This design comes from an exercise in tuning for small area on the open sky130 flow, not from production work.
Where RTL was checked, it was by simulation tests only, not by an equivalence proof against the original.
Some runs may be left out. An edit can pass the tests and still lose a function that they never use.
Only the layout flow was run in runs 2 and 3; the RTL was not checked for function there.

==> run.sh <==
#!/bin/bash
# synth_recipe.tcl (not shown) runs the flow's synth.tcl, then flattens the netlist and writes it again
# the make line also repeats each setting of config.mk as NAME=value (left out here)
make -C /OpenROAD-flow-scripts/flow DESIGN_CONFIG=/design/flow/config.mk WORK_HOME=/design/flow/orfs CLKGATE_MAP_FILE= SYNTH_SCRIPT=/design/flow/synth_recipe.tcl finish
==> config.mk <==
export PLATFORM = sky130hd
export DESIGN_NAME = breakout
export DESIGN_NICKNAME = breakout
export VERILOG_FILES = /design/flow/design.v
export SDC_FILE = /design/flow/constraint.sdc
export NUM_CORES = 4
export LEC_CHECK = 0
export CAP_MARGIN = 20
export CORE_MARGIN = 2
export CORE_UTILIZATION = 40
export SLEW_MARGIN = 20
==> constraint.sdc <==
create_clock -name core_clock -period 20.0 [get_ports {clk}]
set_input_delay 4.0000 -clock core_clock [delete_from_list [all_inputs] [get_ports {clk}]]
set_output_delay 4.0000 -clock core_clock [all_outputs]
set_load 0.01 [all_outputs]
==> design.v <==
`timescale 1ns / 1ns  
module paddle_control(
    input clk,
    input en,
    input resetn,
    input [1:0] go,  
	 input [8:0] ball_x,
	 input [7:0] ball_y,
	 output reg [2:0] PADDLE_HIT,
    output reg draw,
	 output reg [8:0] current_state
    );
    reg [8:0] next_state; 
    localparam  BRICK_WIDTH = 8'd16,
					 BRICK_HEIGHT = 8'd8,
					 PADDLE_WIDTH= 8'd32,  
					 PADDLE_HEIGHT = 8'd2,
					 PADDLE_SIZE = 8'd32,
					 PADDLE_Y_POS = 9'd220;    
    always @(posedge clk)
    if(en) begin
		if(resetn) begin
         case (current_state)
					9'd8: current_state <= 2'd2 * go[0] + current_state;  
					9'd280: current_state <= current_state - (2'd2 * go[1]);  
            default: current_state <= (2'd2 * go[0]) - (2'd2 * go[1]) + current_state;  
         endcase
			if (go[0] || go[1]) draw <= 1'b1;
			else draw <= 1'b0;
		end
		if(resetn == 1'b0) begin
			draw <= 1'b1;
			current_state <= 9'd152;
		end
    end  
	 always@(posedge clk) if(en) begin
		PADDLE_HIT <= 0;
		if(ball_y >= PADDLE_Y_POS && ball_y <= PADDLE_Y_POS + 9'd3 && ball_x >= current_state && ball_x <= current_state + PADDLE_WIDTH)  
			PADDLE_HIT <= ((ball_x - current_state) / 9'd8) + 1'b1;
	 end
endmodule
`timescale 1ns / 1ns  
module ball_control(input clk, 
	input en,
	input reset,
	input [2:0] PADDLE_HIT,
	output reg [8:0] x,
	output reg [7:0] y,
	output reg BRICK_HIT,
	output reg [8:0] brick_x,
	output reg [7:0] brick_y
	);
	localparam LEFT_UP = 3'd0, UP_LEFT = 3'd1, UP_RIGHT = 3'd2, RIGHT_UP = 3'd3, LEFT_DOWN = 3'd4, DOWN_LEFT = 3'd5, DOWN_RIGHT = 3'd6, RIGHT_DOWN = 3'd7,
					LEFT_WALL_X = 9'd12,
					TOP_WALL_Y = 8'd20,
					RIGHT_WALL_X = 9'd320 - 9'd12,
					BRICK_WIDTH = 9'd32, BRICK_HEIGHT = 8'd4,
					BRICK_ONE_X = 9'd100, BRICK_ONE_Y = 8'd60,
					BRICK_TWO_X = 9'd150, BRICK_TWO_Y = 8'd60,
					BRICK_THREE_X = 9'd200, BRICK_THREE_Y = 8'd60;
	reg [8:0] d_x;
	reg [7:0] d_y;
	reg [2:0] current_direction;
	reg [1:0] WALL_HIT; 
	reg [2:0] status;  
	always @(posedge clk) if(en) begin
		case(current_direction)
			LEFT_UP: begin
				d_x <= -9'd2;
				d_y <= -8'd1;
			end
			UP_LEFT: begin
				d_x <= -9'd1;
				d_y <= -8'd2;
			end
			UP_RIGHT: begin
				d_x <= 9'd1;
				d_y <= -8'd2;
			end
			RIGHT_UP: begin
				d_x <= 9'd2;
				d_y <= -8'd1;
			end
			LEFT_DOWN: begin
				d_x <= -9'd2;
				d_y <= 8'd1;
			end
			DOWN_LEFT: begin
				d_x <= -9'd1;
				d_y <= 8'd2;
			end
			DOWN_RIGHT: begin
				d_x <= 9'd1;
				d_y <= 8'd2;
			end
			RIGHT_DOWN: begin
				d_x <= 9'd2;
				d_y <= 8'd1;
			end
		endcase
		if(!reset) begin
			x <= 9'd160;
			y <= 8'd218;
			current_direction <= UP_RIGHT; 
			d_x <= 9'd1;
			d_y <= -8'd2;
		end
		if(!reset) begin 
			status <= 3'b111;
			BRICK_HIT <= 1'b0;
		end
		BRICK_HIT <= 1'b0;
		if(y >= BRICK_ONE_Y && y <= (BRICK_ONE_Y + BRICK_HEIGHT) && x >= BRICK_ONE_X && x <= (BRICK_ONE_X + BRICK_WIDTH) && status[0] == 1'b1) begin
			BRICK_HIT <= 1'b1;
			brick_x <= BRICK_ONE_X; brick_y <= BRICK_ONE_Y;
			status[0] <= 1'b0;
			if(current_direction == LEFT_UP || current_direction == UP_LEFT || current_direction == RIGHT_UP || current_direction == UP_RIGHT)
				current_direction <= ((x - BRICK_ONE_X) / 9'd8) + 3'd4;
			else 
				current_direction <= (x - BRICK_ONE_X) / 9'd8;
		end
		if(y >= BRICK_TWO_Y && y <= (BRICK_TWO_Y + BRICK_HEIGHT) && x >= BRICK_TWO_X && x <= (BRICK_TWO_X + BRICK_WIDTH) && status[1] == 1'b1) begin
			BRICK_HIT <= 1'b1;
			brick_x <= BRICK_TWO_X; brick_y <= BRICK_TWO_Y;
			status[1] <= 1'b0;
			if(current_direction == LEFT_UP || current_direction == UP_LEFT || current_direction == RIGHT_UP || current_direction == UP_RIGHT)
				current_direction <= ((x - BRICK_TWO_X) / 9'd8) + 3'd4;
			else 
				current_direction <= (x - BRICK_TWO_X) / 9'd8;
		end
		if(y >= BRICK_THREE_Y && y <= (BRICK_THREE_Y + BRICK_HEIGHT) && x >= BRICK_THREE_X && x <= (BRICK_THREE_X + BRICK_WIDTH) && status[2] == 1'b1) begin
			BRICK_HIT <= 1'b1;
			brick_x <= BRICK_THREE_X; brick_y <= BRICK_THREE_Y;
			status[2] <= 1'b0;
			if(current_direction == LEFT_UP || current_direction == UP_LEFT || current_direction == RIGHT_UP || current_direction == UP_RIGHT)
				current_direction <= ((x - BRICK_THREE_X) / 9'd8) + 3'd4;
			else 
				current_direction <= (x - BRICK_THREE_X) / 9'd8;
		end
		if(reset && PADDLE_HIT !== 0) current_direction <= PADDLE_HIT - 3'b1;
		if(reset && WALL_HIT !== 0) begin
			case(WALL_HIT)
				2'd1: begin case(current_direction)
							LEFT_UP: begin current_direction <= RIGHT_UP;
											d_x <= 9'd2;
											d_y <= -8'd1;
										end
							UP_LEFT: begin current_direction <= UP_RIGHT;
											d_x <= 9'd1;
											d_y <= -8'd2;
										end
							LEFT_DOWN: begin current_direction <= RIGHT_DOWN;
												d_x <= 9'd2;
												d_y <= 8'd1;
											end
							DOWN_LEFT: begin current_direction <= DOWN_RIGHT;
												d_x <= 9'd1;
												d_y <= 8'd2;
											end
						endcase
					end
				2'd2: begin case(current_direction)
							LEFT_UP: begin current_direction <= LEFT_DOWN;
											d_x <= -9'd2;
											d_y <= 8'd1;
										end
							UP_LEFT: begin current_direction <= DOWN_LEFT;
											d_x <= -9'd1;
											d_y <= 8'd2;
										end
							RIGHT_UP: begin current_direction <= RIGHT_DOWN;
											d_x <= 9'd2;
											d_y <= 8'd1;
										end
							UP_RIGHT: begin current_direction <= DOWN_RIGHT;
												d_x <= 9'd1;
												d_y <= 8'd2;
										end
						endcase
					end
				2'd3: begin case(current_direction)
							RIGHT_UP: begin current_direction <= LEFT_UP;
											d_x <= -9'd2;
											d_y <= -8'd1;
										end
							UP_RIGHT: begin current_direction <= UP_LEFT;
											d_x <= -9'd1;
											d_y <= -8'd2;
										end
							RIGHT_DOWN: begin current_direction <= LEFT_DOWN;
												d_x <= -9'd2;
												d_y <= 8'd1;
										end
							DOWN_RIGHT: begin current_direction <= DOWN_LEFT;
												d_x <= -9'd2;
												d_y <= 8'd1;
										end
						endcase
					end
			endcase
		end
		if(reset) begin 
			x <= x + d_x;
			y <= y + d_y;
		end
		if(y >= 8'd235 && y <= 8'd240) begin
			d_x <= 1'b0;
			d_y <= 1'b0;
		end
	end
	always @(posedge clk) if(en) begin
		if(!reset) WALL_HIT <= 2'b0;
		else begin
			if(x <= LEFT_WALL_X) WALL_HIT <= 2'd1; 
			else begin
				if(y <= TOP_WALL_Y) WALL_HIT <= 2'd2;
				else begin
					if(x >= RIGHT_WALL_X) WALL_HIT <= 2'd3;
					else WALL_HIT <= 2'b0;
				end
			end
		end
	end
endmodule
`timescale 1ns / 1ns  
module new_draw(input clk,
	input reset,
	input [8:0] paddle_pos,
	input p_draw,
	input [8:0] ball_x,
	input [7:0] ball_y,
	input fps,
	input BRICK_HIT,
	input [8:0] brick_x,
	input [7:0] brick_y,
	output reg [8:0] x,
	output reg [7:0] y,
	output reg [2:0] color,
	output reg wren);
	reg [30:0] current_state, next_state;	
	reg [8:0] current_paddle;
	reg [8:0] current_ball_x;
	reg [7:0] current_ball_y;
	reg [3:0] current_brick;
	reg paddle_draw;
	reg ball_draw;
	reg brick_hit;
	reg [15:0] wall_draw_progress;
	reg [6:0] paddle_draw_progress;
	reg [31:0] reset_progress;
	reg [8:0] brick_draw_progress;
	localparam  PADDLE_SIZE = 8'd64,
					INIT = 32'd0,
					LEFT_WALL_FINISHED = INIT + 32'd1920,
					TOP_WALL_FINISHED = LEFT_WALL_FINISHED + 32'd2560,
					RIGHT_WALL_FINISHED = TOP_WALL_FINISHED + 32'd1920,
					DRAW_BRICKS = RIGHT_WALL_FINISHED + 1,
					BRICKS_FINISHED = DRAW_BRICKS + 32'd128,
					WAIT = BRICKS_FINISHED + 1'd1,
					PADDLE_ERASE_START = WAIT + 1'd1,
					PADDLE_DRAW_START = PADDLE_ERASE_START + PADDLE_SIZE + 1'd1,
					PADDLE_CYCLE_END = PADDLE_DRAW_START + PADDLE_SIZE + 1'd1,
					BALL_ERASE = PADDLE_CYCLE_END + 1,
					BALL_DRAW = BALL_ERASE + 2'd2,
					BALL_CYCLE_END = BALL_DRAW + 2'd2,
					RESET_START = BRICK_ERASE_END + 1'b1,
					RESET_END = RESET_START + 32'd76800,
					BRICK_ERASE_START = BALL_CYCLE_END + 1'b1,
					BRICK_ERASE_END = BRICK_ERASE_START + 8'd128;
	always @(posedge clk) begin
		case (current_state)
			WAIT: next_state <= ball_draw ? BALL_ERASE : (paddle_draw ? PADDLE_ERASE_START: WAIT);  
			PADDLE_CYCLE_END: next_state <= (ball_draw ? BALL_ERASE : WAIT);
			BALL_CYCLE_END: next_state <= (brick_hit ? BRICK_ERASE_START : WAIT);
			BRICKS_FINISHED: begin
				if(current_brick < 3'd3) next_state <= DRAW_BRICKS;
				else next_state <= WAIT;
			end
			BRICK_ERASE_END: next_state <= (paddle_draw ? PADDLE_ERASE_START : WAIT);
			RESET_END: next_state <= INIT;
			default: next_state <= current_state + 1'd1;
		endcase			
		if(!reset) begin
			current_state <= INIT;
		end
		else current_state <= next_state;
	end
	always @(posedge clk) begin
		if(fps) ball_draw <= 1'b1;
		if(BRICK_HIT) brick_hit <= 1'b1;
		if(!reset) begin 
			brick_hit <= 1'b0;
			current_brick <= 3'b0;
		end
		case (current_state)
			INIT: begin 
				wall_draw_progress <= 16'd0;
				wren <= 1'b1;
			end	
			LEFT_WALL_FINISHED: begin
				wall_draw_progress <= 16'd0;
			end
			TOP_WALL_FINISHED: begin
				wall_draw_progress <= 16'd0;
			end
			WAIT: begin
				paddle_draw <= p_draw;
				wren <= 1'b0;
			end
			PADDLE_ERASE_START: begin 
				wren <= 1'b1;
				paddle_draw_progress <= 6'd0;
			end
			PADDLE_DRAW_START: begin
				paddle_draw_progress <= 6'd0;
				current_paddle <= paddle_pos;
			end
			PADDLE_CYCLE_END: paddle_draw <= 1'b0;
			BALL_ERASE: wren <= 1'b1;
			BALL_DRAW: begin
				current_ball_x <= ball_x;
				current_ball_y <= ball_y;
			end
			BALL_CYCLE_END: ball_draw <= 1'b0;
			RESET_START: begin 
				wren <= 1'b1;
				reset_progress <= 32'd0;
				y <= 8'd8;
			end
			DRAW_BRICKS: begin 
				wren <= 1'b1;
				brick_draw_progress <= 9'd0;
				current_brick <= current_brick + 1'b1;
			end
			BRICKS_FINISHED: wren <= 1'b0;
			BRICK_ERASE_START: brick_draw_progress <= 9'd0;
			BRICK_ERASE_END: brick_hit <= 1'b0;
			default: begin
				if(INIT < current_state && current_state < LEFT_WALL_FINISHED) begin
					color <= 3'b100;
					x <= wall_draw_progress % 4'd8;
					y <= wall_draw_progress / 4'd8;
				end
				if(LEFT_WALL_FINISHED < current_state && current_state < TOP_WALL_FINISHED) begin
					color <= 3'b100;
					x <= wall_draw_progress % 9'd320;
					y <= wall_draw_progress / 9'd320;
				end
				if(TOP_WALL_FINISHED < current_state && current_state < RIGHT_WALL_FINISHED) begin
					color <= 3'b100;
					x <= 9'd320 - (wall_draw_progress % 4'd8);
					y <= wall_draw_progress / 4'd8;
				end
				if(PADDLE_ERASE_START < current_state && current_state < PADDLE_DRAW_START) begin
					color <= 3'b000;
					x <= current_paddle + (paddle_draw_progress % 6'd32);
					y <= 9'd220 + (paddle_draw_progress / 6'd32);
				end
				if(PADDLE_DRAW_START < current_state && current_state < PADDLE_CYCLE_END) begin
					color <= 3'b001;
					x <= current_paddle + (paddle_draw_progress % 6'd32);
					y <= 9'd220 + (paddle_draw_progress / 6'd32);
				end
				if(BALL_ERASE < current_state && current_state < BALL_DRAW) begin
					color <= 3'b000;
					x <= current_ball_x;
					y <= current_ball_y;
				end
				if(BALL_DRAW < current_state && current_state < BALL_CYCLE_END) begin
					color <= 3'b010;
					x <= current_ball_x;
					y <= current_ball_y;
				end
				if(RESET_START < current_state && current_state < RESET_END) begin
					color<= 3'b000;
					x <= reset_progress % 9'd320;
					y <= reset_progress / 9'd320;
				end
				if(DRAW_BRICKS < current_state && current_state < BRICKS_FINISHED && current_brick == 4'd1) begin
					color <= 3'b110;
					x <= 9'd100 + (brick_draw_progress % 9'd32);
					y <= 8'd60 + (brick_draw_progress / 8'd32);
				end
				if(DRAW_BRICKS < current_state && current_state < BRICKS_FINISHED && current_brick == 4'd2) begin
					color <= 3'b110;
					x <= 9'd150 + (brick_draw_progress % 9'd32);
					y <= 8'd60 + (brick_draw_progress / 8'd32);
				end
				if(DRAW_BRICKS < current_state && current_state < BRICKS_FINISHED && current_brick == 4'd3) begin
					color <= 3'b110;
					x <= 9'd200 + (brick_draw_progress % 9'd32);
					y <= 8'd60 + (brick_draw_progress / 8'd32);
				end
				if(BRICK_ERASE_START < current_state && current_state < BRICK_ERASE_END) begin
					wren <= 1'b1;
					color <= 3'b000;
					x <= brick_x + (brick_draw_progress % 9'd32);
					y <= brick_y + (brick_draw_progress / 8'd32);
				end
				wall_draw_progress <= wall_draw_progress + 1'b1;
				paddle_draw_progress <= paddle_draw_progress + 1'b1;
				reset_progress <= reset_progress + 1'b1;
				brick_draw_progress <= brick_draw_progress + 1'b1;
			end
		endcase
		if(!reset) begin
			x <= 9'd0;
			y <= 8'd0;
			color <= 3'b000;
			paddle_draw <= 1'b0;
			current_paddle <= 9'd152;
			current_ball_x <= 9'd160;
			current_ball_y <= 8'd218;
		end
	end
endmodule
`timescale 1ns / 1ns  
module breakout
	(
		input         clk,
		input         resetn,        
		input  [1:0]  go,            
		input         paddle_tick,   
		input         ball_tick,     
		output [8:0]  x,
		output [7:0]  y,
		output [2:0]  colour,
		output        plot
	);
	 wire draw_paddle;
	 wire[8:0] paddle_pos;
	 wire[8:0] ball_x; wire [7:0] ball_y;
	 wire[2:0] BALL_HIT;
	 wire BRICK_HIT;
	 wire [8:0] brick_x;
	 wire [7:0] brick_y;
	 wire fps_clock = paddle_tick | ~resetn;
	 wire thirty_clock = ball_tick | ~resetn;
	paddle_control PC(.clk(clk), .en(fps_clock), .resetn(resetn), .go(go), .ball_x(ball_x), .ball_y(ball_y), .draw(draw_paddle), .current_state(paddle_pos), .PADDLE_HIT(BALL_HIT));
	ball_control BC(.clk(clk), .en(thirty_clock), .reset(resetn), .x(ball_x), .y(ball_y), .PADDLE_HIT(BALL_HIT), .BRICK_HIT(BRICK_HIT), .brick_x(brick_x), .brick_y(brick_y));
	new_draw ND(.clk(clk), .reset(resetn), .paddle_pos(paddle_pos), .p_draw(draw_paddle), .ball_x(ball_x), .ball_y(ball_y), .x(x), .y(y), .color(colour), .wren(plot), .fps(thirty_clock), .BRICK_HIT(BRICK_HIT), .brick_x(brick_x), .brick_y(brick_y));
endmodule
==> results.txt, run 1 <==
first-pass GRT wire length 79.8 mm; post-route ant nets 0; final net count 2337; critical path arrival 11.08 ns; register area 5900 µm²; ANT cells 0; EDFF count, synth 119; crit share post-route 0.532; port bufs 26; # fillers 4627; maximum clock insertion buffer count 3; Most used DFF post-synth edfxtp_1; drt total wl 49.1 mm; Final Critical Period 10.63 ns; critical path's top delay family compound AO/OA/AOI/OAI gates; Buf+Inv Stages, Crit Path 1; CP required 20.45 ns; crit path launch type register; die height 220 µm; crit path to ND.x[8]$_SDFFE_PN0P_; Critical-path top delay cell edfxtp_1; Post-CTS Setup Bufs 0; Die ar. 48500 µm²; largest net degree at the start of global routing 103; layer carrying the most global-route usage met2; met3 Track Usage GR 0.0186; Hold Path End ND.current_state[3]$_SDFF_PN0_; wire length on met1 22.6 mm; met2 WL 23.2 mm; RR Startpoint ND.reset_progress[26]$_SDFFCE_PP0P_; GRT Util Overall 0.197; Cells after Synth 2326; Critical Path Source ND.reset_progress[26]$_SDFFCE_PP0P_; initial antenna violation count 0; clk slew on worst S/H paths 0.06 ns; cell taking the most area after synthesis edfxtp_1; Initial Util 0.403; count of different cell masters after synthesis 125; grt ovf 0; Worst Setup End Kind register; M1 GR Usage 0.269; vias in the first global route 15400; critical path class register to register; GRT met2 Usage 0.333; via count 16800; Hold Path Stages 1; Highest Signal Layer met4; synthesis-to-finish area growth 7.49%; Hold WC Path Type register to register; Rows 79; fmax 0.0940 GHz; Core Area 46400 µm²; I/O pin total 27; Post-route DRC 0; register area share after synthesis 0.315; DRT iter0 DRCs 1449; min-delay src ND.next_state[3]$_DFF_P_; Worst path depth 38; layout cell share with drive strength beyond 1 0.0604; Avg Inst Size Synth 8.04 µm²; CP peak stage delay 0.73 ns; synthesized area 18700 µm²; routed length on met3 1.90 mm; Final GP Congestion 0.894; Worst path most repeated cell mux2i_1; footprint of the multi-input gates 11800 µm²; Pre-Repair DR Iteration Count 7; ranking of synthesized cells by area edfxtp_1, dfxtp_1, ha_1; Slew headroom 0.293; setup slack, reg-to-reg 9.37 ns; status complete, no violations; clock network latency to the later pin of the worst-skew pair 0.55 ns; most frequent cell after synthesis nand2_1; hold buffers post-CTS 0; clk_skew 0.0147 ns; share of the synthesized area in the top cell type 0.191; Commonest cells post-synth nand2_1, nor2_1, a21oi_1; Mapped Nets 2417; Yosys warnings 3; Setup TNS Final 0 ns; final hold slack 0.428 ns; CTS tree built; Worst R2R End ND.x[8]$_SDFFE_PN0P_; DP Wirelength 34.5 mm; Critical Path Fanout Max 29; Async SR Flop Fraction 0; Seq cells post-synth 235; Final Hold Fails 0; worst-margin pin slew 1.06 ns; max cap viols 0; vias per cell 5.83; RSZ-0062 raised after global routing no; Final Max Slew Viols 0; number of setup violations in the final report 0; average wire per standard cell 17.1 µm; DIE WIDTH 220 µm; CTS resizes 0; FF-to-FF path depth 38
## run 1: layout make-up
class	instances	area share
multi-input cells	1845	0.587
flip-flops and latches	235	0.293
inverters	97	0.0181
clock buffers	37	0.0396
repair buffers	38	0.0173
well taps	607	0.0378
clock inverters	17	0.00660
## run 1: through the flow
stage          cell area, µm²  worst slack [ns]  utilization  instances
3_3_place_gp            19100              9.72        0.413       2822
3_5_place_dp            19100              9.39        0.413       2822
2_1_floorplan           18700             11.28            -       2326
5_1_grt                 20100              8.52        0.433       2876
6_report                20100              9.37        0.433       2876
4_1_cts                 20100              9.35        0.433       2876
## run 1: state kept, by name (all words and copies together) (netlist names), 3 cells and up, named ones only
register and flops:
ND.current_brick 4, ND.y 8, ND.current_state 31, ND.paddle_draw_progress 7, ND.next_state 31, ND.current_paddle 8, BC.d_y 3, ND.x 9
ND.current_ball_y 8, BC.x 9, BC.current_direction 3, ND.color 3, PC.PADDLE_HIT 3, PC.current_state 8, ND.wall_draw_progress 16, BC.y 8
ND.brick_draw_progress 9, BC.d_x 3, ND.reset_progress 32, BC.brick_x 6, ND.current_ball_x 9, BC.status 3
## run 1: layout by cell type, fill, tap and decap left out, types with 22 or more instances in the layout
| cell type | count |
|---|---|
| a21o_1 | 22 |
| a31oi_1 | 26 |
| o211ai_1 | 25 |
| nor2_1 | 244 |
| xnor2_1 | 99 |
| nand3_1 | 109 |
| ha_1 | 80 |
| a21oi_1 | 145 |
| nand4_1 | 34 |
| dfxtp_1 | 116 |
| o21ai_0 | 122 |
| xor2_1 | 53 |
| clkdlybuf4s50_1 | 25 |
| a211oi_1 | 24 |
| nand2b_1 | 31 |
| inv_1 | 88 |
| mux2i_1 | 29 |
| and2_1 | 59 |
| nor3_1 | 63 |
| nor2b_1 | 38 |
| nand2_1 | 255 |
| edfxtp_1 | 119 |
| clkbuf_16 | 29 |
| and3_1 | 29 |
## run 1: logic make-up after synthesis
logic type | count (synthesis) | share of synthesized area
AOI/OAI and AO/OA | 595 | 0.219
xor gates and xnor gates | 154 | 0.0736
adders and majority gates | 88 | 0.0606
buffers and inverters | 246 | 0.0556
DFF | 235 | 0.315
muxes | 40 | 0.0231
and+or+nand+nor | 968 | 0.253
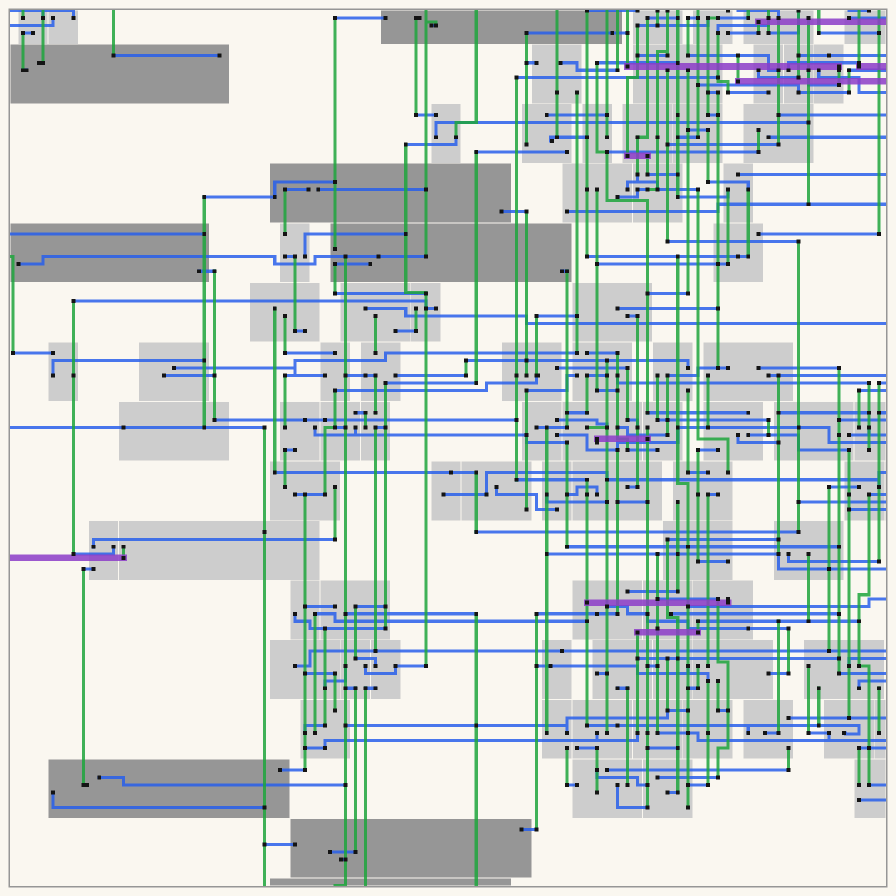
Fig. 1. Zoomed window (run 1).
Region (145, 35) to (185, 75) µm. Cells in grey, sequential cells in the stronger grey; small squares are vias.
metal 2: marked green. metal 3: marked purple. metal 1: marked blue.
Netlist names of flops here include ND.reset_progress (6), ND.wall_draw_progress (1). Most frequent: nor2_1 (13), edfxtp_1 (7), xnor2_1 (7). 85 logic cells have their middle in the window. Sequential cells in the window: 7.

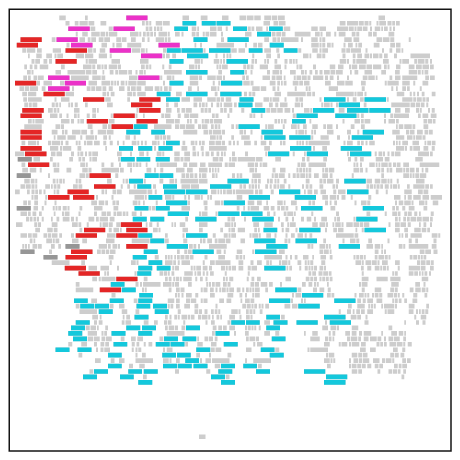
Fig. 2. Flops by top-level scope (run 1).
Drawn at 2 px/µm. Other sequential cells in the stronger grey, the rest of the logic in the fainter grey.
BC: marked red, sequential cells 38. PC: marked magenta, sequential cells 12, where upper left. ND: marked cyan, sequential cells 179.
Another 6 sequential cells are not coloured.

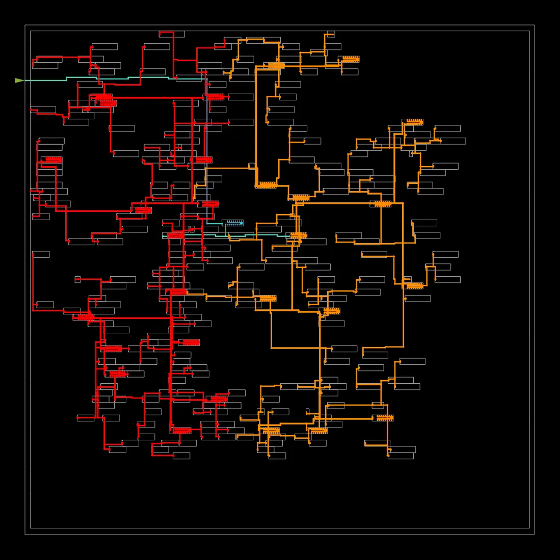
Fig. 3. CTS result over the die (run 1).
clk sink count: 235
CTS buffer count: 29
Root Driver: clkbuf_16
H-tree depth: 1
number of sequential cells: 235

Fig. 4: run 1, routing congestion
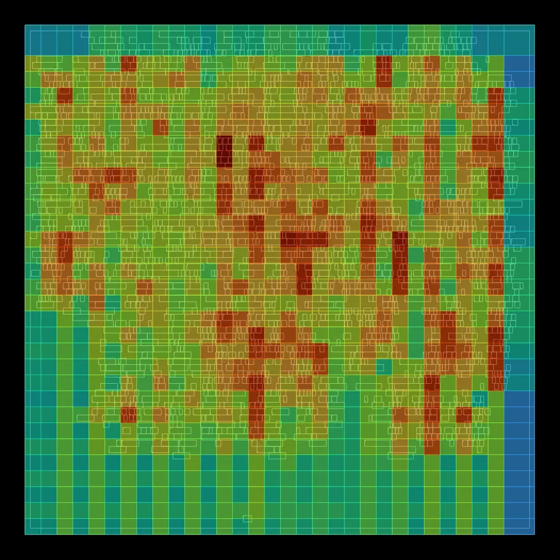

==> run 2: a larger rewrite; changed files in full <==
==> design.v <==
module paddle_control(
	input            clk,
	input            en,
	input            resetn,
	input      [1:0] go,
	input      [8:0] ball_x,
	input      [7:0] ball_y,
	output reg [2:0] PADDLE_HIT,  
	output reg       draw,
	output reg [7:0] pos_half
	);
	wire [8:0] pos = {pos_half, 1'b0};
	wire [8:0] diff = ball_x - pos;
	wire hit = ball_y >= 8'd220 && ball_y <= 8'd223 && ball_x >= pos && diff <= 9'd32;
	always @(posedge clk) if (en) begin
		if (!resetn) begin
			draw <= 1'b1;
			pos_half <= 8'd76;
		end else begin
			draw <= go[0] | go[1];
			if (pos_half == 8'd4) pos_half <= pos_half + go[0];
			else if (pos_half == 8'd140) pos_half <= pos_half - go[1];
			else pos_half <= pos_half + go[0] - go[1];
		end
		PADDLE_HIT <= hit ? diff[5:3] : 3'd6;
	end
endmodule
module ball_control(
	input            clk,
	input            en,
	input            reset,
	input      [2:0] PADDLE_HIT,
	output reg [8:0] x,
	output reg [7:0] y,
	output reg       BRICK_HIT,
	output reg [1:0] brick       
	);
	localparam LEFT_UP = 3'd0, UP_LEFT = 3'd1, UP_RIGHT = 3'd2, RIGHT_UP = 3'd3,
	           LEFT_DOWN = 3'd4, DOWN_LEFT = 3'd5, DOWN_RIGHT = 3'd6, RIGHT_DOWN = 3'd7;
	reg [3:0] dcode;
	reg [2:0] dir;
	reg [1:0] wall;
	reg [2:0] status;
	wire [2:0] dk = dcode[2:0];
	wire [8:0] d_x = dcode[3] ? 9'd0 :
	                 (dk[1:0] == 2'b00) ? -9'd2 :
	                 (dk[1:0] == 2'b01) ? -9'd1 :
	                 (dk[1:0] == 2'b10) ?  9'd1 : 9'd2;
	wire       big_y = dk[0] ^ dk[1];
	wire [7:0] d_y = dcode[3] ? 8'd0 :
	                 dk[2] ? (big_y ? 8'd2 : 8'd1) : (big_y ? -8'd2 : -8'd1);
	wire row_b = y >= 8'd60 && y <= 8'd64;
	wire in1 = row_b && x >= 9'd100 && x <= 9'd132 && status[0];
	wire in2 = row_b && x >= 9'd150 && x <= 9'd182 && status[1];
	wire in3 = row_b && x >= 9'd200 && x <= 9'd232 && status[2];
	wire [8:0] off = x - (in1 ? 9'd100 : in2 ? 9'd150 : 9'd200);
	wire [2:0] q = off[5:3];
	wire up = ~dir[2];
	wire [2:0] brick_dir = {q[2] ^ up, q[1:0]};
	reg [2:0] dir_n;
	reg [3:0] dcode_n;
	always @* begin
		dir_n = dir;
		dcode_n = {1'b0, dir};
		if (!reset) begin
			dir_n = UP_RIGHT;
			dcode_n = {1'b0, UP_RIGHT};
		end
		if (in1 | in2 | in3) dir_n = brick_dir;
		if (reset && !(PADDLE_HIT[2] & PADDLE_HIT[1])) dir_n = PADDLE_HIT;
		if (reset) case (wall)
			2'd1: case (dir)
				LEFT_UP:   begin dir_n = RIGHT_UP;   dcode_n = {1'b0, RIGHT_UP}; end
				UP_LEFT:   begin dir_n = UP_RIGHT;   dcode_n = {1'b0, UP_RIGHT}; end
				LEFT_DOWN: begin dir_n = RIGHT_DOWN; dcode_n = {1'b0, RIGHT_DOWN}; end
				DOWN_LEFT: begin dir_n = DOWN_RIGHT; dcode_n = {1'b0, DOWN_RIGHT}; end
				default: ;
			endcase
			2'd2: case (dir)
				LEFT_UP:  begin dir_n = LEFT_DOWN;  dcode_n = {1'b0, LEFT_DOWN}; end
				UP_LEFT:  begin dir_n = DOWN_LEFT;  dcode_n = {1'b0, DOWN_LEFT}; end
				RIGHT_UP: begin dir_n = RIGHT_DOWN; dcode_n = {1'b0, RIGHT_DOWN}; end
				UP_RIGHT: begin dir_n = DOWN_RIGHT; dcode_n = {1'b0, DOWN_RIGHT}; end
				default: ;
			endcase
			2'd3: case (dir)
				RIGHT_UP:   begin dir_n = LEFT_UP;   dcode_n = {1'b0, LEFT_UP}; end
				UP_RIGHT:   begin dir_n = UP_LEFT;   dcode_n = {1'b0, UP_LEFT}; end
				RIGHT_DOWN: begin dir_n = LEFT_DOWN; dcode_n = {1'b0, LEFT_DOWN}; end
				DOWN_RIGHT: begin dir_n = DOWN_LEFT; dcode_n = {1'b0, LEFT_DOWN}; end
				default: ;
			endcase
			default: ;
		endcase
		if (y >= 8'd235 && y <= 8'd240) dcode_n = {1'b1, dcode_n[2:0]};
	end
	always @(posedge clk) if (en) begin
		dir <= dir_n;
		dcode <= dcode_n;
		BRICK_HIT <= in1 | in2 | in3;
		if (!reset) status <= 3'b111;
		if (in1) begin brick <= 2'd1; status[0] <= 1'b0; end
		if (in2) begin brick <= 2'd2; status[1] <= 1'b0; end
		if (in3) begin brick <= 2'd3; status[2] <= 1'b0; end
		if (!reset) begin
			x <= 9'd160;
			y <= 8'd218;
		end else begin
			x <= x + d_x;
			y <= y + d_y;
		end
		if (!reset) wall <= 2'd0;
		else if (x <= 9'd12) wall <= 2'd1;
		else if (y <= 8'd20) wall <= 2'd2;
		else if (x >= 9'd308) wall <= 2'd3;
		else wall <= 2'd0;
	end
endmodule
module new_draw(
	input            clk,
	input            reset,
	input      [7:0] paddle_half,
	input            p_draw,
	input      [8:0] ball_x,
	input      [7:0] ball_y,
	input            fps,
	input            BRICK_HIT,
	input      [1:0] brick,
	output reg [8:0] x,
	output reg [7:0] y,
	output reg [2:0] color,
	output reg       wren
	);
	localparam [8:0] PCE = 9'd0, BE = 9'd1, BE1 = 9'd2, BD = 9'd3, BD1 = 9'd4, BCE = 9'd5,
		WAIT = 9'd6,
		INIT = 9'd16, LW = 9'd17, LWF = 9'd18, TW = 9'd19, TWF = 9'd20, RW = 9'd21,
		RWF = 9'd22, DB = 9'd23, BR = 9'd24, BF = 9'd25,
		BES = 9'd127, BEE = 9'd255, PES = 9'd319, PDS = 9'd384, PD0 = 9'd448;
	reg [8:0] cs, ns;
	reg [7:0] cp;
	reg [8:0] cbx;
	reg [7:0] cby;
	reg pass2;
	reg paddle_draw, ball_draw, brick_hit;
	reg [8:0] lo;
	reg [6:0] pdp;
	reg [1:0] hx;
	wire [8:0] hi = {hx, pdp};
	wire in_pe  = cs[8:6] == 3'b101;
	wire in_pd  = cs[8:6] == 3'b111;
	wire in_ber = cs[8:7] == 2'b01 && cs[6:0] != 7'd127;
	wire is_lw = cs == LW, is_tw = cs == TW, is_rw = cs == RW;
	wire wall = is_lw | is_tw | is_rw;
	wire lo_wrap = is_tw ? (lo[8] && lo[5:0] == 6'b111111) : (lo[2:0] == 3'b111);
	wire lr_end = hi == 9'd479 && lo[2];                       
	wire tw_end = hi[3:0] == 4'b1111 && lo[8] && lo[5:2] == 4'b1111;  
	wire br_end = lo[7:2] == 6'b111111;                        
	always @(posedge clk) begin
		case (cs)
			WAIT: ns <= ball_draw ? BE : (paddle_draw ? PES : WAIT);
			PCE:  ns <= ball_draw ? BE : WAIT;
			BCE:  ns <= brick_hit ? BES : WAIT;
			BF:   ns <= pass2 ? WAIT : DB;
			BEE:  ns <= paddle_draw ? PES : WAIT;
			PDS:  ns <= PD0;
			LW, RW: ns <= lr_end ? cs + 9'd1 : cs;
			TW:   ns <= tw_end ? cs + 9'd1 : cs;
			BR:   ns <= br_end ? cs + 9'd1 : cs;
			default: ns <= cs + 9'd1;
		endcase
		cs <= reset ? ns : INIT;
	end
	wire brk = cs == BR;
	reg [8:0] bx;
	always @* case (brk ? 2'd2 : brick)
		2'd1: bx = 9'd100;
		2'd2: bx = 9'd150;
		default: bx = 9'd200;
	endcase
	always @(posedge clk) begin
		if (fps) ball_draw <= 1'b1;
		if (BRICK_HIT) brick_hit <= 1'b1;
		if (!reset) begin
			brick_hit <= 1'b0;
			pass2 <= 1'b0;
		end
		case (cs)
			INIT: begin lo <= 9'd0; pdp <= 7'd0; hx <= 2'd0; wren <= 1'b1; end
			LWF: begin lo <= 9'd0; pdp <= 7'd0; hx <= 2'd0; end
			TWF: begin lo <= 9'd0; pdp <= 7'd0; hx <= 2'd0; end
			WAIT: begin paddle_draw <= p_draw; wren <= 1'b0; end
			PES: begin wren <= 1'b1; pdp <= 7'd0; end
			PDS: begin pdp <= 7'd0; cp <= paddle_half; end
			PCE: paddle_draw <= 1'b0;
			BE: wren <= 1'b1;
			BD: begin cbx <= ball_x; cby <= ball_y; end
			BCE: ball_draw <= 1'b0;
			DB: begin wren <= 1'b1; lo <= 9'd0; if (!wren) pass2 <= 1'b1; end
			BF: wren <= 1'b0;
			BES: lo <= 9'd0;
			BEE: brick_hit <= 1'b0;
			default: begin
				if (wall) begin
					color <= 3'b100;
					x <= is_rw ? 9'd320 - lo[2:0] : lo;
					y <= hi[7:0];
				end
				if (in_pe | in_pd) begin
					color <= {2'b00, in_pd};
					x <= {cp + {4'd0, pdp[4:1]}, pdp[0]};
					y <= {6'b110111, pdp[6:5]};
				end
				if (cs == BE1 || cs == BD1) begin
					color <= {1'b0, cs == BD1, 1'b0};
					x <= cbx;
					y <= cby;
				end
				if ((brk && !pass2) || in_ber) begin
					if (in_ber) wren <= 1'b1;
					color <= {brk, brk, 1'b0};
					x <= bx + lo[4:0];
					y <= 8'd60 + lo[8:5];
				end
				lo <= (wall && lo_wrap) ? 9'd0 : lo + 9'd1;
				{hx, pdp} <= wall ? hi + lo_wrap : {hx, pdp + 7'd1};
			end
		endcase
		if (!reset) begin
			x <= 9'd0;
			y <= 8'd0;
			color <= 3'b000;
			paddle_draw <= 1'b0;
			cp <= 8'd76;
			cbx <= 9'd160;
			cby <= 8'd218;
		end
	end
endmodule
`timescale 1ns / 1ns
module breakout
	(
		input         clk,
		input         resetn,        
		input  [1:0]  go,            
		input         paddle_tick,
		input         ball_tick,
		output [8:0]  x,
		output [7:0]  y,
		output [2:0]  colour,
		output        plot
	);
	wire draw_paddle;
	wire [7:0] paddle_half;
	wire [8:0] ball_x;
	wire [7:0] ball_y;
	wire [2:0] BALL_HIT;
	wire BRICK_HIT;
	wire [1:0] brick;
	wire fps_clock = paddle_tick | ~resetn;
	wire thirty_clock = ball_tick | ~resetn;
	paddle_control PC(.clk(clk), .en(fps_clock), .resetn(resetn), .go(go), .ball_x(ball_x), .ball_y(ball_y),
		.draw(draw_paddle), .pos_half(paddle_half), .PADDLE_HIT(BALL_HIT));
	ball_control BC(.clk(clk), .en(thirty_clock), .reset(resetn), .x(ball_x), .y(ball_y),
		.PADDLE_HIT(BALL_HIT), .BRICK_HIT(BRICK_HIT), .brick(brick));
	new_draw ND(.clk(clk), .reset(resetn), .paddle_half(paddle_half), .p_draw(draw_paddle),
		.ball_x(ball_x), .ball_y(ball_y), .x(x), .y(y), .color(colour), .wren(plot),
		.fps(thirty_clock), .BRICK_HIT(BRICK_HIT), .brick(brick));
endmodule
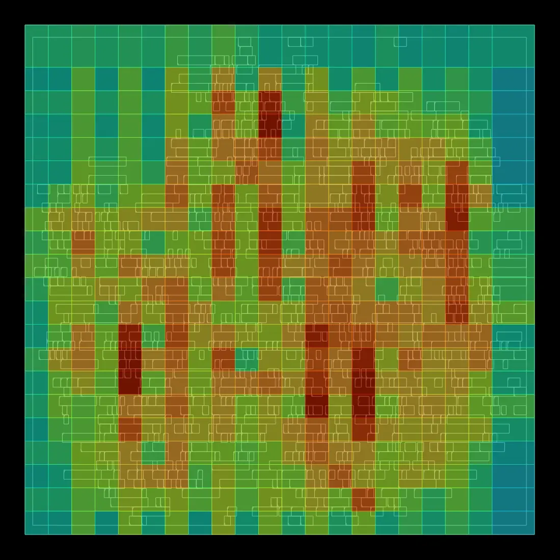
Fig. 5. Routing congestion (run 2).
met3 Track Usage GR: 0.0388
GRT Util Overall: 0.204
post-layout util: 0.457
GRT met2 Usage: 0.340

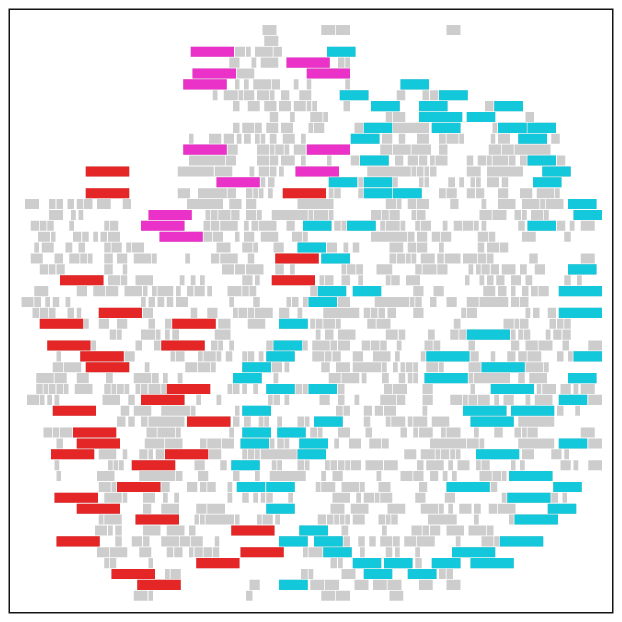
Fig. 6. Flops by top-level scope (run 2).
Drawn at 4 px/µm. Other cells in grey.
PC: marked magenta, sequential cells 12. BC: marked red, sequential cells 32. ND: marked cyan, sequential cells 86.
Final Instance Count excl. Fillers: 1291
Die ar.: 22700 µm²

==> results.txt, run 2 <==
final net count 1071; critical path class input port to register; dpl cells 1259; Hold Path End ND.cs[4]$_SDFF_PN1_; synthesized area 8590 µm²; Hold WC Path Type register to register; FF-to-FF path depth 12; ANT cells 0; Initial Util 0.408; Seq cells post-synth 130; Async SR Flop Fraction 0; I/O pin total 27; share of the synthesized area in the top cell type 0.220; Worst Setup End Kind register; grt ovf 0; cell taking the most area after synthesis edfxtp_1; Root Driver clkbuf_16; post-synthesis adder-cell area fraction 0.0947; Avg Inst Size Synth 8.57 µm²; Hold Path Stages 1; max cap viols 0; clock network latency to the later pin of the worst-skew pair 0.43 ns; ranking of synthesized cells by area edfxtp_1, dfxtp_1, ha_1; Worst R2R End BC.dir[2]$_DFFE_PP_; maximum clock insertion buffer count 2; RR Startpoint BC.y[7]$_SDFFCE_PN1P_; Most used DFF post-synth dfxtp_1; fmax 0.163 GHz; EDFF count, synth 63; setup slack, reg-to-reg 15.98 ns; DIE WIDTH 151 µm; setup ws final 13.88 ns; DP Wirelength 15.8 mm; Yosys warnings 3; count of different cell masters after synthesis 76; layout cell share with drive strength beyond 1 0.0492; CTS resizes 0; clk slew on worst S/H paths 0.06 ns; critical path arrival 6.28 ns; simple-gate area share of the yosys netlist 0.229; largest family of logic cells by synthesized area simple AND/OR/NAND/NOR gates; first-pass GRT wire length 35.9 mm; Setup TNS Final 0 ns; hold buffers post-CTS 0; Post-CTS Setup Bufs 0; drt total wl 22.4 mm; Critical Path Fanout Max 6; number of setup violations in the final report 0; most frequent cells in the layout nand2_1, nor2_1, dfxtp_1, edfxtp_1, a21oi_1; register area share after synthesis 0.377; footprint of the multi-input gates 4950 µm²; vias per cell 5.61; register area 3230 µm²; Slew headroom 0.349; Core Area 21000 µm²; min-delay src ND.ns[4]$_DFF_P_; Compound-Gate Fraction of Synth Area 0.183; vias in the first global route 6835; via count 7242; Final Critical Period 6.12 ns; worst-margin pin slew 0.972 ns; XOR/XNOR share of the synthesized area 0.0479; initial antenna violation count 0; Post-route DRC 0; final hold slack 0.403 ns; clk sink count 130; Final Max Slew Viols 0; # fillers 2023; Mapped Nets 1070; Final Hold Fails 0; CP required 20.16 ns; crit path launch type input port; die height 151 µm; H-tree depth 4; status complete, no violations; largest net degree at the start of global routing 50; Cells after Synth 1002; post-synthesis mux area share 0.0189; crit share post-route 0.306; synthesis-to-finish area growth 12.0%; most frequent cell after synthesis nand2_1; port bufs 26; average wire per standard cell 17.4 µm
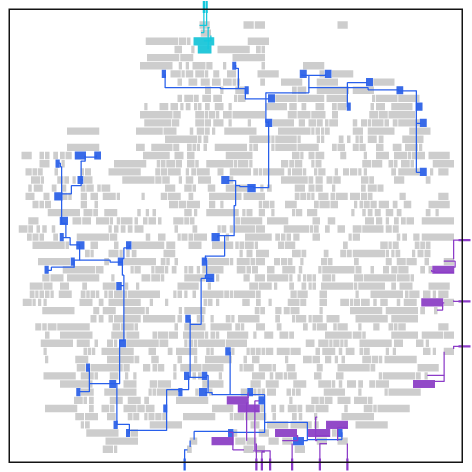
Fig. 7. Nets reached from selected ports (run 2).
Drawn at 3 px/µm.
resetn: marked blue, bits 1, direction input, end cells 49, wire 656 µm. go: marked cyan, bits 2, direction input, end cells 3, wire 27.0 µm. x: marked purple, bits 9, direction output, end cells 9, wire 162 µm.

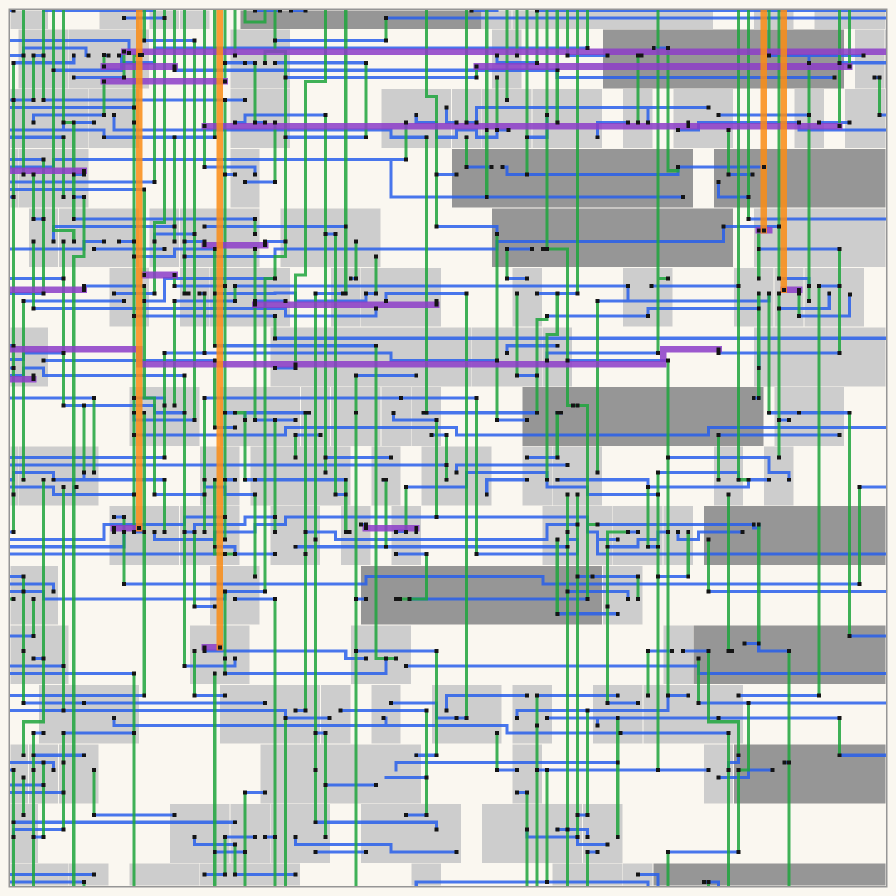
Fig. 8. Zoomed window (run 2).
Region (93, 18) to (133, 58) µm. Cells in grey, sequential cells in the stronger grey; small squares are vias.
metal 3: marked purple. metal 4: marked orange. metal 2: marked green. metal 1: marked blue.
Sequential cells in the window: 9. Most frequent: nor2_1 (12), inv_1 (11), edfxtp_1 (9). 98 logic cells have their middle in the window. Netlist names of flops here include ND.lo (6), ND.pdp (3).

-- run 2: changes by cell type after synthesis, moves of 38 or more --
cell | before | now
and2_1 | 59 | 20
edfxtp_1 | 119 | 63
nor2_1 | 246 | 95
xor2_1 | 53 | 15
a21oi_1 | 145 | 63
dfxtp_1 | 116 | 67
xnor2_1 | 99 | 32
nand2_1 | 255 | 127
o21ai_0 | 123 | 57
clkbuf_1 | 97 | 40
nand3_1 | 109 | 32
-- run 2: per-stage QoR --
step / utilization / instance area [µm²]
finish: 0.457 / 9610
global route: 0.457 / 9610
detailed placement: 0.429 / 9020
floorplan: - / 8590
CTS: 0.457 / 9600
global placement: 0.429 / 9020
-- run 2: how the worst max path moves through the flow --
stage / startpoint / endpoint
2_1_floorplan: go[0] / PC.pos_half[7]$_SDFFCE_PN0P_
3_3_place_gp: go[0] / PC.pos_half[7]$_SDFFCE_PN0P_
3_5_place_dp: go[0] / PC.pos_half[7]$_SDFFCE_PN0P_
4_1_cts: go[0] / PC.pos_half[7]$_SDFFCE_PN0P_
5_1_grt: go[0] / PC.pos_half[7]$_SDFFCE_PN0P_
6_report: go[0] / PC.pos_half[7]$_SDFFCE_PN0P_
-- run 2: layout make-up --
class / instances / area share
clock inverters: 11 / 0.0103
well taps: 275 / 0.0358
clock buffers: 21 / 0.0501
multi-input cells: 767 / 0.515
repair buffers: 32 / 0.0312
inverters: 55 / 0.0215
flip-flops and latches: 130 / 0.336
-- run 2: critical path, cell delays in order --
cell	delay [ns]
clkdlybuf4s50_1	0.42
ha_1	0.24
ha_1	0.29
xnor2_1	0.25
nand3b_1	0.18
a311oi_1	0.39
nand2_1	0.12
mux2i_1	0.20
xnor2_1	0.14
nor2_1	0.05
-- run 2: routing by layer --
metal	share of wire	track usage	vias to the layer above
met2	0.47	0.340	165
li1	-	-	3613
met1	0.47	0.269	3437
met4	0.017	0.0599	0
met3	0.043	0.0388	27
met5	0	0	-
Fig. 9: run 2, floorplan with the power grid
Drawn at 3 px/µm. Pins as bars on the die edge. Tap cells in grey.
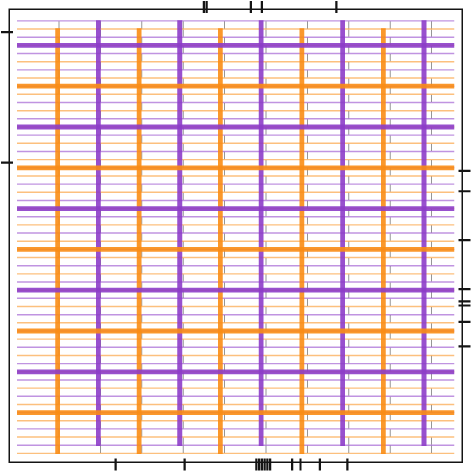

==> inputs of run 3 (changes only) <==
==> flow/run.sh (new file) <==
#!/bin/bash
# Own layout flow: the standard ORFS flow (standard.sh), with
#  - synthesis: ORFS's synth.tcl unchanged except that full adders are not
#    extracted and ABC maps with an area-oriented script (flow/abc_area.script);
#    the Yosys passes before ABC, the flip-flop mapping, the flattening and the
#    renaming are the standard ones, so the registers are the same;
#  - clock tree: no dummy loads, small clock buffers (CTS_ARGS);
#  - port buffers: the smallest buffer (BUFFER_PORTS_ARGS).
# Each tool's output goes to a log file in the work folder.
set -euo pipefail
W=$PWD
F=$W/flow

# synthesis script
sed -e '/^  extract_fa /d' \
    -e 's|^  log_cmd abc {\*}\$abc_args|  set abc_args [lreplace $abc_args 1 1 '"$F"'/abc_area.script]\n  log_cmd abc {*}$abc_args|' \
    "$FLOW_HOME/scripts/synth.tcl" > "$W/own_synth_core.tcl"
grep -q 'abc_area.script' "$W/own_synth_core.tcl"
! grep -q '^  extract_fa ' "$W/own_synth_core.tcl"
sed -e 's|source \$::env(SCRIPTS_DIR)/synth.tcl|source '"$W"'/own_synth_core.tcl|' "$W/synth_recipe.tcl" > "$W/own_synth.tcl"
grep -q own_synth_core "$W/own_synth.tcl"
sed -E 's|SYNTH_SCRIPT=[^ ]+|SYNTH_SCRIPT='"$W"'/own_synth.tcl|' "$W/standard.sh" > "$W/own_standard.sh"
grep -q 'own_synth.tcl' "$W/own_standard.sh"

bash "$W/own_standard.sh" synth > "$W/synth.log" 2>&1

# rest of the layout, the standard flow
export CTS_ARGS="${OWN_CTS_ARGS:--sink_clustering_enable -repair_clock_nets -dont_use_dummy_load -buf_list sky130_fd_sc_hd__clkbuf_8 -root_buf sky130_fd_sc_hd__clkbuf_8}"
export BUFFER_PORTS_ARGS="-buffer_cell sky130_fd_sc_hd__buf_1"
bash "$W/standard.sh" > "$W/layout.log" 2>&1
test -s "$W/out/final.def"
==> flow/abc_area.script (new file) <==
strash
&get -n
&deepsyn -T 60
&put
dch -f
amap
topo
==> standard.sh (new file) <==
#!/bin/bash
# synth_recipe.tcl (not shown) runs the flow's synth.tcl, then flattens the netlist and writes it again
# the make line also repeats each setting of config.mk as NAME=value (left out here)
make -C /OpenROAD-flow-scripts/flow DESIGN_CONFIG=/design/flow/config.mk WORK_HOME=/design/flow/orfs CLKGATE_MAP_FILE= SYNTH_SCRIPT=/design/flow/synth_recipe.tcl "${@:-finish}"
removed: run.sh
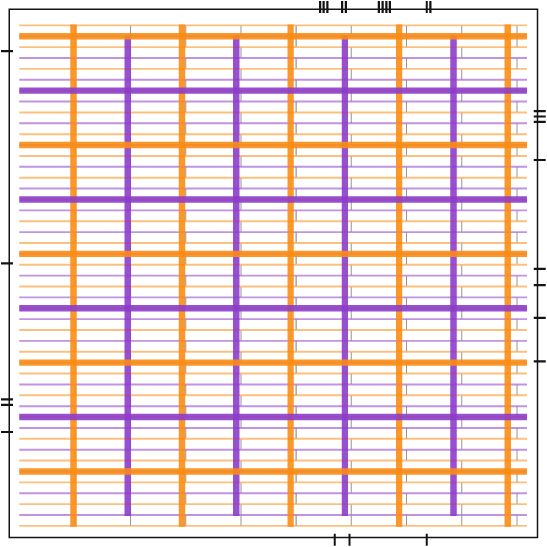
Fig. 10. Floorplan with the power grid (run 3).
Drawn at 4 px/µm. Pins as bars on the die edge. Tap cells in grey.
VSS: marked orange. VDD: marked purple.
27 signal pins sit on the boundary. The core has 46 rows. 9 straps on met5. 47 met1 rails follow the rows.
Core Area: 15900 µm²
DIE WIDTH: 132 µm
die height: 132 µm

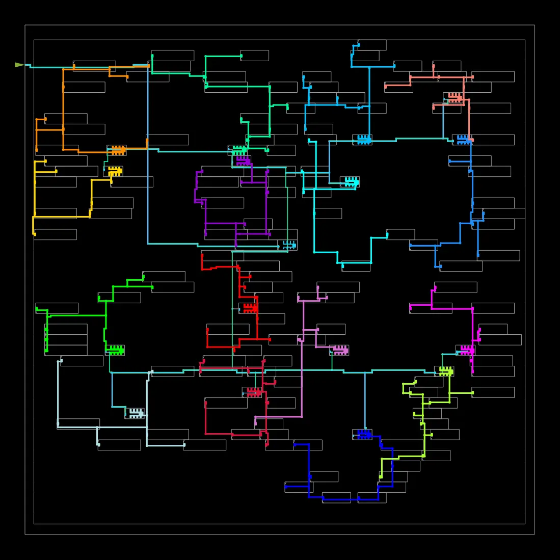
Fig. 11. CTS result over the die (run 3).
H-tree depth: 4
CTS buffer count: 17

==> results.txt, run 3 <==
register area share after synthesis 0.496; max cap viols 0; Async SR Flop Fraction 0; count of different cell masters after synthesis 43; ranking of synthesized cells by area edfxtp_1, dfxtp_1, nor2_1; ANT cells 0; synthesis-to-finish area growth 10.1%; Initial Util 0.411; critical path class input port to register; CP required 20.37 ns; Final Max Slew Viols 0; CTS resizes 0; largest family of logic cells by synthesized area compound AO/OA/AOI/OAI gates; grt ovf 0; Yosys warnings 3; crit path launch type input port; most frequent cells in the layout nor2_1, clkinv_1, dfxtp_1, o21ai_0, edfxtp_1; port bufs 26; most frequent cell after synthesis nor2_1; via count 5857; final net count 842; Worst Setup End Kind register; hold buffers post-CTS 0; Post-route DRC 0; # fillers 1624; Most used DFF post-synth dfxtp_1; worst-path cell chain buf_1 -> buf_4 -> clkinv_1 -> nor3_1 -> clkinv_1 -> nand2_1 -> nor2_1 -> a21oi_1; most common cell after layout, fill and taps aside nor2_1; Root Driver clkbuf_8; fmax 0.161 GHz; Critical-path top delay cell nor3_1; Avg Inst Size Synth 8.29 µm²; Seq cells post-synth 130; Slew headroom 0.348; Commonest cells post-synth nor2_1, clkinv_1, dfxtp_1, o21ai_0, edfxtp_1; post-route ant nets 0; Final Instance Count excl. Fillers 1050; cell taking the most area after synthesis edfxtp_1; share of the synthesized area in the top cell type 0.290; final hold slack 0.406 ns; worst-margin pin slew 0.974 ns; CP peak stage delay 0.74 ns; critical path arrival 6.56 ns; vias in the first global route 5415; XOR/XNOR share of the synthesized area 0; dpl cells 1032; FF-to-FF path depth 18; Compound-Gate Fraction of Synth Area 0.241; EDFF count, synth 63; post-layout util 0.452; synthesized area 6520 µm²; layout cell share with drive strength beyond 1 0.0276; status complete, no violations; clk slew on worst S/H paths 0.06 ns; clk sink count 130; DP Wirelength 13.4 mm; Buf+Inv Stages, Crit Path 4; I/O pin total 27; drt total wl 18.0 mm; clock network latency to the later pin of the worst-skew pair 0.44 ns; vias per cell 5.58; clk_skew 0.0116 ns; Final GP Congestion 0.916; crit share post-route 0.310; Rows 46; Final Hold Fails 0; Worst path depth 8; RSZ-0062 raised after global routing no; Hold Path Stages 1; number of setup violations in the final report 0; simple-gate area share of the yosys netlist 0.193; largest net degree at the start of global routing 46; Setup TNS Final 0 ns; critical path's top delay family simple AND/OR/NAND/NOR gates; post-synthesis mux area share 0; initial antenna violation count 0; Critical Path Fanout Max 30; Worst path most repeated cell clkinv_1; Post-CTS Setup Bufs 0; CTS tree built; min-delay src ND.ns[4]$_DFF_P_; RR Startpoint ND.cs[2]$_SDFF_PN0_; Hold WC Path Type register to register; Cells after Synth 787; Mapped Nets 793; Critical Path Source resetn; Final Critical Period 6.19 ns; Pre-Repair DR Iteration Count 6; Die ar. 17300 µm²; maximum clock insertion buffer count 2; DRT iter0 DRCs 605; first-pass GRT wire length 29.1 mm; post-synthesis adder-cell area fraction 0
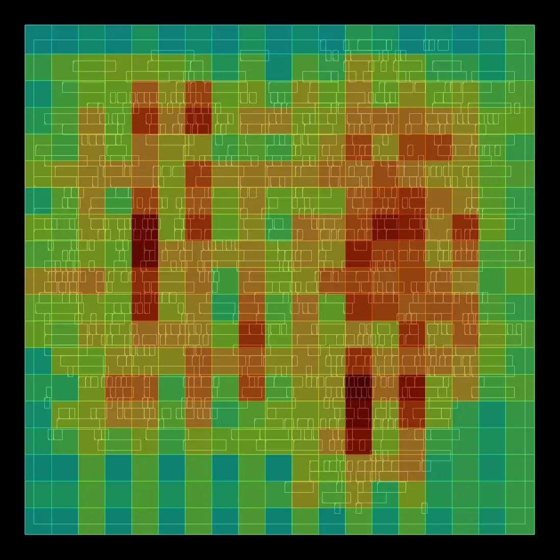
Fig. 12. Routing congestion (run 3).
M1 GR Usage: 0.294
average wire per standard cell: 17.1 µm
GRT Util Overall: 0.213
met3 Track Usage GR: 0.0494

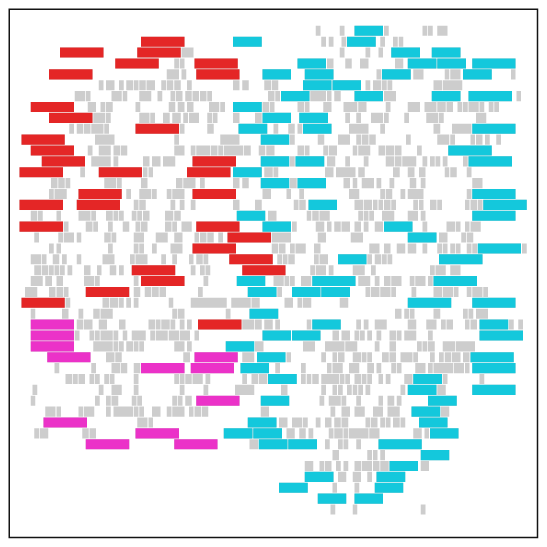
Fig. 13. Flops by top-level scope (run 3).
Drawn at 4 px/µm. Other cells in grey.
BC: marked red, sequential cells 32. ND: marked cyan, sequential cells 86. PC: marked magenta, sequential cells 12.

## run 3: cell types whose count changed after synthesis, sizes merged, moves of 15 or more
cell,previous run,this run
o22ai,2,30
nand3,32,16
clkbuf,40,0
nor2,96,155
inv,54,0
ha,57,0
and2,20,1
clkinv,1,121
xnor2,32,0
xor2,15,0
a21oi,63,41
nand2,128,55
## run 3: area by class of cell
| cell class | count | area (µm²) | area share |
|---|---|---|---|
| Inverter | 121 | 454 | 0.0633 |
| Tap cell | 216 | 270 | 0.0376 |
| Sequential cell | 130 | 3230 | 0.450 |
| Clock buffer | 17 | 234 | 0.0326 |
| Multi-Input combinational cell | 535 | 2840 | 0.395 |
| Timing Repair Buffer | 31 | 153 | 0.0213 |
## run 3: final timing paths
check                                              end  slack, ns
worst max-delay path            ND.cby[3]$_SDFFE_PN1P_      13.81
worst min-delay path               ND.cs[4]$_SDFF_PN1_       0.41
worst max register to register    ND.x[5]$_SDFFE_PN0P_      15.08
worst min register to register     ND.cs[4]$_SDFF_PN1_       0.41
## run 3: per-layer routing
metal  GRT usage  vias to the layer above  share of wire
met5           0                        -              0
met4      0.0761                        0          0.022
met3      0.0494                       38          0.054
met2       0.328                      194           0.46
met1       0.294                     2671           0.46
li1            -                     2954              -
## run 3: stage by stage
stage / instance area [µm²] / setup WS (ns)
2_1_floorplan: 6520 / 13.64
3_3_place_gp: 6920 / 13.44
3_5_place_dp: 6920 / 13.41
4_1_cts: 7160 / 13.87
5_1_grt: 7180 / 13.59
6_report: 7180 / 13.81
## run 3: cells by family (layout without fill, tap and decap cells)
kind of cell	count (synthesis)	in the layout
AOI/OAI and AO/OA	242	242
buffers and inverters	122	169
DFF	130	130
and+or+nand+nor	293	293
Fig. 14: run 3, zoomed window
Region (79, 13) to (119, 53) µm. Cells in grey, sequential cells in the stronger grey; small squares are vias.
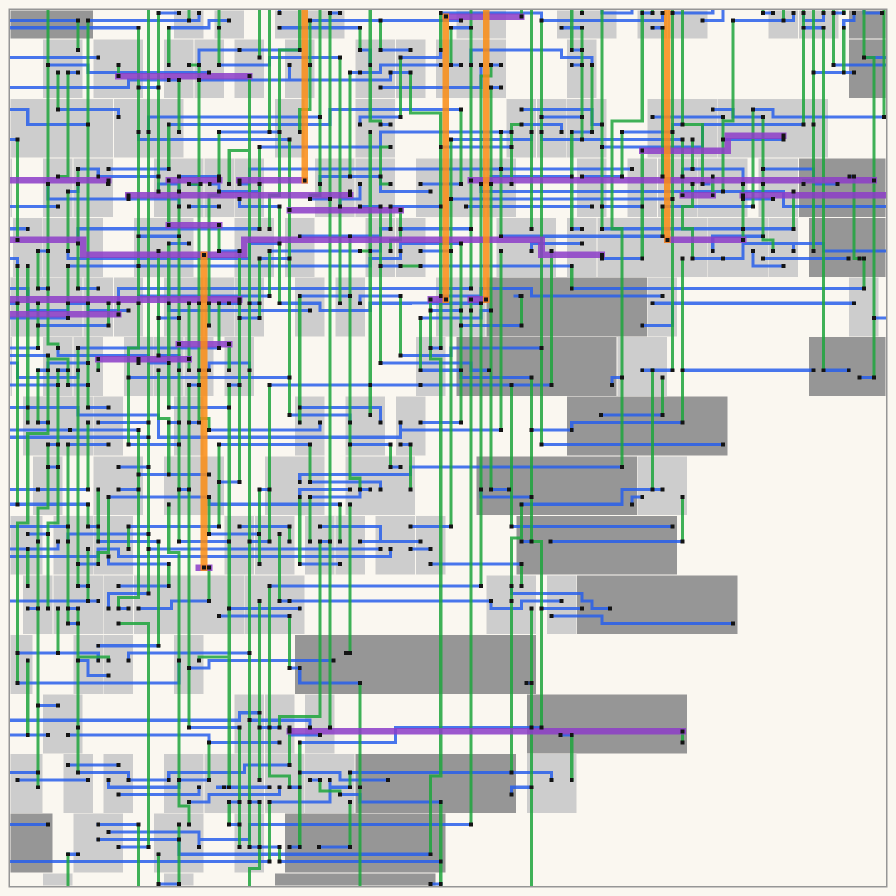

==> run 4: a larger rewrite; changed files in full <==
removed: flow/run.sh
removed: flow/abc_area.script
removed: standard.sh
==> design.v <==
module paddle_control(
	input            clk,
	input            en,
	input            resetn,
	input      [1:0] go,
	input      [8:0] ball_x,
	input      [7:0] ball_y,
	output reg [2:0] PADDLE_HIT,
	output reg       draw,
	output reg [7:0] pos_half
	);
	wire [8:0] pos = {pos_half, 1'b0};
	wire [8:0] diff = ball_x - pos;
	wire hit = ball_y >= 8'd220 && ball_y <= 8'd223 && ball_x >= pos && diff <= 9'd32;
	always @(posedge clk) if (en) begin
		if (!resetn) begin
			draw <= 1'b1;
			pos_half <= 8'd76;
		end else begin
			draw <= go[0] | go[1];
			if (pos_half == 8'd4) pos_half <= pos_half + go[0];
			else if (pos_half == 8'd140) pos_half <= pos_half - go[1];
			else pos_half <= pos_half + go[0] - go[1];
		end
		PADDLE_HIT <= hit ? diff[5:3] + 3'd1 : 3'd0;
	end
endmodule
module ball_control(
	input            clk,
	input            en,
	input            reset,
	input      [2:0] PADDLE_HIT,
	output reg [8:0] x,
	output reg [7:0] y,
	output reg       BRICK_HIT,
	output reg [1:0] brick       
	);
	localparam LEFT_UP = 3'd0, UP_LEFT = 3'd1, UP_RIGHT = 3'd2, RIGHT_UP = 3'd3,
	           LEFT_DOWN = 3'd4, DOWN_LEFT = 3'd5, DOWN_RIGHT = 3'd6, RIGHT_DOWN = 3'd7;
	reg [3:0] dcode;
	reg [2:0] dir;
	reg [1:0] wall;
	reg [2:0] status;
	wire [2:0] dk = dcode[2:0];
	wire [8:0] d_x = dcode[3] ? 9'd0 :
	                 (dk[1:0] == 2'b00) ? -9'd2 :
	                 (dk[1:0] == 2'b01) ? -9'd1 :
	                 (dk[1:0] == 2'b10) ?  9'd1 : 9'd2;
	wire       big_y = dk[0] ^ dk[1];
	wire [7:0] d_y = dcode[3] ? 8'd0 :
	                 dk[2] ? (big_y ? 8'd2 : 8'd1) : (big_y ? -8'd2 : -8'd1);
	wire row_b = y >= 8'd60 && y <= 8'd64;
	wire in1 = row_b && x >= 9'd100 && x <= 9'd132 && status[0];
	wire in2 = row_b && x >= 9'd150 && x <= 9'd182 && status[1];
	wire in3 = row_b && x >= 9'd200 && x <= 9'd232 && status[2];
	wire [8:0] off = x - (in1 ? 9'd100 : in2 ? 9'd150 : 9'd200);
	wire [2:0] q = off[5:3];
	wire up = ~dir[2];
	wire [2:0] brick_dir = {q[2] ^ up, q[1:0]};
	reg [2:0] dir_n;
	reg [3:0] dcode_n;
	always @* begin
		dir_n = dir;
		dcode_n = {1'b0, dir};
		if (!reset) begin
			dir_n = UP_RIGHT;
			dcode_n = {1'b0, UP_RIGHT};
		end
		if (in1 | in2 | in3) dir_n = brick_dir;
		if (reset && PADDLE_HIT != 3'd0) dir_n = PADDLE_HIT - 3'd1;
		if (reset) case (wall)
			2'd1: case (dir)
				LEFT_UP:   begin dir_n = RIGHT_UP;   dcode_n = {1'b0, RIGHT_UP}; end
				UP_LEFT:   begin dir_n = UP_RIGHT;   dcode_n = {1'b0, UP_RIGHT}; end
				LEFT_DOWN: begin dir_n = RIGHT_DOWN; dcode_n = {1'b0, RIGHT_DOWN}; end
				DOWN_LEFT: begin dir_n = DOWN_RIGHT; dcode_n = {1'b0, DOWN_RIGHT}; end
				default: ;
			endcase
			2'd2: case (dir)
				LEFT_UP:  begin dir_n = LEFT_DOWN;  dcode_n = {1'b0, LEFT_DOWN}; end
				UP_LEFT:  begin dir_n = DOWN_LEFT;  dcode_n = {1'b0, DOWN_LEFT}; end
				RIGHT_UP: begin dir_n = RIGHT_DOWN; dcode_n = {1'b0, RIGHT_DOWN}; end
				UP_RIGHT: begin dir_n = DOWN_RIGHT; dcode_n = {1'b0, DOWN_RIGHT}; end
				default: ;
			endcase
			2'd3: case (dir)
				RIGHT_UP:   begin dir_n = LEFT_UP;   dcode_n = {1'b0, LEFT_UP}; end
				UP_RIGHT:   begin dir_n = UP_LEFT;   dcode_n = {1'b0, UP_LEFT}; end
				RIGHT_DOWN: begin dir_n = LEFT_DOWN; dcode_n = {1'b0, LEFT_DOWN}; end
				DOWN_RIGHT: begin dir_n = DOWN_LEFT; dcode_n = {1'b0, LEFT_DOWN}; end
				default: ;
			endcase
			default: ;
		endcase
		if (y >= 8'd235 && y <= 8'd240) dcode_n = {1'b1, dcode_n[2:0]};
	end
	always @(posedge clk) if (en) begin
		dir <= dir_n;
		dcode <= dcode_n;
		BRICK_HIT <= in1 | in2 | in3;
		if (!reset) status <= 3'b111;
		if (in1) begin brick <= 2'd1; status[0] <= 1'b0; end
		if (in2) begin brick <= 2'd2; status[1] <= 1'b0; end
		if (in3) begin brick <= 2'd3; status[2] <= 1'b0; end
		if (!reset) begin
			x <= 9'd160;
			y <= 8'd218;
		end else begin
			x <= x + d_x;
			y <= y + d_y;
		end
		if (!reset) wall <= 2'd0;
		else if (x <= 9'd12) wall <= 2'd1;
		else if (y <= 8'd20) wall <= 2'd2;
		else if (x >= 9'd308) wall <= 2'd3;
		else wall <= 2'd0;
	end
endmodule
module new_draw(
	input            clk,
	input            reset,
	input      [7:0] paddle_half,
	input            p_draw,
	input      [8:0] ball_x,
	input      [7:0] ball_y,
	input            fps,
	input            BRICK_HIT,
	input      [1:0] brick,
	output reg [8:0] x,
	output reg [7:0] y,
	output reg [2:0] color,
	output reg       wren
	);
	localparam [12:0] INIT = 13'd0, LWF = 13'd1920, TWF = 13'd4480, RWF = 13'd6400,
		DB = 13'd6401, BF = 13'd6529, WAIT = 13'd6530, PES = 13'd6531, PDS = 13'd6596,
		PCE = 13'd6661, BE = 13'd6662, BD = 13'd6664, BCE = 13'd6666, BES = 13'd6667,
		BEE = 13'd6795;
	reg [12:0] cs, ns;
	reg [7:0] cp;
	reg [8:0] cbx;
	reg [7:0] cby;
	reg pass2;
	reg paddle_draw, ball_draw, brick_hit;
	reg [12:0] cnt;      
	reg [6:0] pdp;
	always @(posedge clk) begin
		case (cs)
			WAIT: ns <= ball_draw ? BE : (paddle_draw ? PES : WAIT);
			PCE:  ns <= ball_draw ? BE : WAIT;
			BCE:  ns <= brick_hit ? BES : WAIT;
			BF:   ns <= pass2 ? WAIT : DB;
			BEE:  ns <= paddle_draw ? PES : WAIT;
			default: ns <= cs + 13'd1;
		endcase
		cs <= reset ? ns : INIT;
	end
	wire tw = cs > LWF && cs < TWF;
	reg [8:0] bx;
	always @* case (brick)
		2'd1: bx = 9'd100;
		2'd2: bx = 9'd150;
		default: bx = 9'd200;
	endcase
	always @(posedge clk) begin
		if (fps) ball_draw <= 1'b1;
		if (BRICK_HIT) brick_hit <= 1'b1;
		if (!reset) begin
			brick_hit <= 1'b0;
			pass2 <= 1'b0;
		end
		case (cs)
			INIT: begin cnt <= 13'd0; wren <= 1'b1; end
			LWF: cnt <= 13'd0;
			TWF: cnt <= 13'd0;
			WAIT: begin paddle_draw <= p_draw; wren <= 1'b0; end
			PES: begin wren <= 1'b1; pdp <= 7'd0; end
			PDS: begin pdp <= 7'd0; cp <= paddle_half; end
			PCE: paddle_draw <= 1'b0;
			BE: wren <= 1'b1;
			BD: begin cbx <= ball_x; cby <= ball_y; end
			BCE: ball_draw <= 1'b0;
			DB: begin wren <= 1'b1; cnt <= 13'd0; if (!wren) pass2 <= 1'b1; end
			BF: wren <= 1'b0;
			BES: cnt <= 13'd0;
			BEE: brick_hit <= 1'b0;
			default: begin
				if (cs > INIT && cs < LWF) begin
					color <= 3'b100;
					x <= {6'd0, cnt[2:0]};
					y <= cnt[10:3];
				end
				if (tw) begin
					color <= 3'b100;
					x <= cnt[8:0];
					y <= {4'd0, cnt[12:9]};
				end
				if (cs > TWF && cs < RWF) begin
					color <= 3'b100;
					x <= 9'd320 - cnt[2:0];
					y <= cnt[10:3];
				end
				if (cs > PES && cs < PDS) begin
					color <= 3'b000;
					x <= {cp + {4'd0, pdp[4:1]}, pdp[0]};
					y <= {6'b110111, pdp[6:5]};
				end
				if (cs > PDS && cs < PCE) begin
					color <= 3'b001;
					x <= {cp + {4'd0, pdp[4:1]}, pdp[0]};
					y <= {6'b110111, pdp[6:5]};
				end
				if (cs == BE + 13'd1) begin
					color <= 3'b000;
					x <= cbx;
					y <= cby;
				end
				if (cs == BD + 13'd1) begin
					color <= 3'b010;
					x <= cbx;
					y <= cby;
				end
				if (cs > DB && cs < BF && !pass2) begin
					color <= 3'b110;
					x <= 9'd150 + cnt[4:0];
					y <= 8'd60 + cnt[8:5];
				end
				if (cs > BES && cs < BEE) begin
					wren <= 1'b1;
					color <= 3'b000;
					x <= bx + cnt[4:0];
					y <= 8'd60 + cnt[8:5];
				end
				cnt <= (tw && cnt[8:0] == 9'd319) ? {cnt[12:9] + 4'd1, 9'd0} : cnt + 13'd1;
				pdp <= pdp + 7'd1;
			end
		endcase
		if (!reset) begin
			x <= 9'd0;
			y <= 8'd0;
			color <= 3'b000;
			paddle_draw <= 1'b0;
			cp <= 8'd76;
			cbx <= 9'd160;
			cby <= 8'd218;
		end
	end
endmodule
`timescale 1ns / 1ns
module breakout
	(
		input         clk,
		input         resetn,        
		input  [1:0]  go,            
		input         paddle_tick,
		input         ball_tick,
		output [8:0]  x,
		output [7:0]  y,
		output [2:0]  colour,
		output        plot
	);
	wire draw_paddle;
	wire [7:0] paddle_half;
	wire [8:0] ball_x;
	wire [7:0] ball_y;
	wire [2:0] BALL_HIT;
	wire BRICK_HIT;
	wire [1:0] brick;
	wire fps_clock = paddle_tick | ~resetn;
	wire thirty_clock = ball_tick | ~resetn;
	paddle_control PC(.clk(clk), .en(fps_clock), .resetn(resetn), .go(go), .ball_x(ball_x), .ball_y(ball_y),
		.draw(draw_paddle), .pos_half(paddle_half), .PADDLE_HIT(BALL_HIT));
	ball_control BC(.clk(clk), .en(thirty_clock), .reset(resetn), .x(ball_x), .y(ball_y),
		.PADDLE_HIT(BALL_HIT), .BRICK_HIT(BRICK_HIT), .brick(brick));
	new_draw ND(.clk(clk), .reset(resetn), .paddle_half(paddle_half), .p_draw(draw_paddle),
		.ball_x(ball_x), .ball_y(ball_y), .x(x), .y(y), .color(colour), .wren(plot),
		.fps(thirty_clock), .BRICK_HIT(BRICK_HIT), .brick(brick));
endmodule
==> run.sh <==
#!/bin/bash
# synth_recipe.tcl (not shown) runs the flow's synth.tcl, then flattens the netlist and writes it again
# the make line also repeats each setting of config.mk as NAME=value (left out here)
make -C /OpenROAD-flow-scripts/flow DESIGN_CONFIG=/design/flow/config.mk WORK_HOME=/design/flow/orfs CLKGATE_MAP_FILE= SYNTH_SCRIPT=/design/flow/synth_recipe.tcl finish
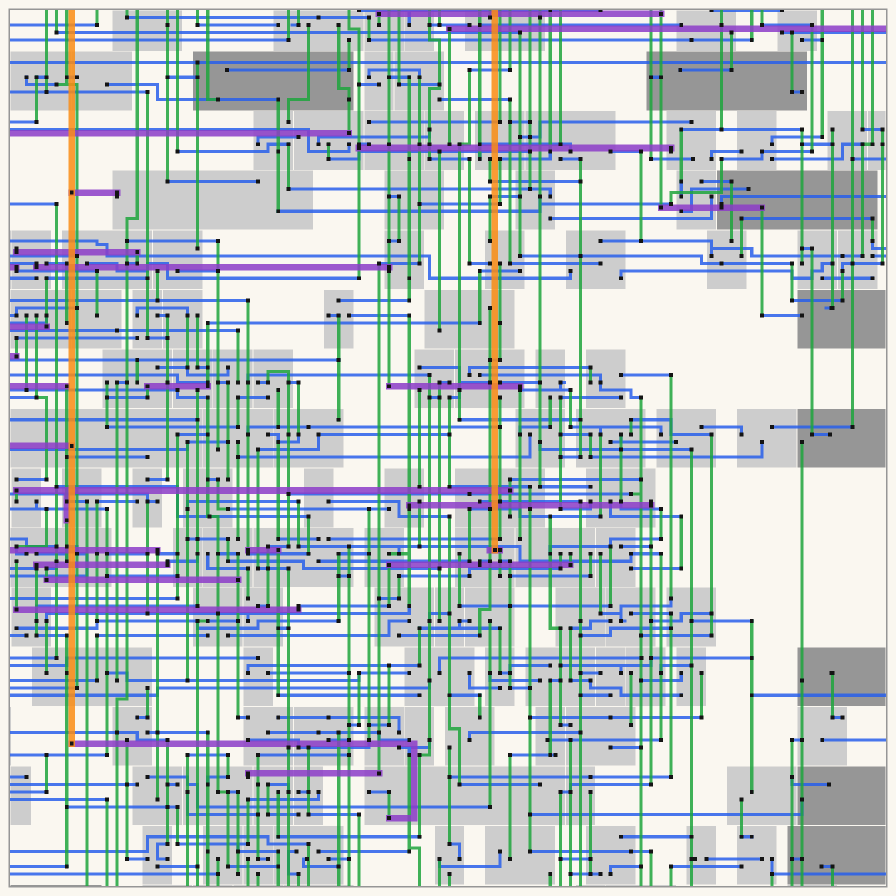
Fig. 15. Zoomed window (run 4).
Region (97, 19) to (137, 59) µm. Cells in grey, sequential cells in the stronger grey; small squares are vias.
metal 2: marked green. metal 1: marked blue. metal 4: marked orange. metal 3: marked purple.
Most frequent: nand3_1 (12), a21oi_1 (11), nor2_1 (10). 121 logic cells have their middle in the window. Sequential cells in the window: 8. Netlist names of flops here include ND.color (3), ND.cs (2), ND.y (2).

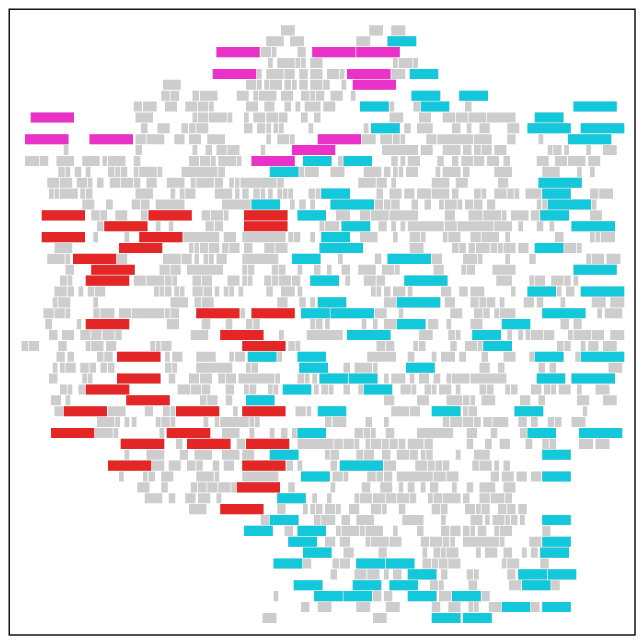
Fig. 16. Flops by top-level scope (run 4).
Drawn at 4 px/µm. Other cells in grey.
PC: marked magenta, sequential cells 12. BC: marked red, sequential cells 32. ND: marked cyan, sequential cells 96.

==> results.txt, run 4 <==
drt total wl 24.1 mm; setup ws final 14.11 ns; ANT cells 0; CP required 20.17 ns; Highest Signal Layer met4; count of different cell masters after synthesis 76; Yosys warnings 3; pre-CTS setup slack 13.66 ns; Critical Path Fanout Max 3; share of the synthesized area in the top cell type 0.211; max cap viols 0; critical path arrival 6.06 ns; most common cell after layout, fill and taps aside nand2_1; largest family of logic cells by synthesized area simple AND/OR/NAND/NOR gates; die height 156 µm; Slew headroom 0.259; worst-margin pin slew 1.11 ns; Critical Path Source go[0]; grt ovf 0; layout cell share with drive strength beyond 1 0.0553; port bufs 26; ranking of synthesized cells by area edfxtp_1, dfxtp_1, ha_1; layer carrying the most global-route usage met2; Hold Path Stages 1; I/O pin total 27; Pre-Repair DR Iteration Count 5; crit share post-route 0.295; first-pass GRT wire length 39.0 mm; Mapped Nets 1133; vias in the first global route 7271; Hold Path End ND.cs[3]$_SDFF_PN0_; Cells after Synth 1061; average wire per standard cell 17.8 µm; post-route ant nets 0; CTS tree built; Final Hold Fails 0; maximum clock insertion buffer count 2; Final Max Slew Viols 0; most frequent cells in the layout nand2_1, nor2_1, dfxtp_1, a21oi_1, edfxtp_1; wire length on met1 11.5 mm; Die ar. 24400 µm²; dpl cells 1320; cell taking the most area after synthesis edfxtp_1; post-synthesis mux area share 0.0176; Final GP Congestion 0.865; clk sink count 140; post-synthesis adder-cell area fraction 0.0933; synthesized area 9250 µm²; vias per cell 5.78; Most used DFF post-synth dfxtp_1; most frequent cell after synthesis nand2_1; number of setup violations in the final report 0; DIE WIDTH 156 µm; Final Instance Count excl. Fillers 1352; critical path class input port to register; fmax 0.170 GHz; CTS buffer count 17; Avg Inst Size Synth 8.72 µm²; Seq cells post-synth 140; Hold WC Path Type register to register; Compound-Gate Fraction of Synth Area 0.173; status complete, no violations; Setup TNS Final 0 ns; Worst Setup End Kind register; clk slew on worst S/H paths 0.06 ns; Commonest cells post-synth nand2_1, nor2_1, dfxtp_1; CTS resizes 0; Post-CTS Setup Bufs 0; RSZ-0062 raised after global routing no; EDFF count, synth 65; FF-to-FF path depth 8; simple-gate area share of the yosys netlist 0.227; routed length on met3 1.17 mm; clock network latency to the later pin of the worst-skew pair 0.43 ns; largest net degree at the start of global routing 65; Worst R2R End ND.x[6]$_SDFFE_PN0P_; GRT Util Overall 0.201; Final Critical Period 5.89 ns; Initial Util 0.409; hold buffers post-CTS 0; via count 7815; Async SR Flop Fraction 0; Core Area 22600 µm²; DRT iter0 DRCs 668; DP Wirelength 16.8 mm; Post-route DRC 0; initial antenna violation count 0; register area share after synthesis 0.373; min-delay src ND.ns[3]$_DFF_P_; synthesis-to-finish area growth 10.7%; final net count 1126; biggest regs ND.cnt x13, ND.cs x13, ND.ns x13; Root Driver clkbuf_16; clk_skew 0.0149 ns; XOR/XNOR share of the synthesized area 0.0659; crit path launch type input port; RR Startpoint ND.cs[8]$_SDFF_PN0_; H-tree depth 4; Rows 55; setup slack, reg-to-reg 16.31 ns; met2 WL 11.0 mm
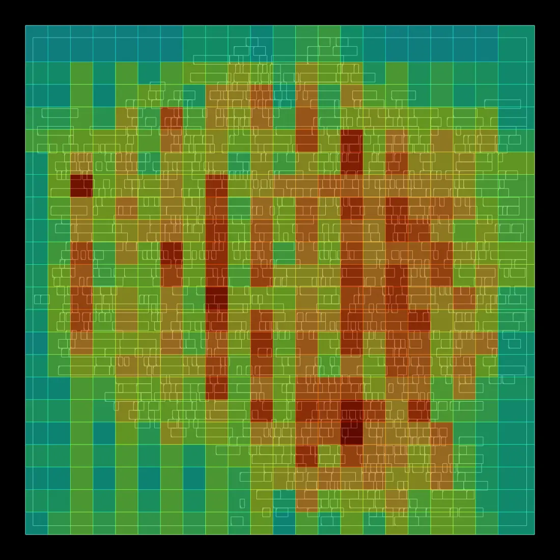
Fig. 17. Routing congestion (run 4).
met3 Track Usage GR: 0.0281
M1 GR Usage: 0.278
post-layout util: 0.452
GRT met2 Usage: 0.328

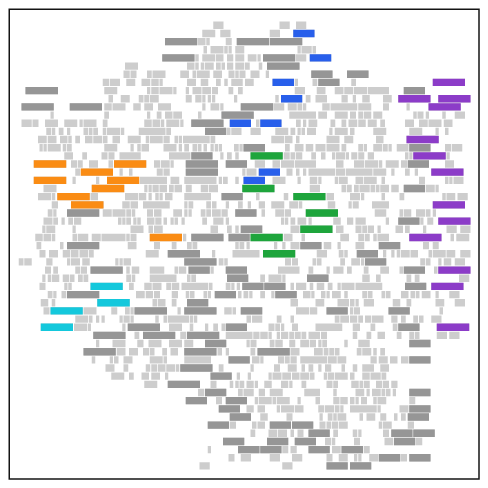
Fig. 18. Sequential cells coloured by netlist name (run 4).
Drawn at 3 px/µm. Other sequential cells in the stronger grey, the rest of the logic in the fainter grey.
ND.pdp: marked green, sequential cells 7, where centre. ND.cp: marked blue, sequential cells 8, where top centre. BC.dcode: marked cyan, sequential cells 4. BC.x: marked orange, sequential cells 9. ND.cnt: marked purple, sequential cells 13.
Another 99 sequential cells are not coloured.

==> run 4: changes by cell type after synthesis, sizes merged, moves of 41 or more <==
cell / previous run / this run
xnor2: 0 / 46
nor2: 155 / 97
nand2: 55 / 122
clkinv: 121 / 0
inv: 0 / 54
clkbuf: 0 / 41
ha: 0 / 61
==> run 4: worst max-delay path by stage <==
stage                                        end  slack [ns]  cells after the start
floorplan           PC.pos_half[7]$_SDFFCE_PN0P_       14.28                      9
global placement    PC.pos_half[7]$_SDFFCE_PN0P_       13.73                     10
detailed placement  PC.pos_half[7]$_SDFFCE_PN0P_       13.66                     10
CTS                 PC.pos_half[7]$_SDFFCE_PN0P_       14.13                     10
global route        PC.pos_half[7]$_SDFFCE_PN0P_       13.96                     10
finish              PC.pos_half[7]$_SDFFCE_PN0P_       14.11                     10
==> run 4: critical path: stages <==
cell and delay [ns]:
clkdlybuf4s50_1 0.42, ha_1 0.24, ha_1 0.23, xor2_1 0.15, a41oi_1 0.29, and2_1 0.23
and3_1 0.20, nand3_1 0.10, xnor2_1 0.15, nor2_1 0.06
==> run 4: cell families (layout without fill, tap and decap cells) <==
family          count (synthesis)  in the layout
fa+ha+maj                      66             66
compound gates                241            241
buf+inv                       114            120
xor+xnor                       68             68
flops                         140            140
simple gates                  416            416
mux                            16             16
==> run 4: cell type report <==
| class | count | area [µm²] |
|---|---|---|
| fillers | 2194 | 12400 |
| clock buffers | 21 | 472 |
| multi-input cells | 807 | 5350 |
| inverters | 54 | 203 |
| flip-flops and latches | 140 | 3450 |
| clock inverters | 11 | 92.6 |
| repair buffers | 34 | 315 |
| well taps | 285 | 357 |
==> run 4: stage by stage <==
step / cell area (µm²) / hold slack (ns) / utilization
2_1_floorplan: 9250 / 0.412 / -
3_3_place_gp: 9670 / 0.414 / 0.427
3_5_place_dp: 9670 / 0.419 / 0.427
4_1_cts: 10200 / 0.432 / 0.452
5_1_grt: 10200 / 0.441 / 0.452
6_report: 10200 / 0.430 / 0.452
Fig. 19: run 4, floorplan with the power grid
Drawn at 3 px/µm. Pins as bars on the die edge. Tap cells in grey.
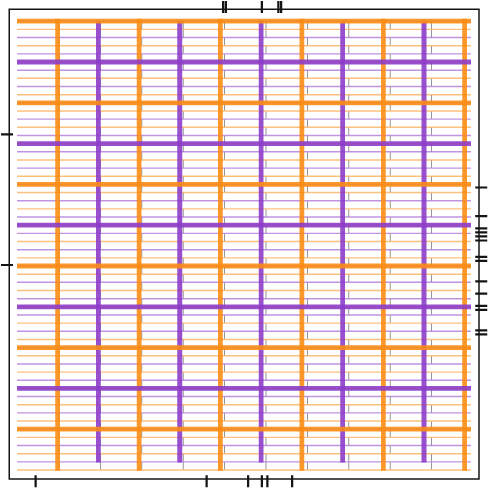

==> run 5: a larger rewrite; changed files in full <==
removed: run.sh
==> design.v <==
module paddle_control(
	input            clk,
	input            en,        
	input            resetn,
	input      [1:0] go,
	input      [8:0] ball_x,
	input      [7:0] ball_y,
	output reg [2:0] PADDLE_HIT,  
	output reg       draw,
	output reg [7:0] pos_half
	);
	wire rst = ~resetn;
	wire run = en & resetn;
	wire at_left = pos_half[7:3] == 5'd0 && pos_half[1:0] == 2'd0;
	wire at_right = pos_half[7] & pos_half[3] & pos_half[2];
	wire up = go[0] & (~go[1] | at_left) & ~at_right;
	wire dn = go[1] & (~go[0] | at_right) & ~at_left;
	wire [7:0] moved = pos_half + {{7{dn & en}}, (up | dn) & en};
	wire [8:0] d8 = {1'b0, ball_x[8:1]} - {1'b0, pos_half};
	wire hit = ball_y[7:2] == 6'b110111 && !d8[8] && (d8[7:4] == 4'd0 || (d8[7:0] == 8'd16 && !ball_x[0]));
	wire [2:0] ph = hit ? d8[4:2] : 3'd6;
	always @(posedge clk) begin
		pos_half <= rst ? 8'd76 : moved;    
		draw <= rst | (run & (go[0] | go[1])) | (~en & draw);
		PADDLE_HIT <= ({3{en}} & ph) | ({3{~en}} & PADDLE_HIT);
	end
endmodule
module ball_control(
	input            clk,
	input            en,         
	input            tick,       
	input            reset,      
	input      [2:0] PADDLE_HIT,
	output reg [8:0] x,
	output reg [7:0] y,
	output reg       BRICK_HIT,
	output reg [1:0] brick       
	);
	localparam LEFT_UP = 3'd0, UP_LEFT = 3'd1, UP_RIGHT = 3'd2, RIGHT_UP = 3'd3,
	           LEFT_DOWN = 3'd4, DOWN_LEFT = 3'd5, DOWN_RIGHT = 3'd6, RIGHT_DOWN = 3'd7;
	reg [3:0] dcode;
	reg [2:0] dir;
	reg [1:0] wall;
	reg [2:0] status;
	wire [2:0] dk = dcode[2:0];
	wire [8:0] d_x = dcode[3] ? 9'd0 :
	                 (dk[1:0] == 2'b00) ? -9'd2 :
	                 (dk[1:0] == 2'b01) ? -9'd1 :
	                 (dk[1:0] == 2'b10) ?  9'd1 : 9'd2;
	wire       big_y = dk[0] ^ dk[1];
	wire [7:0] d_y = dcode[3] ? 8'd0 :
	                 dk[2] ? (big_y ? 8'd2 : 8'd1) : (big_y ? -8'd2 : -8'd1);
	wire row_b = y >= 8'd60 && y <= 8'd64;
	wire in1 = row_b && x >= 9'd100 && x <= 9'd132 && status[0];
	wire in2 = row_b && x >= 9'd150 && x <= 9'd182 && status[1];
	wire in3 = row_b && x >= 9'd200 && x <= 9'd232 && status[2];
	wire inb = in1 | in2 | in3;
	wire [8:0] off = x - (in1 ? 9'd100 : in2 ? 9'd150 : 9'd200);
	wire [2:0] q = off[5:3];
	wire up = ~dir[2];
	wire [2:0] brick_dir = {q[2] ^ up, q[1:0]};
	reg [2:0] dir_n;
	reg [3:0] dcode_n;
	always @* begin
		dir_n = dir;
		dcode_n = {1'b0, dir};
		if (!reset) begin
			dir_n = UP_RIGHT;
			dcode_n = {1'b0, UP_RIGHT};
		end
		if (inb) dir_n = brick_dir;
		if (reset && !(PADDLE_HIT[2] & PADDLE_HIT[1])) dir_n = PADDLE_HIT;
		if (reset) case (wall)
			2'd1: case (dir)
				LEFT_UP:   begin dir_n = RIGHT_UP;   dcode_n = {1'b0, RIGHT_UP}; end
				UP_LEFT:   begin dir_n = UP_RIGHT;   dcode_n = {1'b0, UP_RIGHT}; end
				LEFT_DOWN: begin dir_n = RIGHT_DOWN; dcode_n = {1'b0, RIGHT_DOWN}; end
				DOWN_LEFT: begin dir_n = DOWN_RIGHT; dcode_n = {1'b0, DOWN_RIGHT}; end
				default: ;
			endcase
			2'd2: case (dir)
				LEFT_UP:  begin dir_n = LEFT_DOWN;  dcode_n = {1'b0, LEFT_DOWN}; end
				UP_LEFT:  begin dir_n = DOWN_LEFT;  dcode_n = {1'b0, DOWN_LEFT}; end
				RIGHT_UP: begin dir_n = RIGHT_DOWN; dcode_n = {1'b0, RIGHT_DOWN}; end
				UP_RIGHT: begin dir_n = DOWN_RIGHT; dcode_n = {1'b0, DOWN_RIGHT}; end
				default: ;
			endcase
			2'd3: case (dir)
				RIGHT_UP:   begin dir_n = LEFT_UP;   dcode_n = {1'b0, LEFT_UP}; end
				UP_RIGHT:   begin dir_n = UP_LEFT;   dcode_n = {1'b0, UP_LEFT}; end
				RIGHT_DOWN: begin dir_n = LEFT_DOWN; dcode_n = {1'b0, LEFT_DOWN}; end
				DOWN_RIGHT: begin dir_n = DOWN_LEFT; dcode_n = {1'b0, LEFT_DOWN}; end
				default: ;
			endcase
			default: ;
		endcase
		if (y >= 8'd235 && y <= 8'd240) dcode_n = {1'b1, dcode_n[2:0]};
	end
	wire [2:0] status_n = (reset ? status : 3'b111) & ~({3{en}} & {in3, in2, in1});
	wire [1:0] brick_n = in1 ? 2'd1 : in2 ? 2'd2 : in3 ? 2'd3 : 2'd0;
	wire [8:0] x_n = reset ? x + ({9{tick}} & d_x) : 9'd160;
	wire [7:0] y_n = reset ? y + ({8{tick}} & d_y) : 8'd218;
	wire [1:0] wall_n = !reset ? 2'd0 : (x <= 9'd12) ? 2'd1 : (y <= 8'd20) ? 2'd2 : (x >= 9'd308) ? 2'd3 : 2'd0;
	always @(posedge clk) begin
		dir <= ({3{en}} & dir_n) | ({3{~en}} & dir);
		dcode <= ({4{en}} & dcode_n) | ({4{~en}} & dcode);
		BRICK_HIT <= (en & inb) | (~en & BRICK_HIT);
		status <= status_n;
		brick <= ({2{en & inb}} & brick_n) | ({2{~(en & inb)}} & brick);
		x <= x_n;
		y <= y_n;
		wall <= ({2{en}} & wall_n) | ({2{~en}} & wall);
	end
endmodule
module new_draw(
	input            clk,
	input            reset,
	input      [7:0] paddle_half,
	input            p_draw,
	input      [8:0] ball_x,
	input      [7:0] ball_y,
	input            fps,
	input            BRICK_HIT,
	input      [1:0] brick,
	output reg [8:0] x,
	output reg [7:0] y,
	output reg [2:0] color,
	output reg       wren
	);
	localparam [8:0] PCE = 9'd0, BE = 9'd1, BE1 = 9'd2, BD = 9'd3, BD1 = 9'd4, BCE = 9'd5,
		WAIT = 9'd6,
		INIT = 9'd64, LW = 9'd65, LWF = 9'd66, TW = 9'd67, TWF = 9'd68, RW = 9'd69,
		RWF = 9'd70, DB = 9'd71, BR = 9'd72, BF = 9'd73,
		BES = 9'd127, BEE = 9'd255, PES = 9'd319, PDS = 9'd384, PD0 = 9'd448;
	reg [8:0] cs, ns;
	reg [7:0] cp;
	reg [8:0] cbx;
	reg [7:0] cby;
	reg pass2;
	reg paddle_draw, ball_draw, brick_hit;
	reg [8:0] lo;
	reg [6:0] pdp;
	reg [1:0] hx;
	wire [8:0] hi = {hx, pdp};
	wire rst = ~reset;
	wire g_s  = ~cs[8] & ~cs[7] & ~cs[6];            
	wire i_s  = ~cs[8] & ~cs[7] &  cs[6] & ~cs[5];   
	wire s_pce  = g_s & cs[2:0] == 3'd0;
	wire s_be   = g_s & cs[2:0] == 3'd1;
	wire s_be1  = g_s & cs[2:0] == 3'd2;
	wire s_bd   = g_s & cs[2:0] == 3'd3;
	wire s_bd1  = g_s & cs[2:0] == 3'd4;
	wire s_bce  = g_s & cs[2:0] == 3'd5;
	wire s_wait = g_s & cs[2:1] == 2'd3;
	wire s_bes  = ~cs[8] & ~cs[7] & cs[6] & cs[5];
	wire s_cr   = i_s & ~cs[3] & ~cs[0];                         
	wire s_wall = i_s & ~cs[3] & cs[0] & ~(cs[2] & cs[1]);       
	wire s_tw   = s_wall & cs[1];
	wire s_rw   = s_wall & cs[2];
	wire s_db   = i_s & ~cs[3] & cs[2] & cs[1] & cs[0];
	wire s_br   = i_s & cs[3] & ~cs[0];
	wire s_bf   = i_s & cs[3] & cs[0];
	wire s_berx = ~cs[8] & cs[7];              
	wire s_bee  = s_berx & (&cs[6:0]);
	wire s_ber  = s_berx & ~(&cs[6:0]);
	wire s_pes  = cs[8] & ~cs[7] & ~cs[6];
	wire s_pe   = cs[8] & ~cs[7] &  cs[6];
	wire s_pds  = cs[8] &  cs[7] & ~cs[6];
	wire s_pd   = cs[8] &  cs[7] &  cs[6];
	wire lo_wrap = s_tw ? (lo[8] && lo[5:0] == 6'b111111) : (lo[2:0] == 3'b111);
	wire lr_end = hi == 9'd479 && lo[2];                       
	wire tw_end = hi[3:0] == 4'b1111 && lo[8] && lo[5:2] == 4'b1111;  
	wire br_end = lo[7:2] == 6'b111111;                        
	wire hold = (s_wall & (s_tw ? ~tw_end : ~lr_end)) | (s_br & ~br_end);
	reg [8:0] f;
	always @* begin
		f = cs + {8'd0, ~hold};
		if (s_pce) f = ball_draw ? BE : WAIT;
		if (s_bce) f = brick_hit ? BES : WAIT;
		if (s_wait) f = ball_draw ? BE : (paddle_draw ? PES : WAIT);
		if (s_bee) f = paddle_draw ? PES : WAIT;
		if (s_pds) f = PD0;
		if (s_bf) f = pass2 ? WAIT : DB;
	end
	always @(posedge clk) begin
		ns <= f;
		cs <= reset ? ns : INIT;
	end
	wire w_wall = s_wall;
	wire w_pad  = s_pe | s_pd;
	wire w_ball = s_be1 | s_bd1;
	wire w_brk  = (s_br & ~pass2) | s_ber;
	wire inc    = s_wall | s_br | s_be1 | s_bd1 | s_pe | s_pd | s_ber;    
	wire keep   = ~(w_wall | w_pad | w_ball | w_brk);
	reg [8:0] bx;
	always @* case (s_br ? 2'd2 : brick)
		2'd1: bx = 9'd100;
		2'd2: bx = 9'd150;
		default: bx = 9'd200;
	endcase
	wire [8:0] x_wall = s_rw ? 9'd320 - lo[2:0] : lo;
	wire [8:0] x_pad  = {cp + {4'd0, pdp[4:1]}, pdp[0]};
	wire [8:0] x_brk  = bx + lo[4:0];
	wire [7:0] y_brk  = 8'd60 + lo[8:5];
	wire [8:0] x_new = ({9{w_wall}} & x_wall) | ({9{w_pad}} & x_pad) | ({9{w_ball}} & cbx) | ({9{w_brk}} & x_brk);
	wire [7:0] y_new = ({8{w_wall}} & hi[7:0]) | ({8{w_pad}} & {6'b110111, pdp[6:5]}) | ({8{w_ball}} & cby) | ({8{w_brk}} & y_brk);
	wire [2:0] c_new = {w_wall | (w_brk & s_br), w_brk & s_br | s_bd1, s_pd};
	wire cnt_clr = s_cr;
	wire lo_clr  = s_cr | s_db | s_bes;
	wire pdp_clr = s_cr | s_pes | s_pds;
	wire lo_zero = lo_clr | (inc & s_wall & lo_wrap);
	wire cin = inc & (s_wall ? lo_wrap : 1'b1);
	wire [7:0] pdp_inc = {1'b0, pdp} + cin;
	wire [1:0] hx_inc = hx + (s_wall & pdp_inc[7]);
	wire wren_set = s_db | s_be | s_pes | s_ber;
	wire wren_clr = s_wait | s_bf;
	always @(posedge clk) begin
		x <= {9{~rst}} & (x_new | ({9{keep}} & x));
		y <= {8{~rst}} & (y_new | ({8{keep}} & y));
		color <= {3{~rst}} & (c_new | ({3{keep}} & color));
		wren <= rst | wren_set | (~wren_clr & wren);
		lo <= {9{~lo_zero}} & (lo + {8'd0, inc});
		pdp <= {7{~pdp_clr}} & pdp_inc[6:0];
		hx <= {2{~cnt_clr}} & hx_inc;
		cp <= ({8{rst}} & 8'd76) | ({8{reset & s_pds}} & paddle_half) | ({8{reset & ~s_pds}} & cp);
		cbx <= ({9{rst}} & 9'd160) | ({9{reset & s_bd}} & ball_x) | ({9{reset & ~s_bd}} & cbx);
		cby <= ({8{rst}} & 8'd218) | ({8{reset & s_bd}} & ball_y) | ({8{reset & ~s_bd}} & cby);
		pass2 <= reset & (pass2 | (s_db & ~wren));
		ball_draw <= ~s_bce & (fps | ball_draw);
		brick_hit <= ~s_bee & reset & (BRICK_HIT | brick_hit);
		paddle_draw <= (s_wait & p_draw) | (~s_wait & ~s_pce & paddle_draw);
	end
endmodule
`timescale 1ns / 1ns
module breakout
	(
		input         clk,
		input         resetn,        
		input  [1:0]  go,            
		input         paddle_tick,
		input         ball_tick,
		output [8:0]  x,
		output [7:0]  y,
		output [2:0]  colour,
		output        plot
	);
	wire draw_paddle;
	wire [7:0] paddle_half;
	wire [8:0] ball_x;
	wire [7:0] ball_y;
	wire [2:0] BALL_HIT;
	wire BRICK_HIT;
	wire [1:0] brick;
	wire fps_clock = paddle_tick | ~resetn;
	wire thirty_clock = ball_tick | ~resetn;
	paddle_control PC(.clk(clk), .en(fps_clock), .resetn(resetn), .go(go), .ball_x(ball_x), .ball_y(ball_y),
		.draw(draw_paddle), .pos_half(paddle_half), .PADDLE_HIT(BALL_HIT));
	ball_control BC(.clk(clk), .en(thirty_clock), .tick(ball_tick), .reset(resetn), .x(ball_x), .y(ball_y),
		.PADDLE_HIT(BALL_HIT), .BRICK_HIT(BRICK_HIT), .brick(brick));
	new_draw ND(.clk(clk), .reset(resetn), .paddle_half(paddle_half), .p_draw(draw_paddle),
		.ball_x(ball_x), .ball_y(ball_y), .x(x), .y(y), .color(colour), .wren(plot),
		.fps(thirty_clock), .BRICK_HIT(BRICK_HIT), .brick(brick));
endmodule
==> flow/run.sh <==
#!/bin/bash
# Own layout flow: the standard ORFS flow (standard.sh), with
#  - synthesis: ORFS's synth.tcl unchanged except that full adders are not
#    extracted and ABC maps with an area-oriented script (flow/abc_area.script);
#    the Yosys passes before ABC, the flip-flop mapping, the flattening and the
#    renaming are the standard ones, so the registers are the same. The
#    flip-flops then get the instance names of the standard synthesis (run
#    first, matched by the register on the Q pin; flow/match_regs.py), since
#    its automatic names depend on the number of cells ABC made before them;
#  - clock tree: no dummy loads, smaller clock buffers (CTS_ARGS);
#  - port buffers: the smallest buffer (BUFFER_PORTS_ARGS).
# Each tool's output goes to a log file in the work folder.
set -euo pipefail
W=$PWD
F=$W/flow
R=$W/orfs/results/$FLOW_PLATFORM/breakout/base

# the standard synthesis, for the flip-flop names
bash "$W/standard.sh" synth > "$W/std_synth.log" 2>&1
cp "$R/1_2_yosys.v" "$W/std_1_2_yosys.v"
rm -rf "$W/orfs"

# own synthesis script
sed -e '/^  extract_fa /d' \
    -e 's|^  log_cmd abc {\*}\$abc_args|  set abc_args [lreplace $abc_args 1 1 '"$F"'/abc_area.script]\n  log_cmd abc {*}$abc_args|' \
    "$FLOW_HOME/scripts/synth.tcl" > "$W/own_synth_core.tcl"
grep -q 'abc_area.script' "$W/own_synth_core.tcl"
! grep -q '^  extract_fa ' "$W/own_synth_core.tcl"
sed -e 's|source \$::env(SCRIPTS_DIR)/synth.tcl|source '"$W"'/own_synth_core.tcl|' "$W/synth_recipe.tcl" > "$W/own_synth.tcl"
grep -q own_synth_core "$W/own_synth.tcl"
sed -E 's|SYNTH_SCRIPT=[^ ]+|SYNTH_SCRIPT='"$W"'/own_synth.tcl|' "$W/standard.sh" > "$W/own_standard.sh"
grep -q 'own_synth.tcl' "$W/own_standard.sh"

bash "$W/own_standard.sh" synth > "$W/synth.log" 2>&1
python3 "$F/match_regs.py" "$W/std_1_2_yosys.v" "$R/1_2_yosys.v" > "$W/match_regs.log" 2>&1
rm -f "$R/1_synth.odb" "$R/1_synth.sdc"

# rest of the layout, the standard flow
export CTS_ARGS="-sink_clustering_enable -repair_clock_nets -dont_use_dummy_load -buf_list sky130_fd_sc_hd__clkbuf_8 -root_buf sky130_fd_sc_hd__clkbuf_8"
export BUFFER_PORTS_ARGS="-buffer_cell sky130_fd_sc_hd__buf_1"
bash "$W/standard.sh" > "$W/layout.log" 2>&1
test -s "$W/out/final.def"
==> flow/abc_area.script <==
strash
&get -n
&deepsyn -T 60
&put
dch -f
amap
topo
==> flow/match_regs.py <==
#!/usr/bin/env python3
"""Give the flip-flops of a netlist the instance names that the standard
synthesis gave them: a flip-flop is matched by the net on its Q pin (the
register's name in the RTL). Other instances whose names would clash are
renamed. Usage: match_regs.py REFERENCE.v NETLIST.v (NETLIST.v is rewritten)."""
import re
import sys

INST = re.compile(r'^(\s*)(sky130_fd_sc_hd__\w+)\s+(\\\S+|[A-Za-z_][\w$]*)(\s*\()\s*$')
PIN = re.compile(r'^\s*\.(\w+)\((.*)\),?\s*$')


def base(cell):
    return re.sub(r'_\d+$', '', cell)


def parse(lines):
    """instances: list of [line index, cell, name, {pin: net}]"""
    insts = []
    cur = None
    for i, line in enumerate(lines):
        m = INST.match(line)
        if m:
            cur = [i, m.group(2), m.group(3), {}]
            insts.append(cur)
            continue
        if cur is not None:
            p = PIN.match(line)
            if p:
                cur[3][p.group(1)] = p.group(2).strip()
            if line.strip().startswith(');'):
                cur = None
    return insts


def flops(insts):
    return [x for x in insts if 'CLK' in x[3] and 'Q' in x[3]]


def main():
    ref_lines = open(sys.argv[1]).read().split('\n')
    lines = open(sys.argv[2]).read().split('\n')
    ref = flops(parse(ref_lines))
    insts = parse(lines)
    mine = flops(insts)
    by_q = {}
    for x in ref:
        assert x[3]['Q'] not in by_q, 'two reference flip-flops drive ' + x[3]['Q']
        by_q[x[3]['Q']] = x
    assert len(ref) == len(mine), 'flip-flop count %d != reference %d' % (len(mine), len(ref))
    new_name = {}
    for x in mine:
        r = by_q.get(x[3]['Q'])
        assert r is not None, 'no reference flip-flop drives ' + x[3]['Q']
        assert base(r[1]) == base(x[1]), 'cell type %s != reference %s for %s' % (x[1], r[1], x[3]['Q'])
        new_name[x[0]] = r[2]
    targets = set(new_name.values())
    assert len(targets) == len(mine)
    used = set(x[2] for x in insts) | targets
    n = 0
    renamed = 0
    for x in insts:
        if x[0] in new_name:
            continue
        if x[2] in targets:
            while True:
                cand = 'own_cell_%d' % n
                n += 1
                if cand not in used:
                    break
            used.add(cand)
            new_name[x[0]] = cand
    for i, name in new_name.items():
        m = INST.match(lines[i])
        if m.group(3) != name:
            renamed += 1
        sep = ' ' if name.startswith('\\') else ''
        lines[i] = '%s%s %s%s%s' % (m.group(1), m.group(2), name, sep, m.group(4))
    open(sys.argv[2], 'w').write('\n'.join(lines))
    print('%d flip-flops matched, %d instances renamed' % (len(mine), renamed))


main()
==> standard.sh <==
#!/bin/bash
# synth_recipe.tcl (not shown) runs the flow's synth.tcl, then flattens the netlist and writes it again
# the make line also repeats each setting of config.mk as NAME=value (left out here)
make -C /OpenROAD-flow-scripts/flow DESIGN_CONFIG=/design/flow/config.mk WORK_HOME=/design/flow/orfs CLKGATE_MAP_FILE= SYNTH_SCRIPT=/design/flow/synth_recipe.tcl "${@:-finish}"
==> config.mk <==
export PLATFORM = sky130hd
export DESIGN_NAME = breakout
export DESIGN_NICKNAME = breakout
export VERILOG_FILES = /design/flow/design.v
export SDC_FILE = /design/flow/constraint.sdc
export NUM_CORES = 4
export LEC_CHECK = 0
export CAP_MARGIN = 20
export CORE_MARGIN = 2
export CORE_UTILIZATION = 60
export SLEW_MARGIN = 20
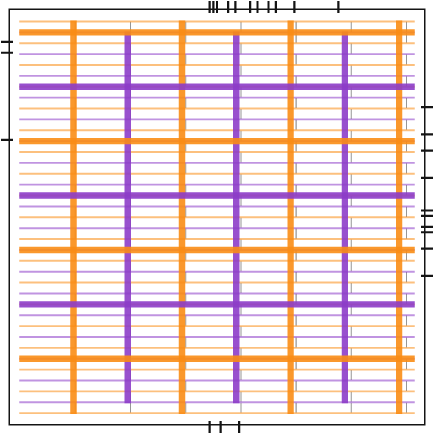
Fig. 20. Floorplan with the power grid (run 5).
Drawn at 4 px/µm. Pins as bars on the die edge. Tap cells in grey.
VSS: marked orange. VDD: marked purple.
133 tap cells. The core has 36 rows. 7 straps on met4. 7 straps on met5. 37 met1 rails follow the rows.
die height: 104 µm

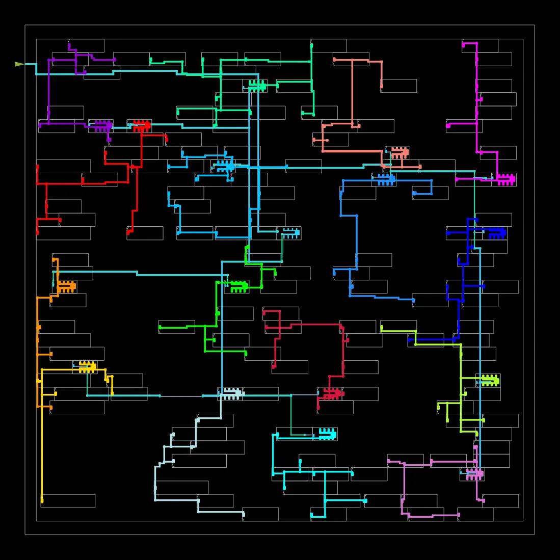
Fig. 21. CTS result over the die (run 5).
number of sequential cells: 130
Root Driver: clkbuf_8
clk sink count: 130

==> results.txt, run 5 <==
status complete, no violations; most frequent cell after synthesis nor2_1; Cells after Synth 751; fmax 0.155 GHz; Pre-Repair DR Iteration Count 5; most common cell after layout, fill and taps aside nor2_1; RSZ-0062 raised after global routing no; post-layout util 0.666; first-pass GRT wire length 26.7 mm; most frequent cells in the layout nor2_1, dfxtp_1, clkinv_1, o21ai_0, nand2_1; Most used DFF post-synth dfxtp_1; Commonest cells post-synth nor2_1, dfxtp_1, clkinv_1; port bufs 26; ANT cells 0; pre-CTS setup slack 13.15 ns; number of setup violations in the final report 0; cell taking the most area after synthesis dfxtp_1; Initial Util 0.613; post-route ant nets 0; Compound-Gate Fraction of Synth Area 0.265; CTS tree built; H-tree depth 4; Final Max Slew Viols 0; Final Critical Period 6.45 ns; setup ws final 13.55 ns; count of different cell masters after synthesis 44; Final GP Congestion 0.948; critical path class input port to register; final net count 804; Final Hold Fails 0; DP Wirelength 12.2 mm; GRT Util Overall 0.317; Hold WC Path Type register to register; Critical Path Source resetn; Seq cells post-synth 130; Avg Inst Size Synth 7.91 µm²; Rows 36; critical path arrival 6.84 ns; layout cell share with drive strength beyond 1 0.0239; Critical Path Fanout Max 23; hold buffers post-CTS 0; via count 5867; CTS buffer count 17; vias in the first global route 5474; register area share after synthesis 0.463; share of the synthesized area in the top cell type 0.388; post-synthesis mux area share 0; min-delay src ND.ns[2]$_SDFF_PP1_; I/O pin total 27; max cap viols 0; clk slew on worst S/H paths 0.08 ns; Setup TNS Final 0 ns; CP required 20.39 ns; drt total wl 16.6 mm; grt ovf 0; CTS resizes 0; crit share post-route 0.322; Core Area 9680 µm²; Post-CTS Setup Bufs 0; DRT iter0 DRCs 450; largest net degree at the start of global routing 45; worst-margin pin slew 1.06 ns; Post-route DRC 0; clock network latency to the later pin of the worst-skew pair 0.46 ns; XOR/XNOR share of the synthesized area 0; Slew headroom 0.285; crit path launch type input port; largest family of logic cells by synthesized area compound AO/OA/AOI/OAI gates; vias per cell 6.32; synthesized area 5940 µm²; Mapped Nets 757; simple-gate area share of the yosys netlist 0.208; maximum clock insertion buffer count 2; post-synthesis adder-cell area fraction 0; EDFF count, synth 15; average wire per standard cell 17.9 µm; initial antenna violation count 0; DIE WIDTH 104 µm; RR Startpoint ND.cs[2]$_SDFF_PN0_; final hold slack 0.440 ns; ranking of synthesized cells by area dfxtp_1, nor2_1, edfxtp_1; clk_skew 0.0293 ns; Yosys warnings 3; Worst Setup End Kind register; Async SR Flop Fraction 0; synthesis-to-finish area growth 8.64%; Die ar. 10700 µm²
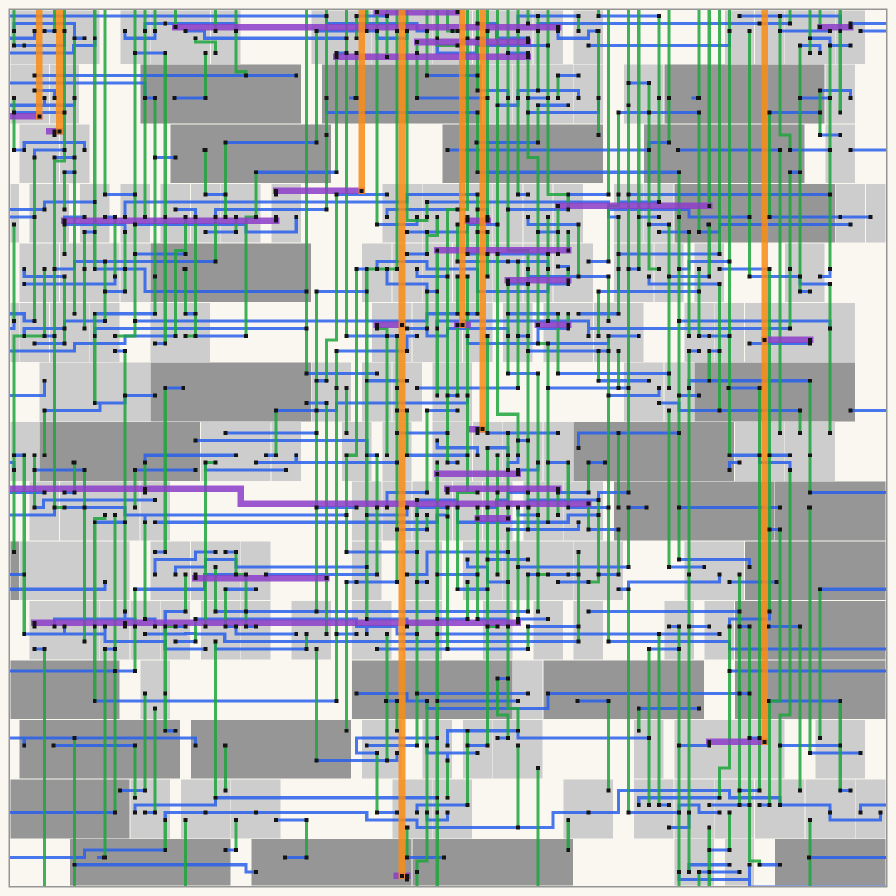
Fig. 22. Zoomed window (run 5).
Region (58, 6) to (98, 46) µm. Cells in grey, sequential cells in the stronger grey; small squares are vias.
metal 1: marked blue. metal 3: marked purple. metal 4: marked orange. metal 2: marked green.
171 logic cells have their middle in the window. Most frequent: nor2_1 (32), dfxtp_1 (26). Netlist names of flops here include ND.cs (8), ND.ns (7), ND.pdp (5). Sequential cells in the window: 26.

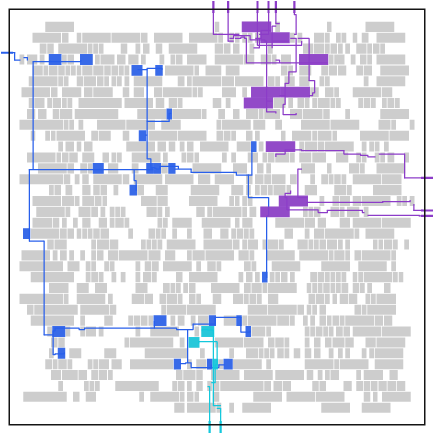
Fig. 23. Nets reached from selected ports (run 5).
Drawn at 4 px/µm.
x: marked purple, bits 9, direction output, end cells 9, wire 319 µm. resetn: marked blue, bits 1, direction input, end cells 23, wire 329 µm. go: marked cyan, bits 2, direction input, end cells 3, wire 54.5 µm.

==> run 5: changes by cell type after synthesis, sizes merged, moves of 41 or more <==
| cell | change |
|---|---|
| nand2 | -71 |
| nor2 | +47 |
| edfxtp | -50 |
| clkbuf | -41 |
| inv | -54 |
| ha | -61 |
| clkinv | +102 |
| xnor2 | -46 |
==> run 5: final cells by class <==
| type | instances | area, µm² |
|---|---|---|
| Fill cell | 858 | 3230 |
| Inverter | 102 | 383 |
| Multi-Input combinational cell | 519 | 2810 |
| Tap cell | 133 | 166 |
| Clock buffer | 17 | 234 |
| Sequential cell | 130 | 2750 |
| Timing Repair Buffer | 28 | 113 |
==> run 5: metal layers <==
layer / up-vias / wire length [µm] / GRT usage / share of wire
li1: 2812 / - / - / -
met1: 2693 / 6860 / 0.388 / 0.41
met2: 302 / 7800 / 0.516 / 0.47
met3: 60 / 1220 / 0.0806 / 0.073
met4: 0 / 708 / 0.169 / 0.043
met5: - / 0 / 0 / 0
==> run 5: critical path: stages <==
cell and delay, ns:
buf_1 0.06, buf_4 0.29, clkinv_1 0.14, or2_0 0.28, nor3_1 0.74, clkinv_1 0.61
nand2_1 0.48, nor2_1 0.08, a21oi_1 0.14
==> run 5: cells by family (layout without fill, tap and decap cells) <==
logic type	count (synthesis)	after routing
simple gates	284	284
compound gates	235	235
flops	130	130
buf+inv	102	147
==> run 5: final timing paths <==
kind                                             to  slack [ns]  cells after the start
worst max-delay path              ND.cby[3]$_DFF_P_       13.55                      9
worst min-delay path            ND.cs[2]$_SDFF_PN0_        0.44                      1
worst max register to register      ND.x[3]$_DFF_P_       16.27                     17
worst min register to register  ND.cs[2]$_SDFF_PN0_        0.44                      1
==> run 5: metrics by stage <==
stage	instance area, µm²	cells
after floorplan	5940	751
after global placement	6220	912
after detailed placement	6220	912
after CTS	6450	929
after global routing	6450	929
final	6450	929

## separate check: timing with driven ports
Ports are ideal in the flow. The routed layouts listed here were re-timed in OpenROAD. Step 1, drivers: a clkbuf_16 drives clk and a buf_2 each remaining input, both assumed. Step 2 also shifts input and output timing later by t, the mid clock arrival at the registers, as if the neighbouring blocks saw the same clock. Slacks: ideal ports / drivers / drivers and shift; pairs: ideal ports / drivers.
run | shift t [ns] | setup WS [ns] | latest minus earliest clock arrival (ns)
run 1 | 0.595 | 9.365 / 9.365 / 9.365 | 0.015 / 0.015
run 2 | 0.472 | 13.876 / 13.900 / 13.429 | 0.015 / 0.015
run 3 | 0.475 | 13.806 / 13.821 / 13.346 | 0.014 / 0.014
run 4 | 0.470 | 14.107 / 14.125 / 13.656 | 0.015 / 0.015
run 5 | 0.480 | 13.554 / 13.565 / 13.085 | 0.029 / 0.029
After both steps every run listed still meets setup and hold. For run 5, which loses most, drivers alone change the setup slack by +0.011 ns; drivers and shift together by -0.469 ns.
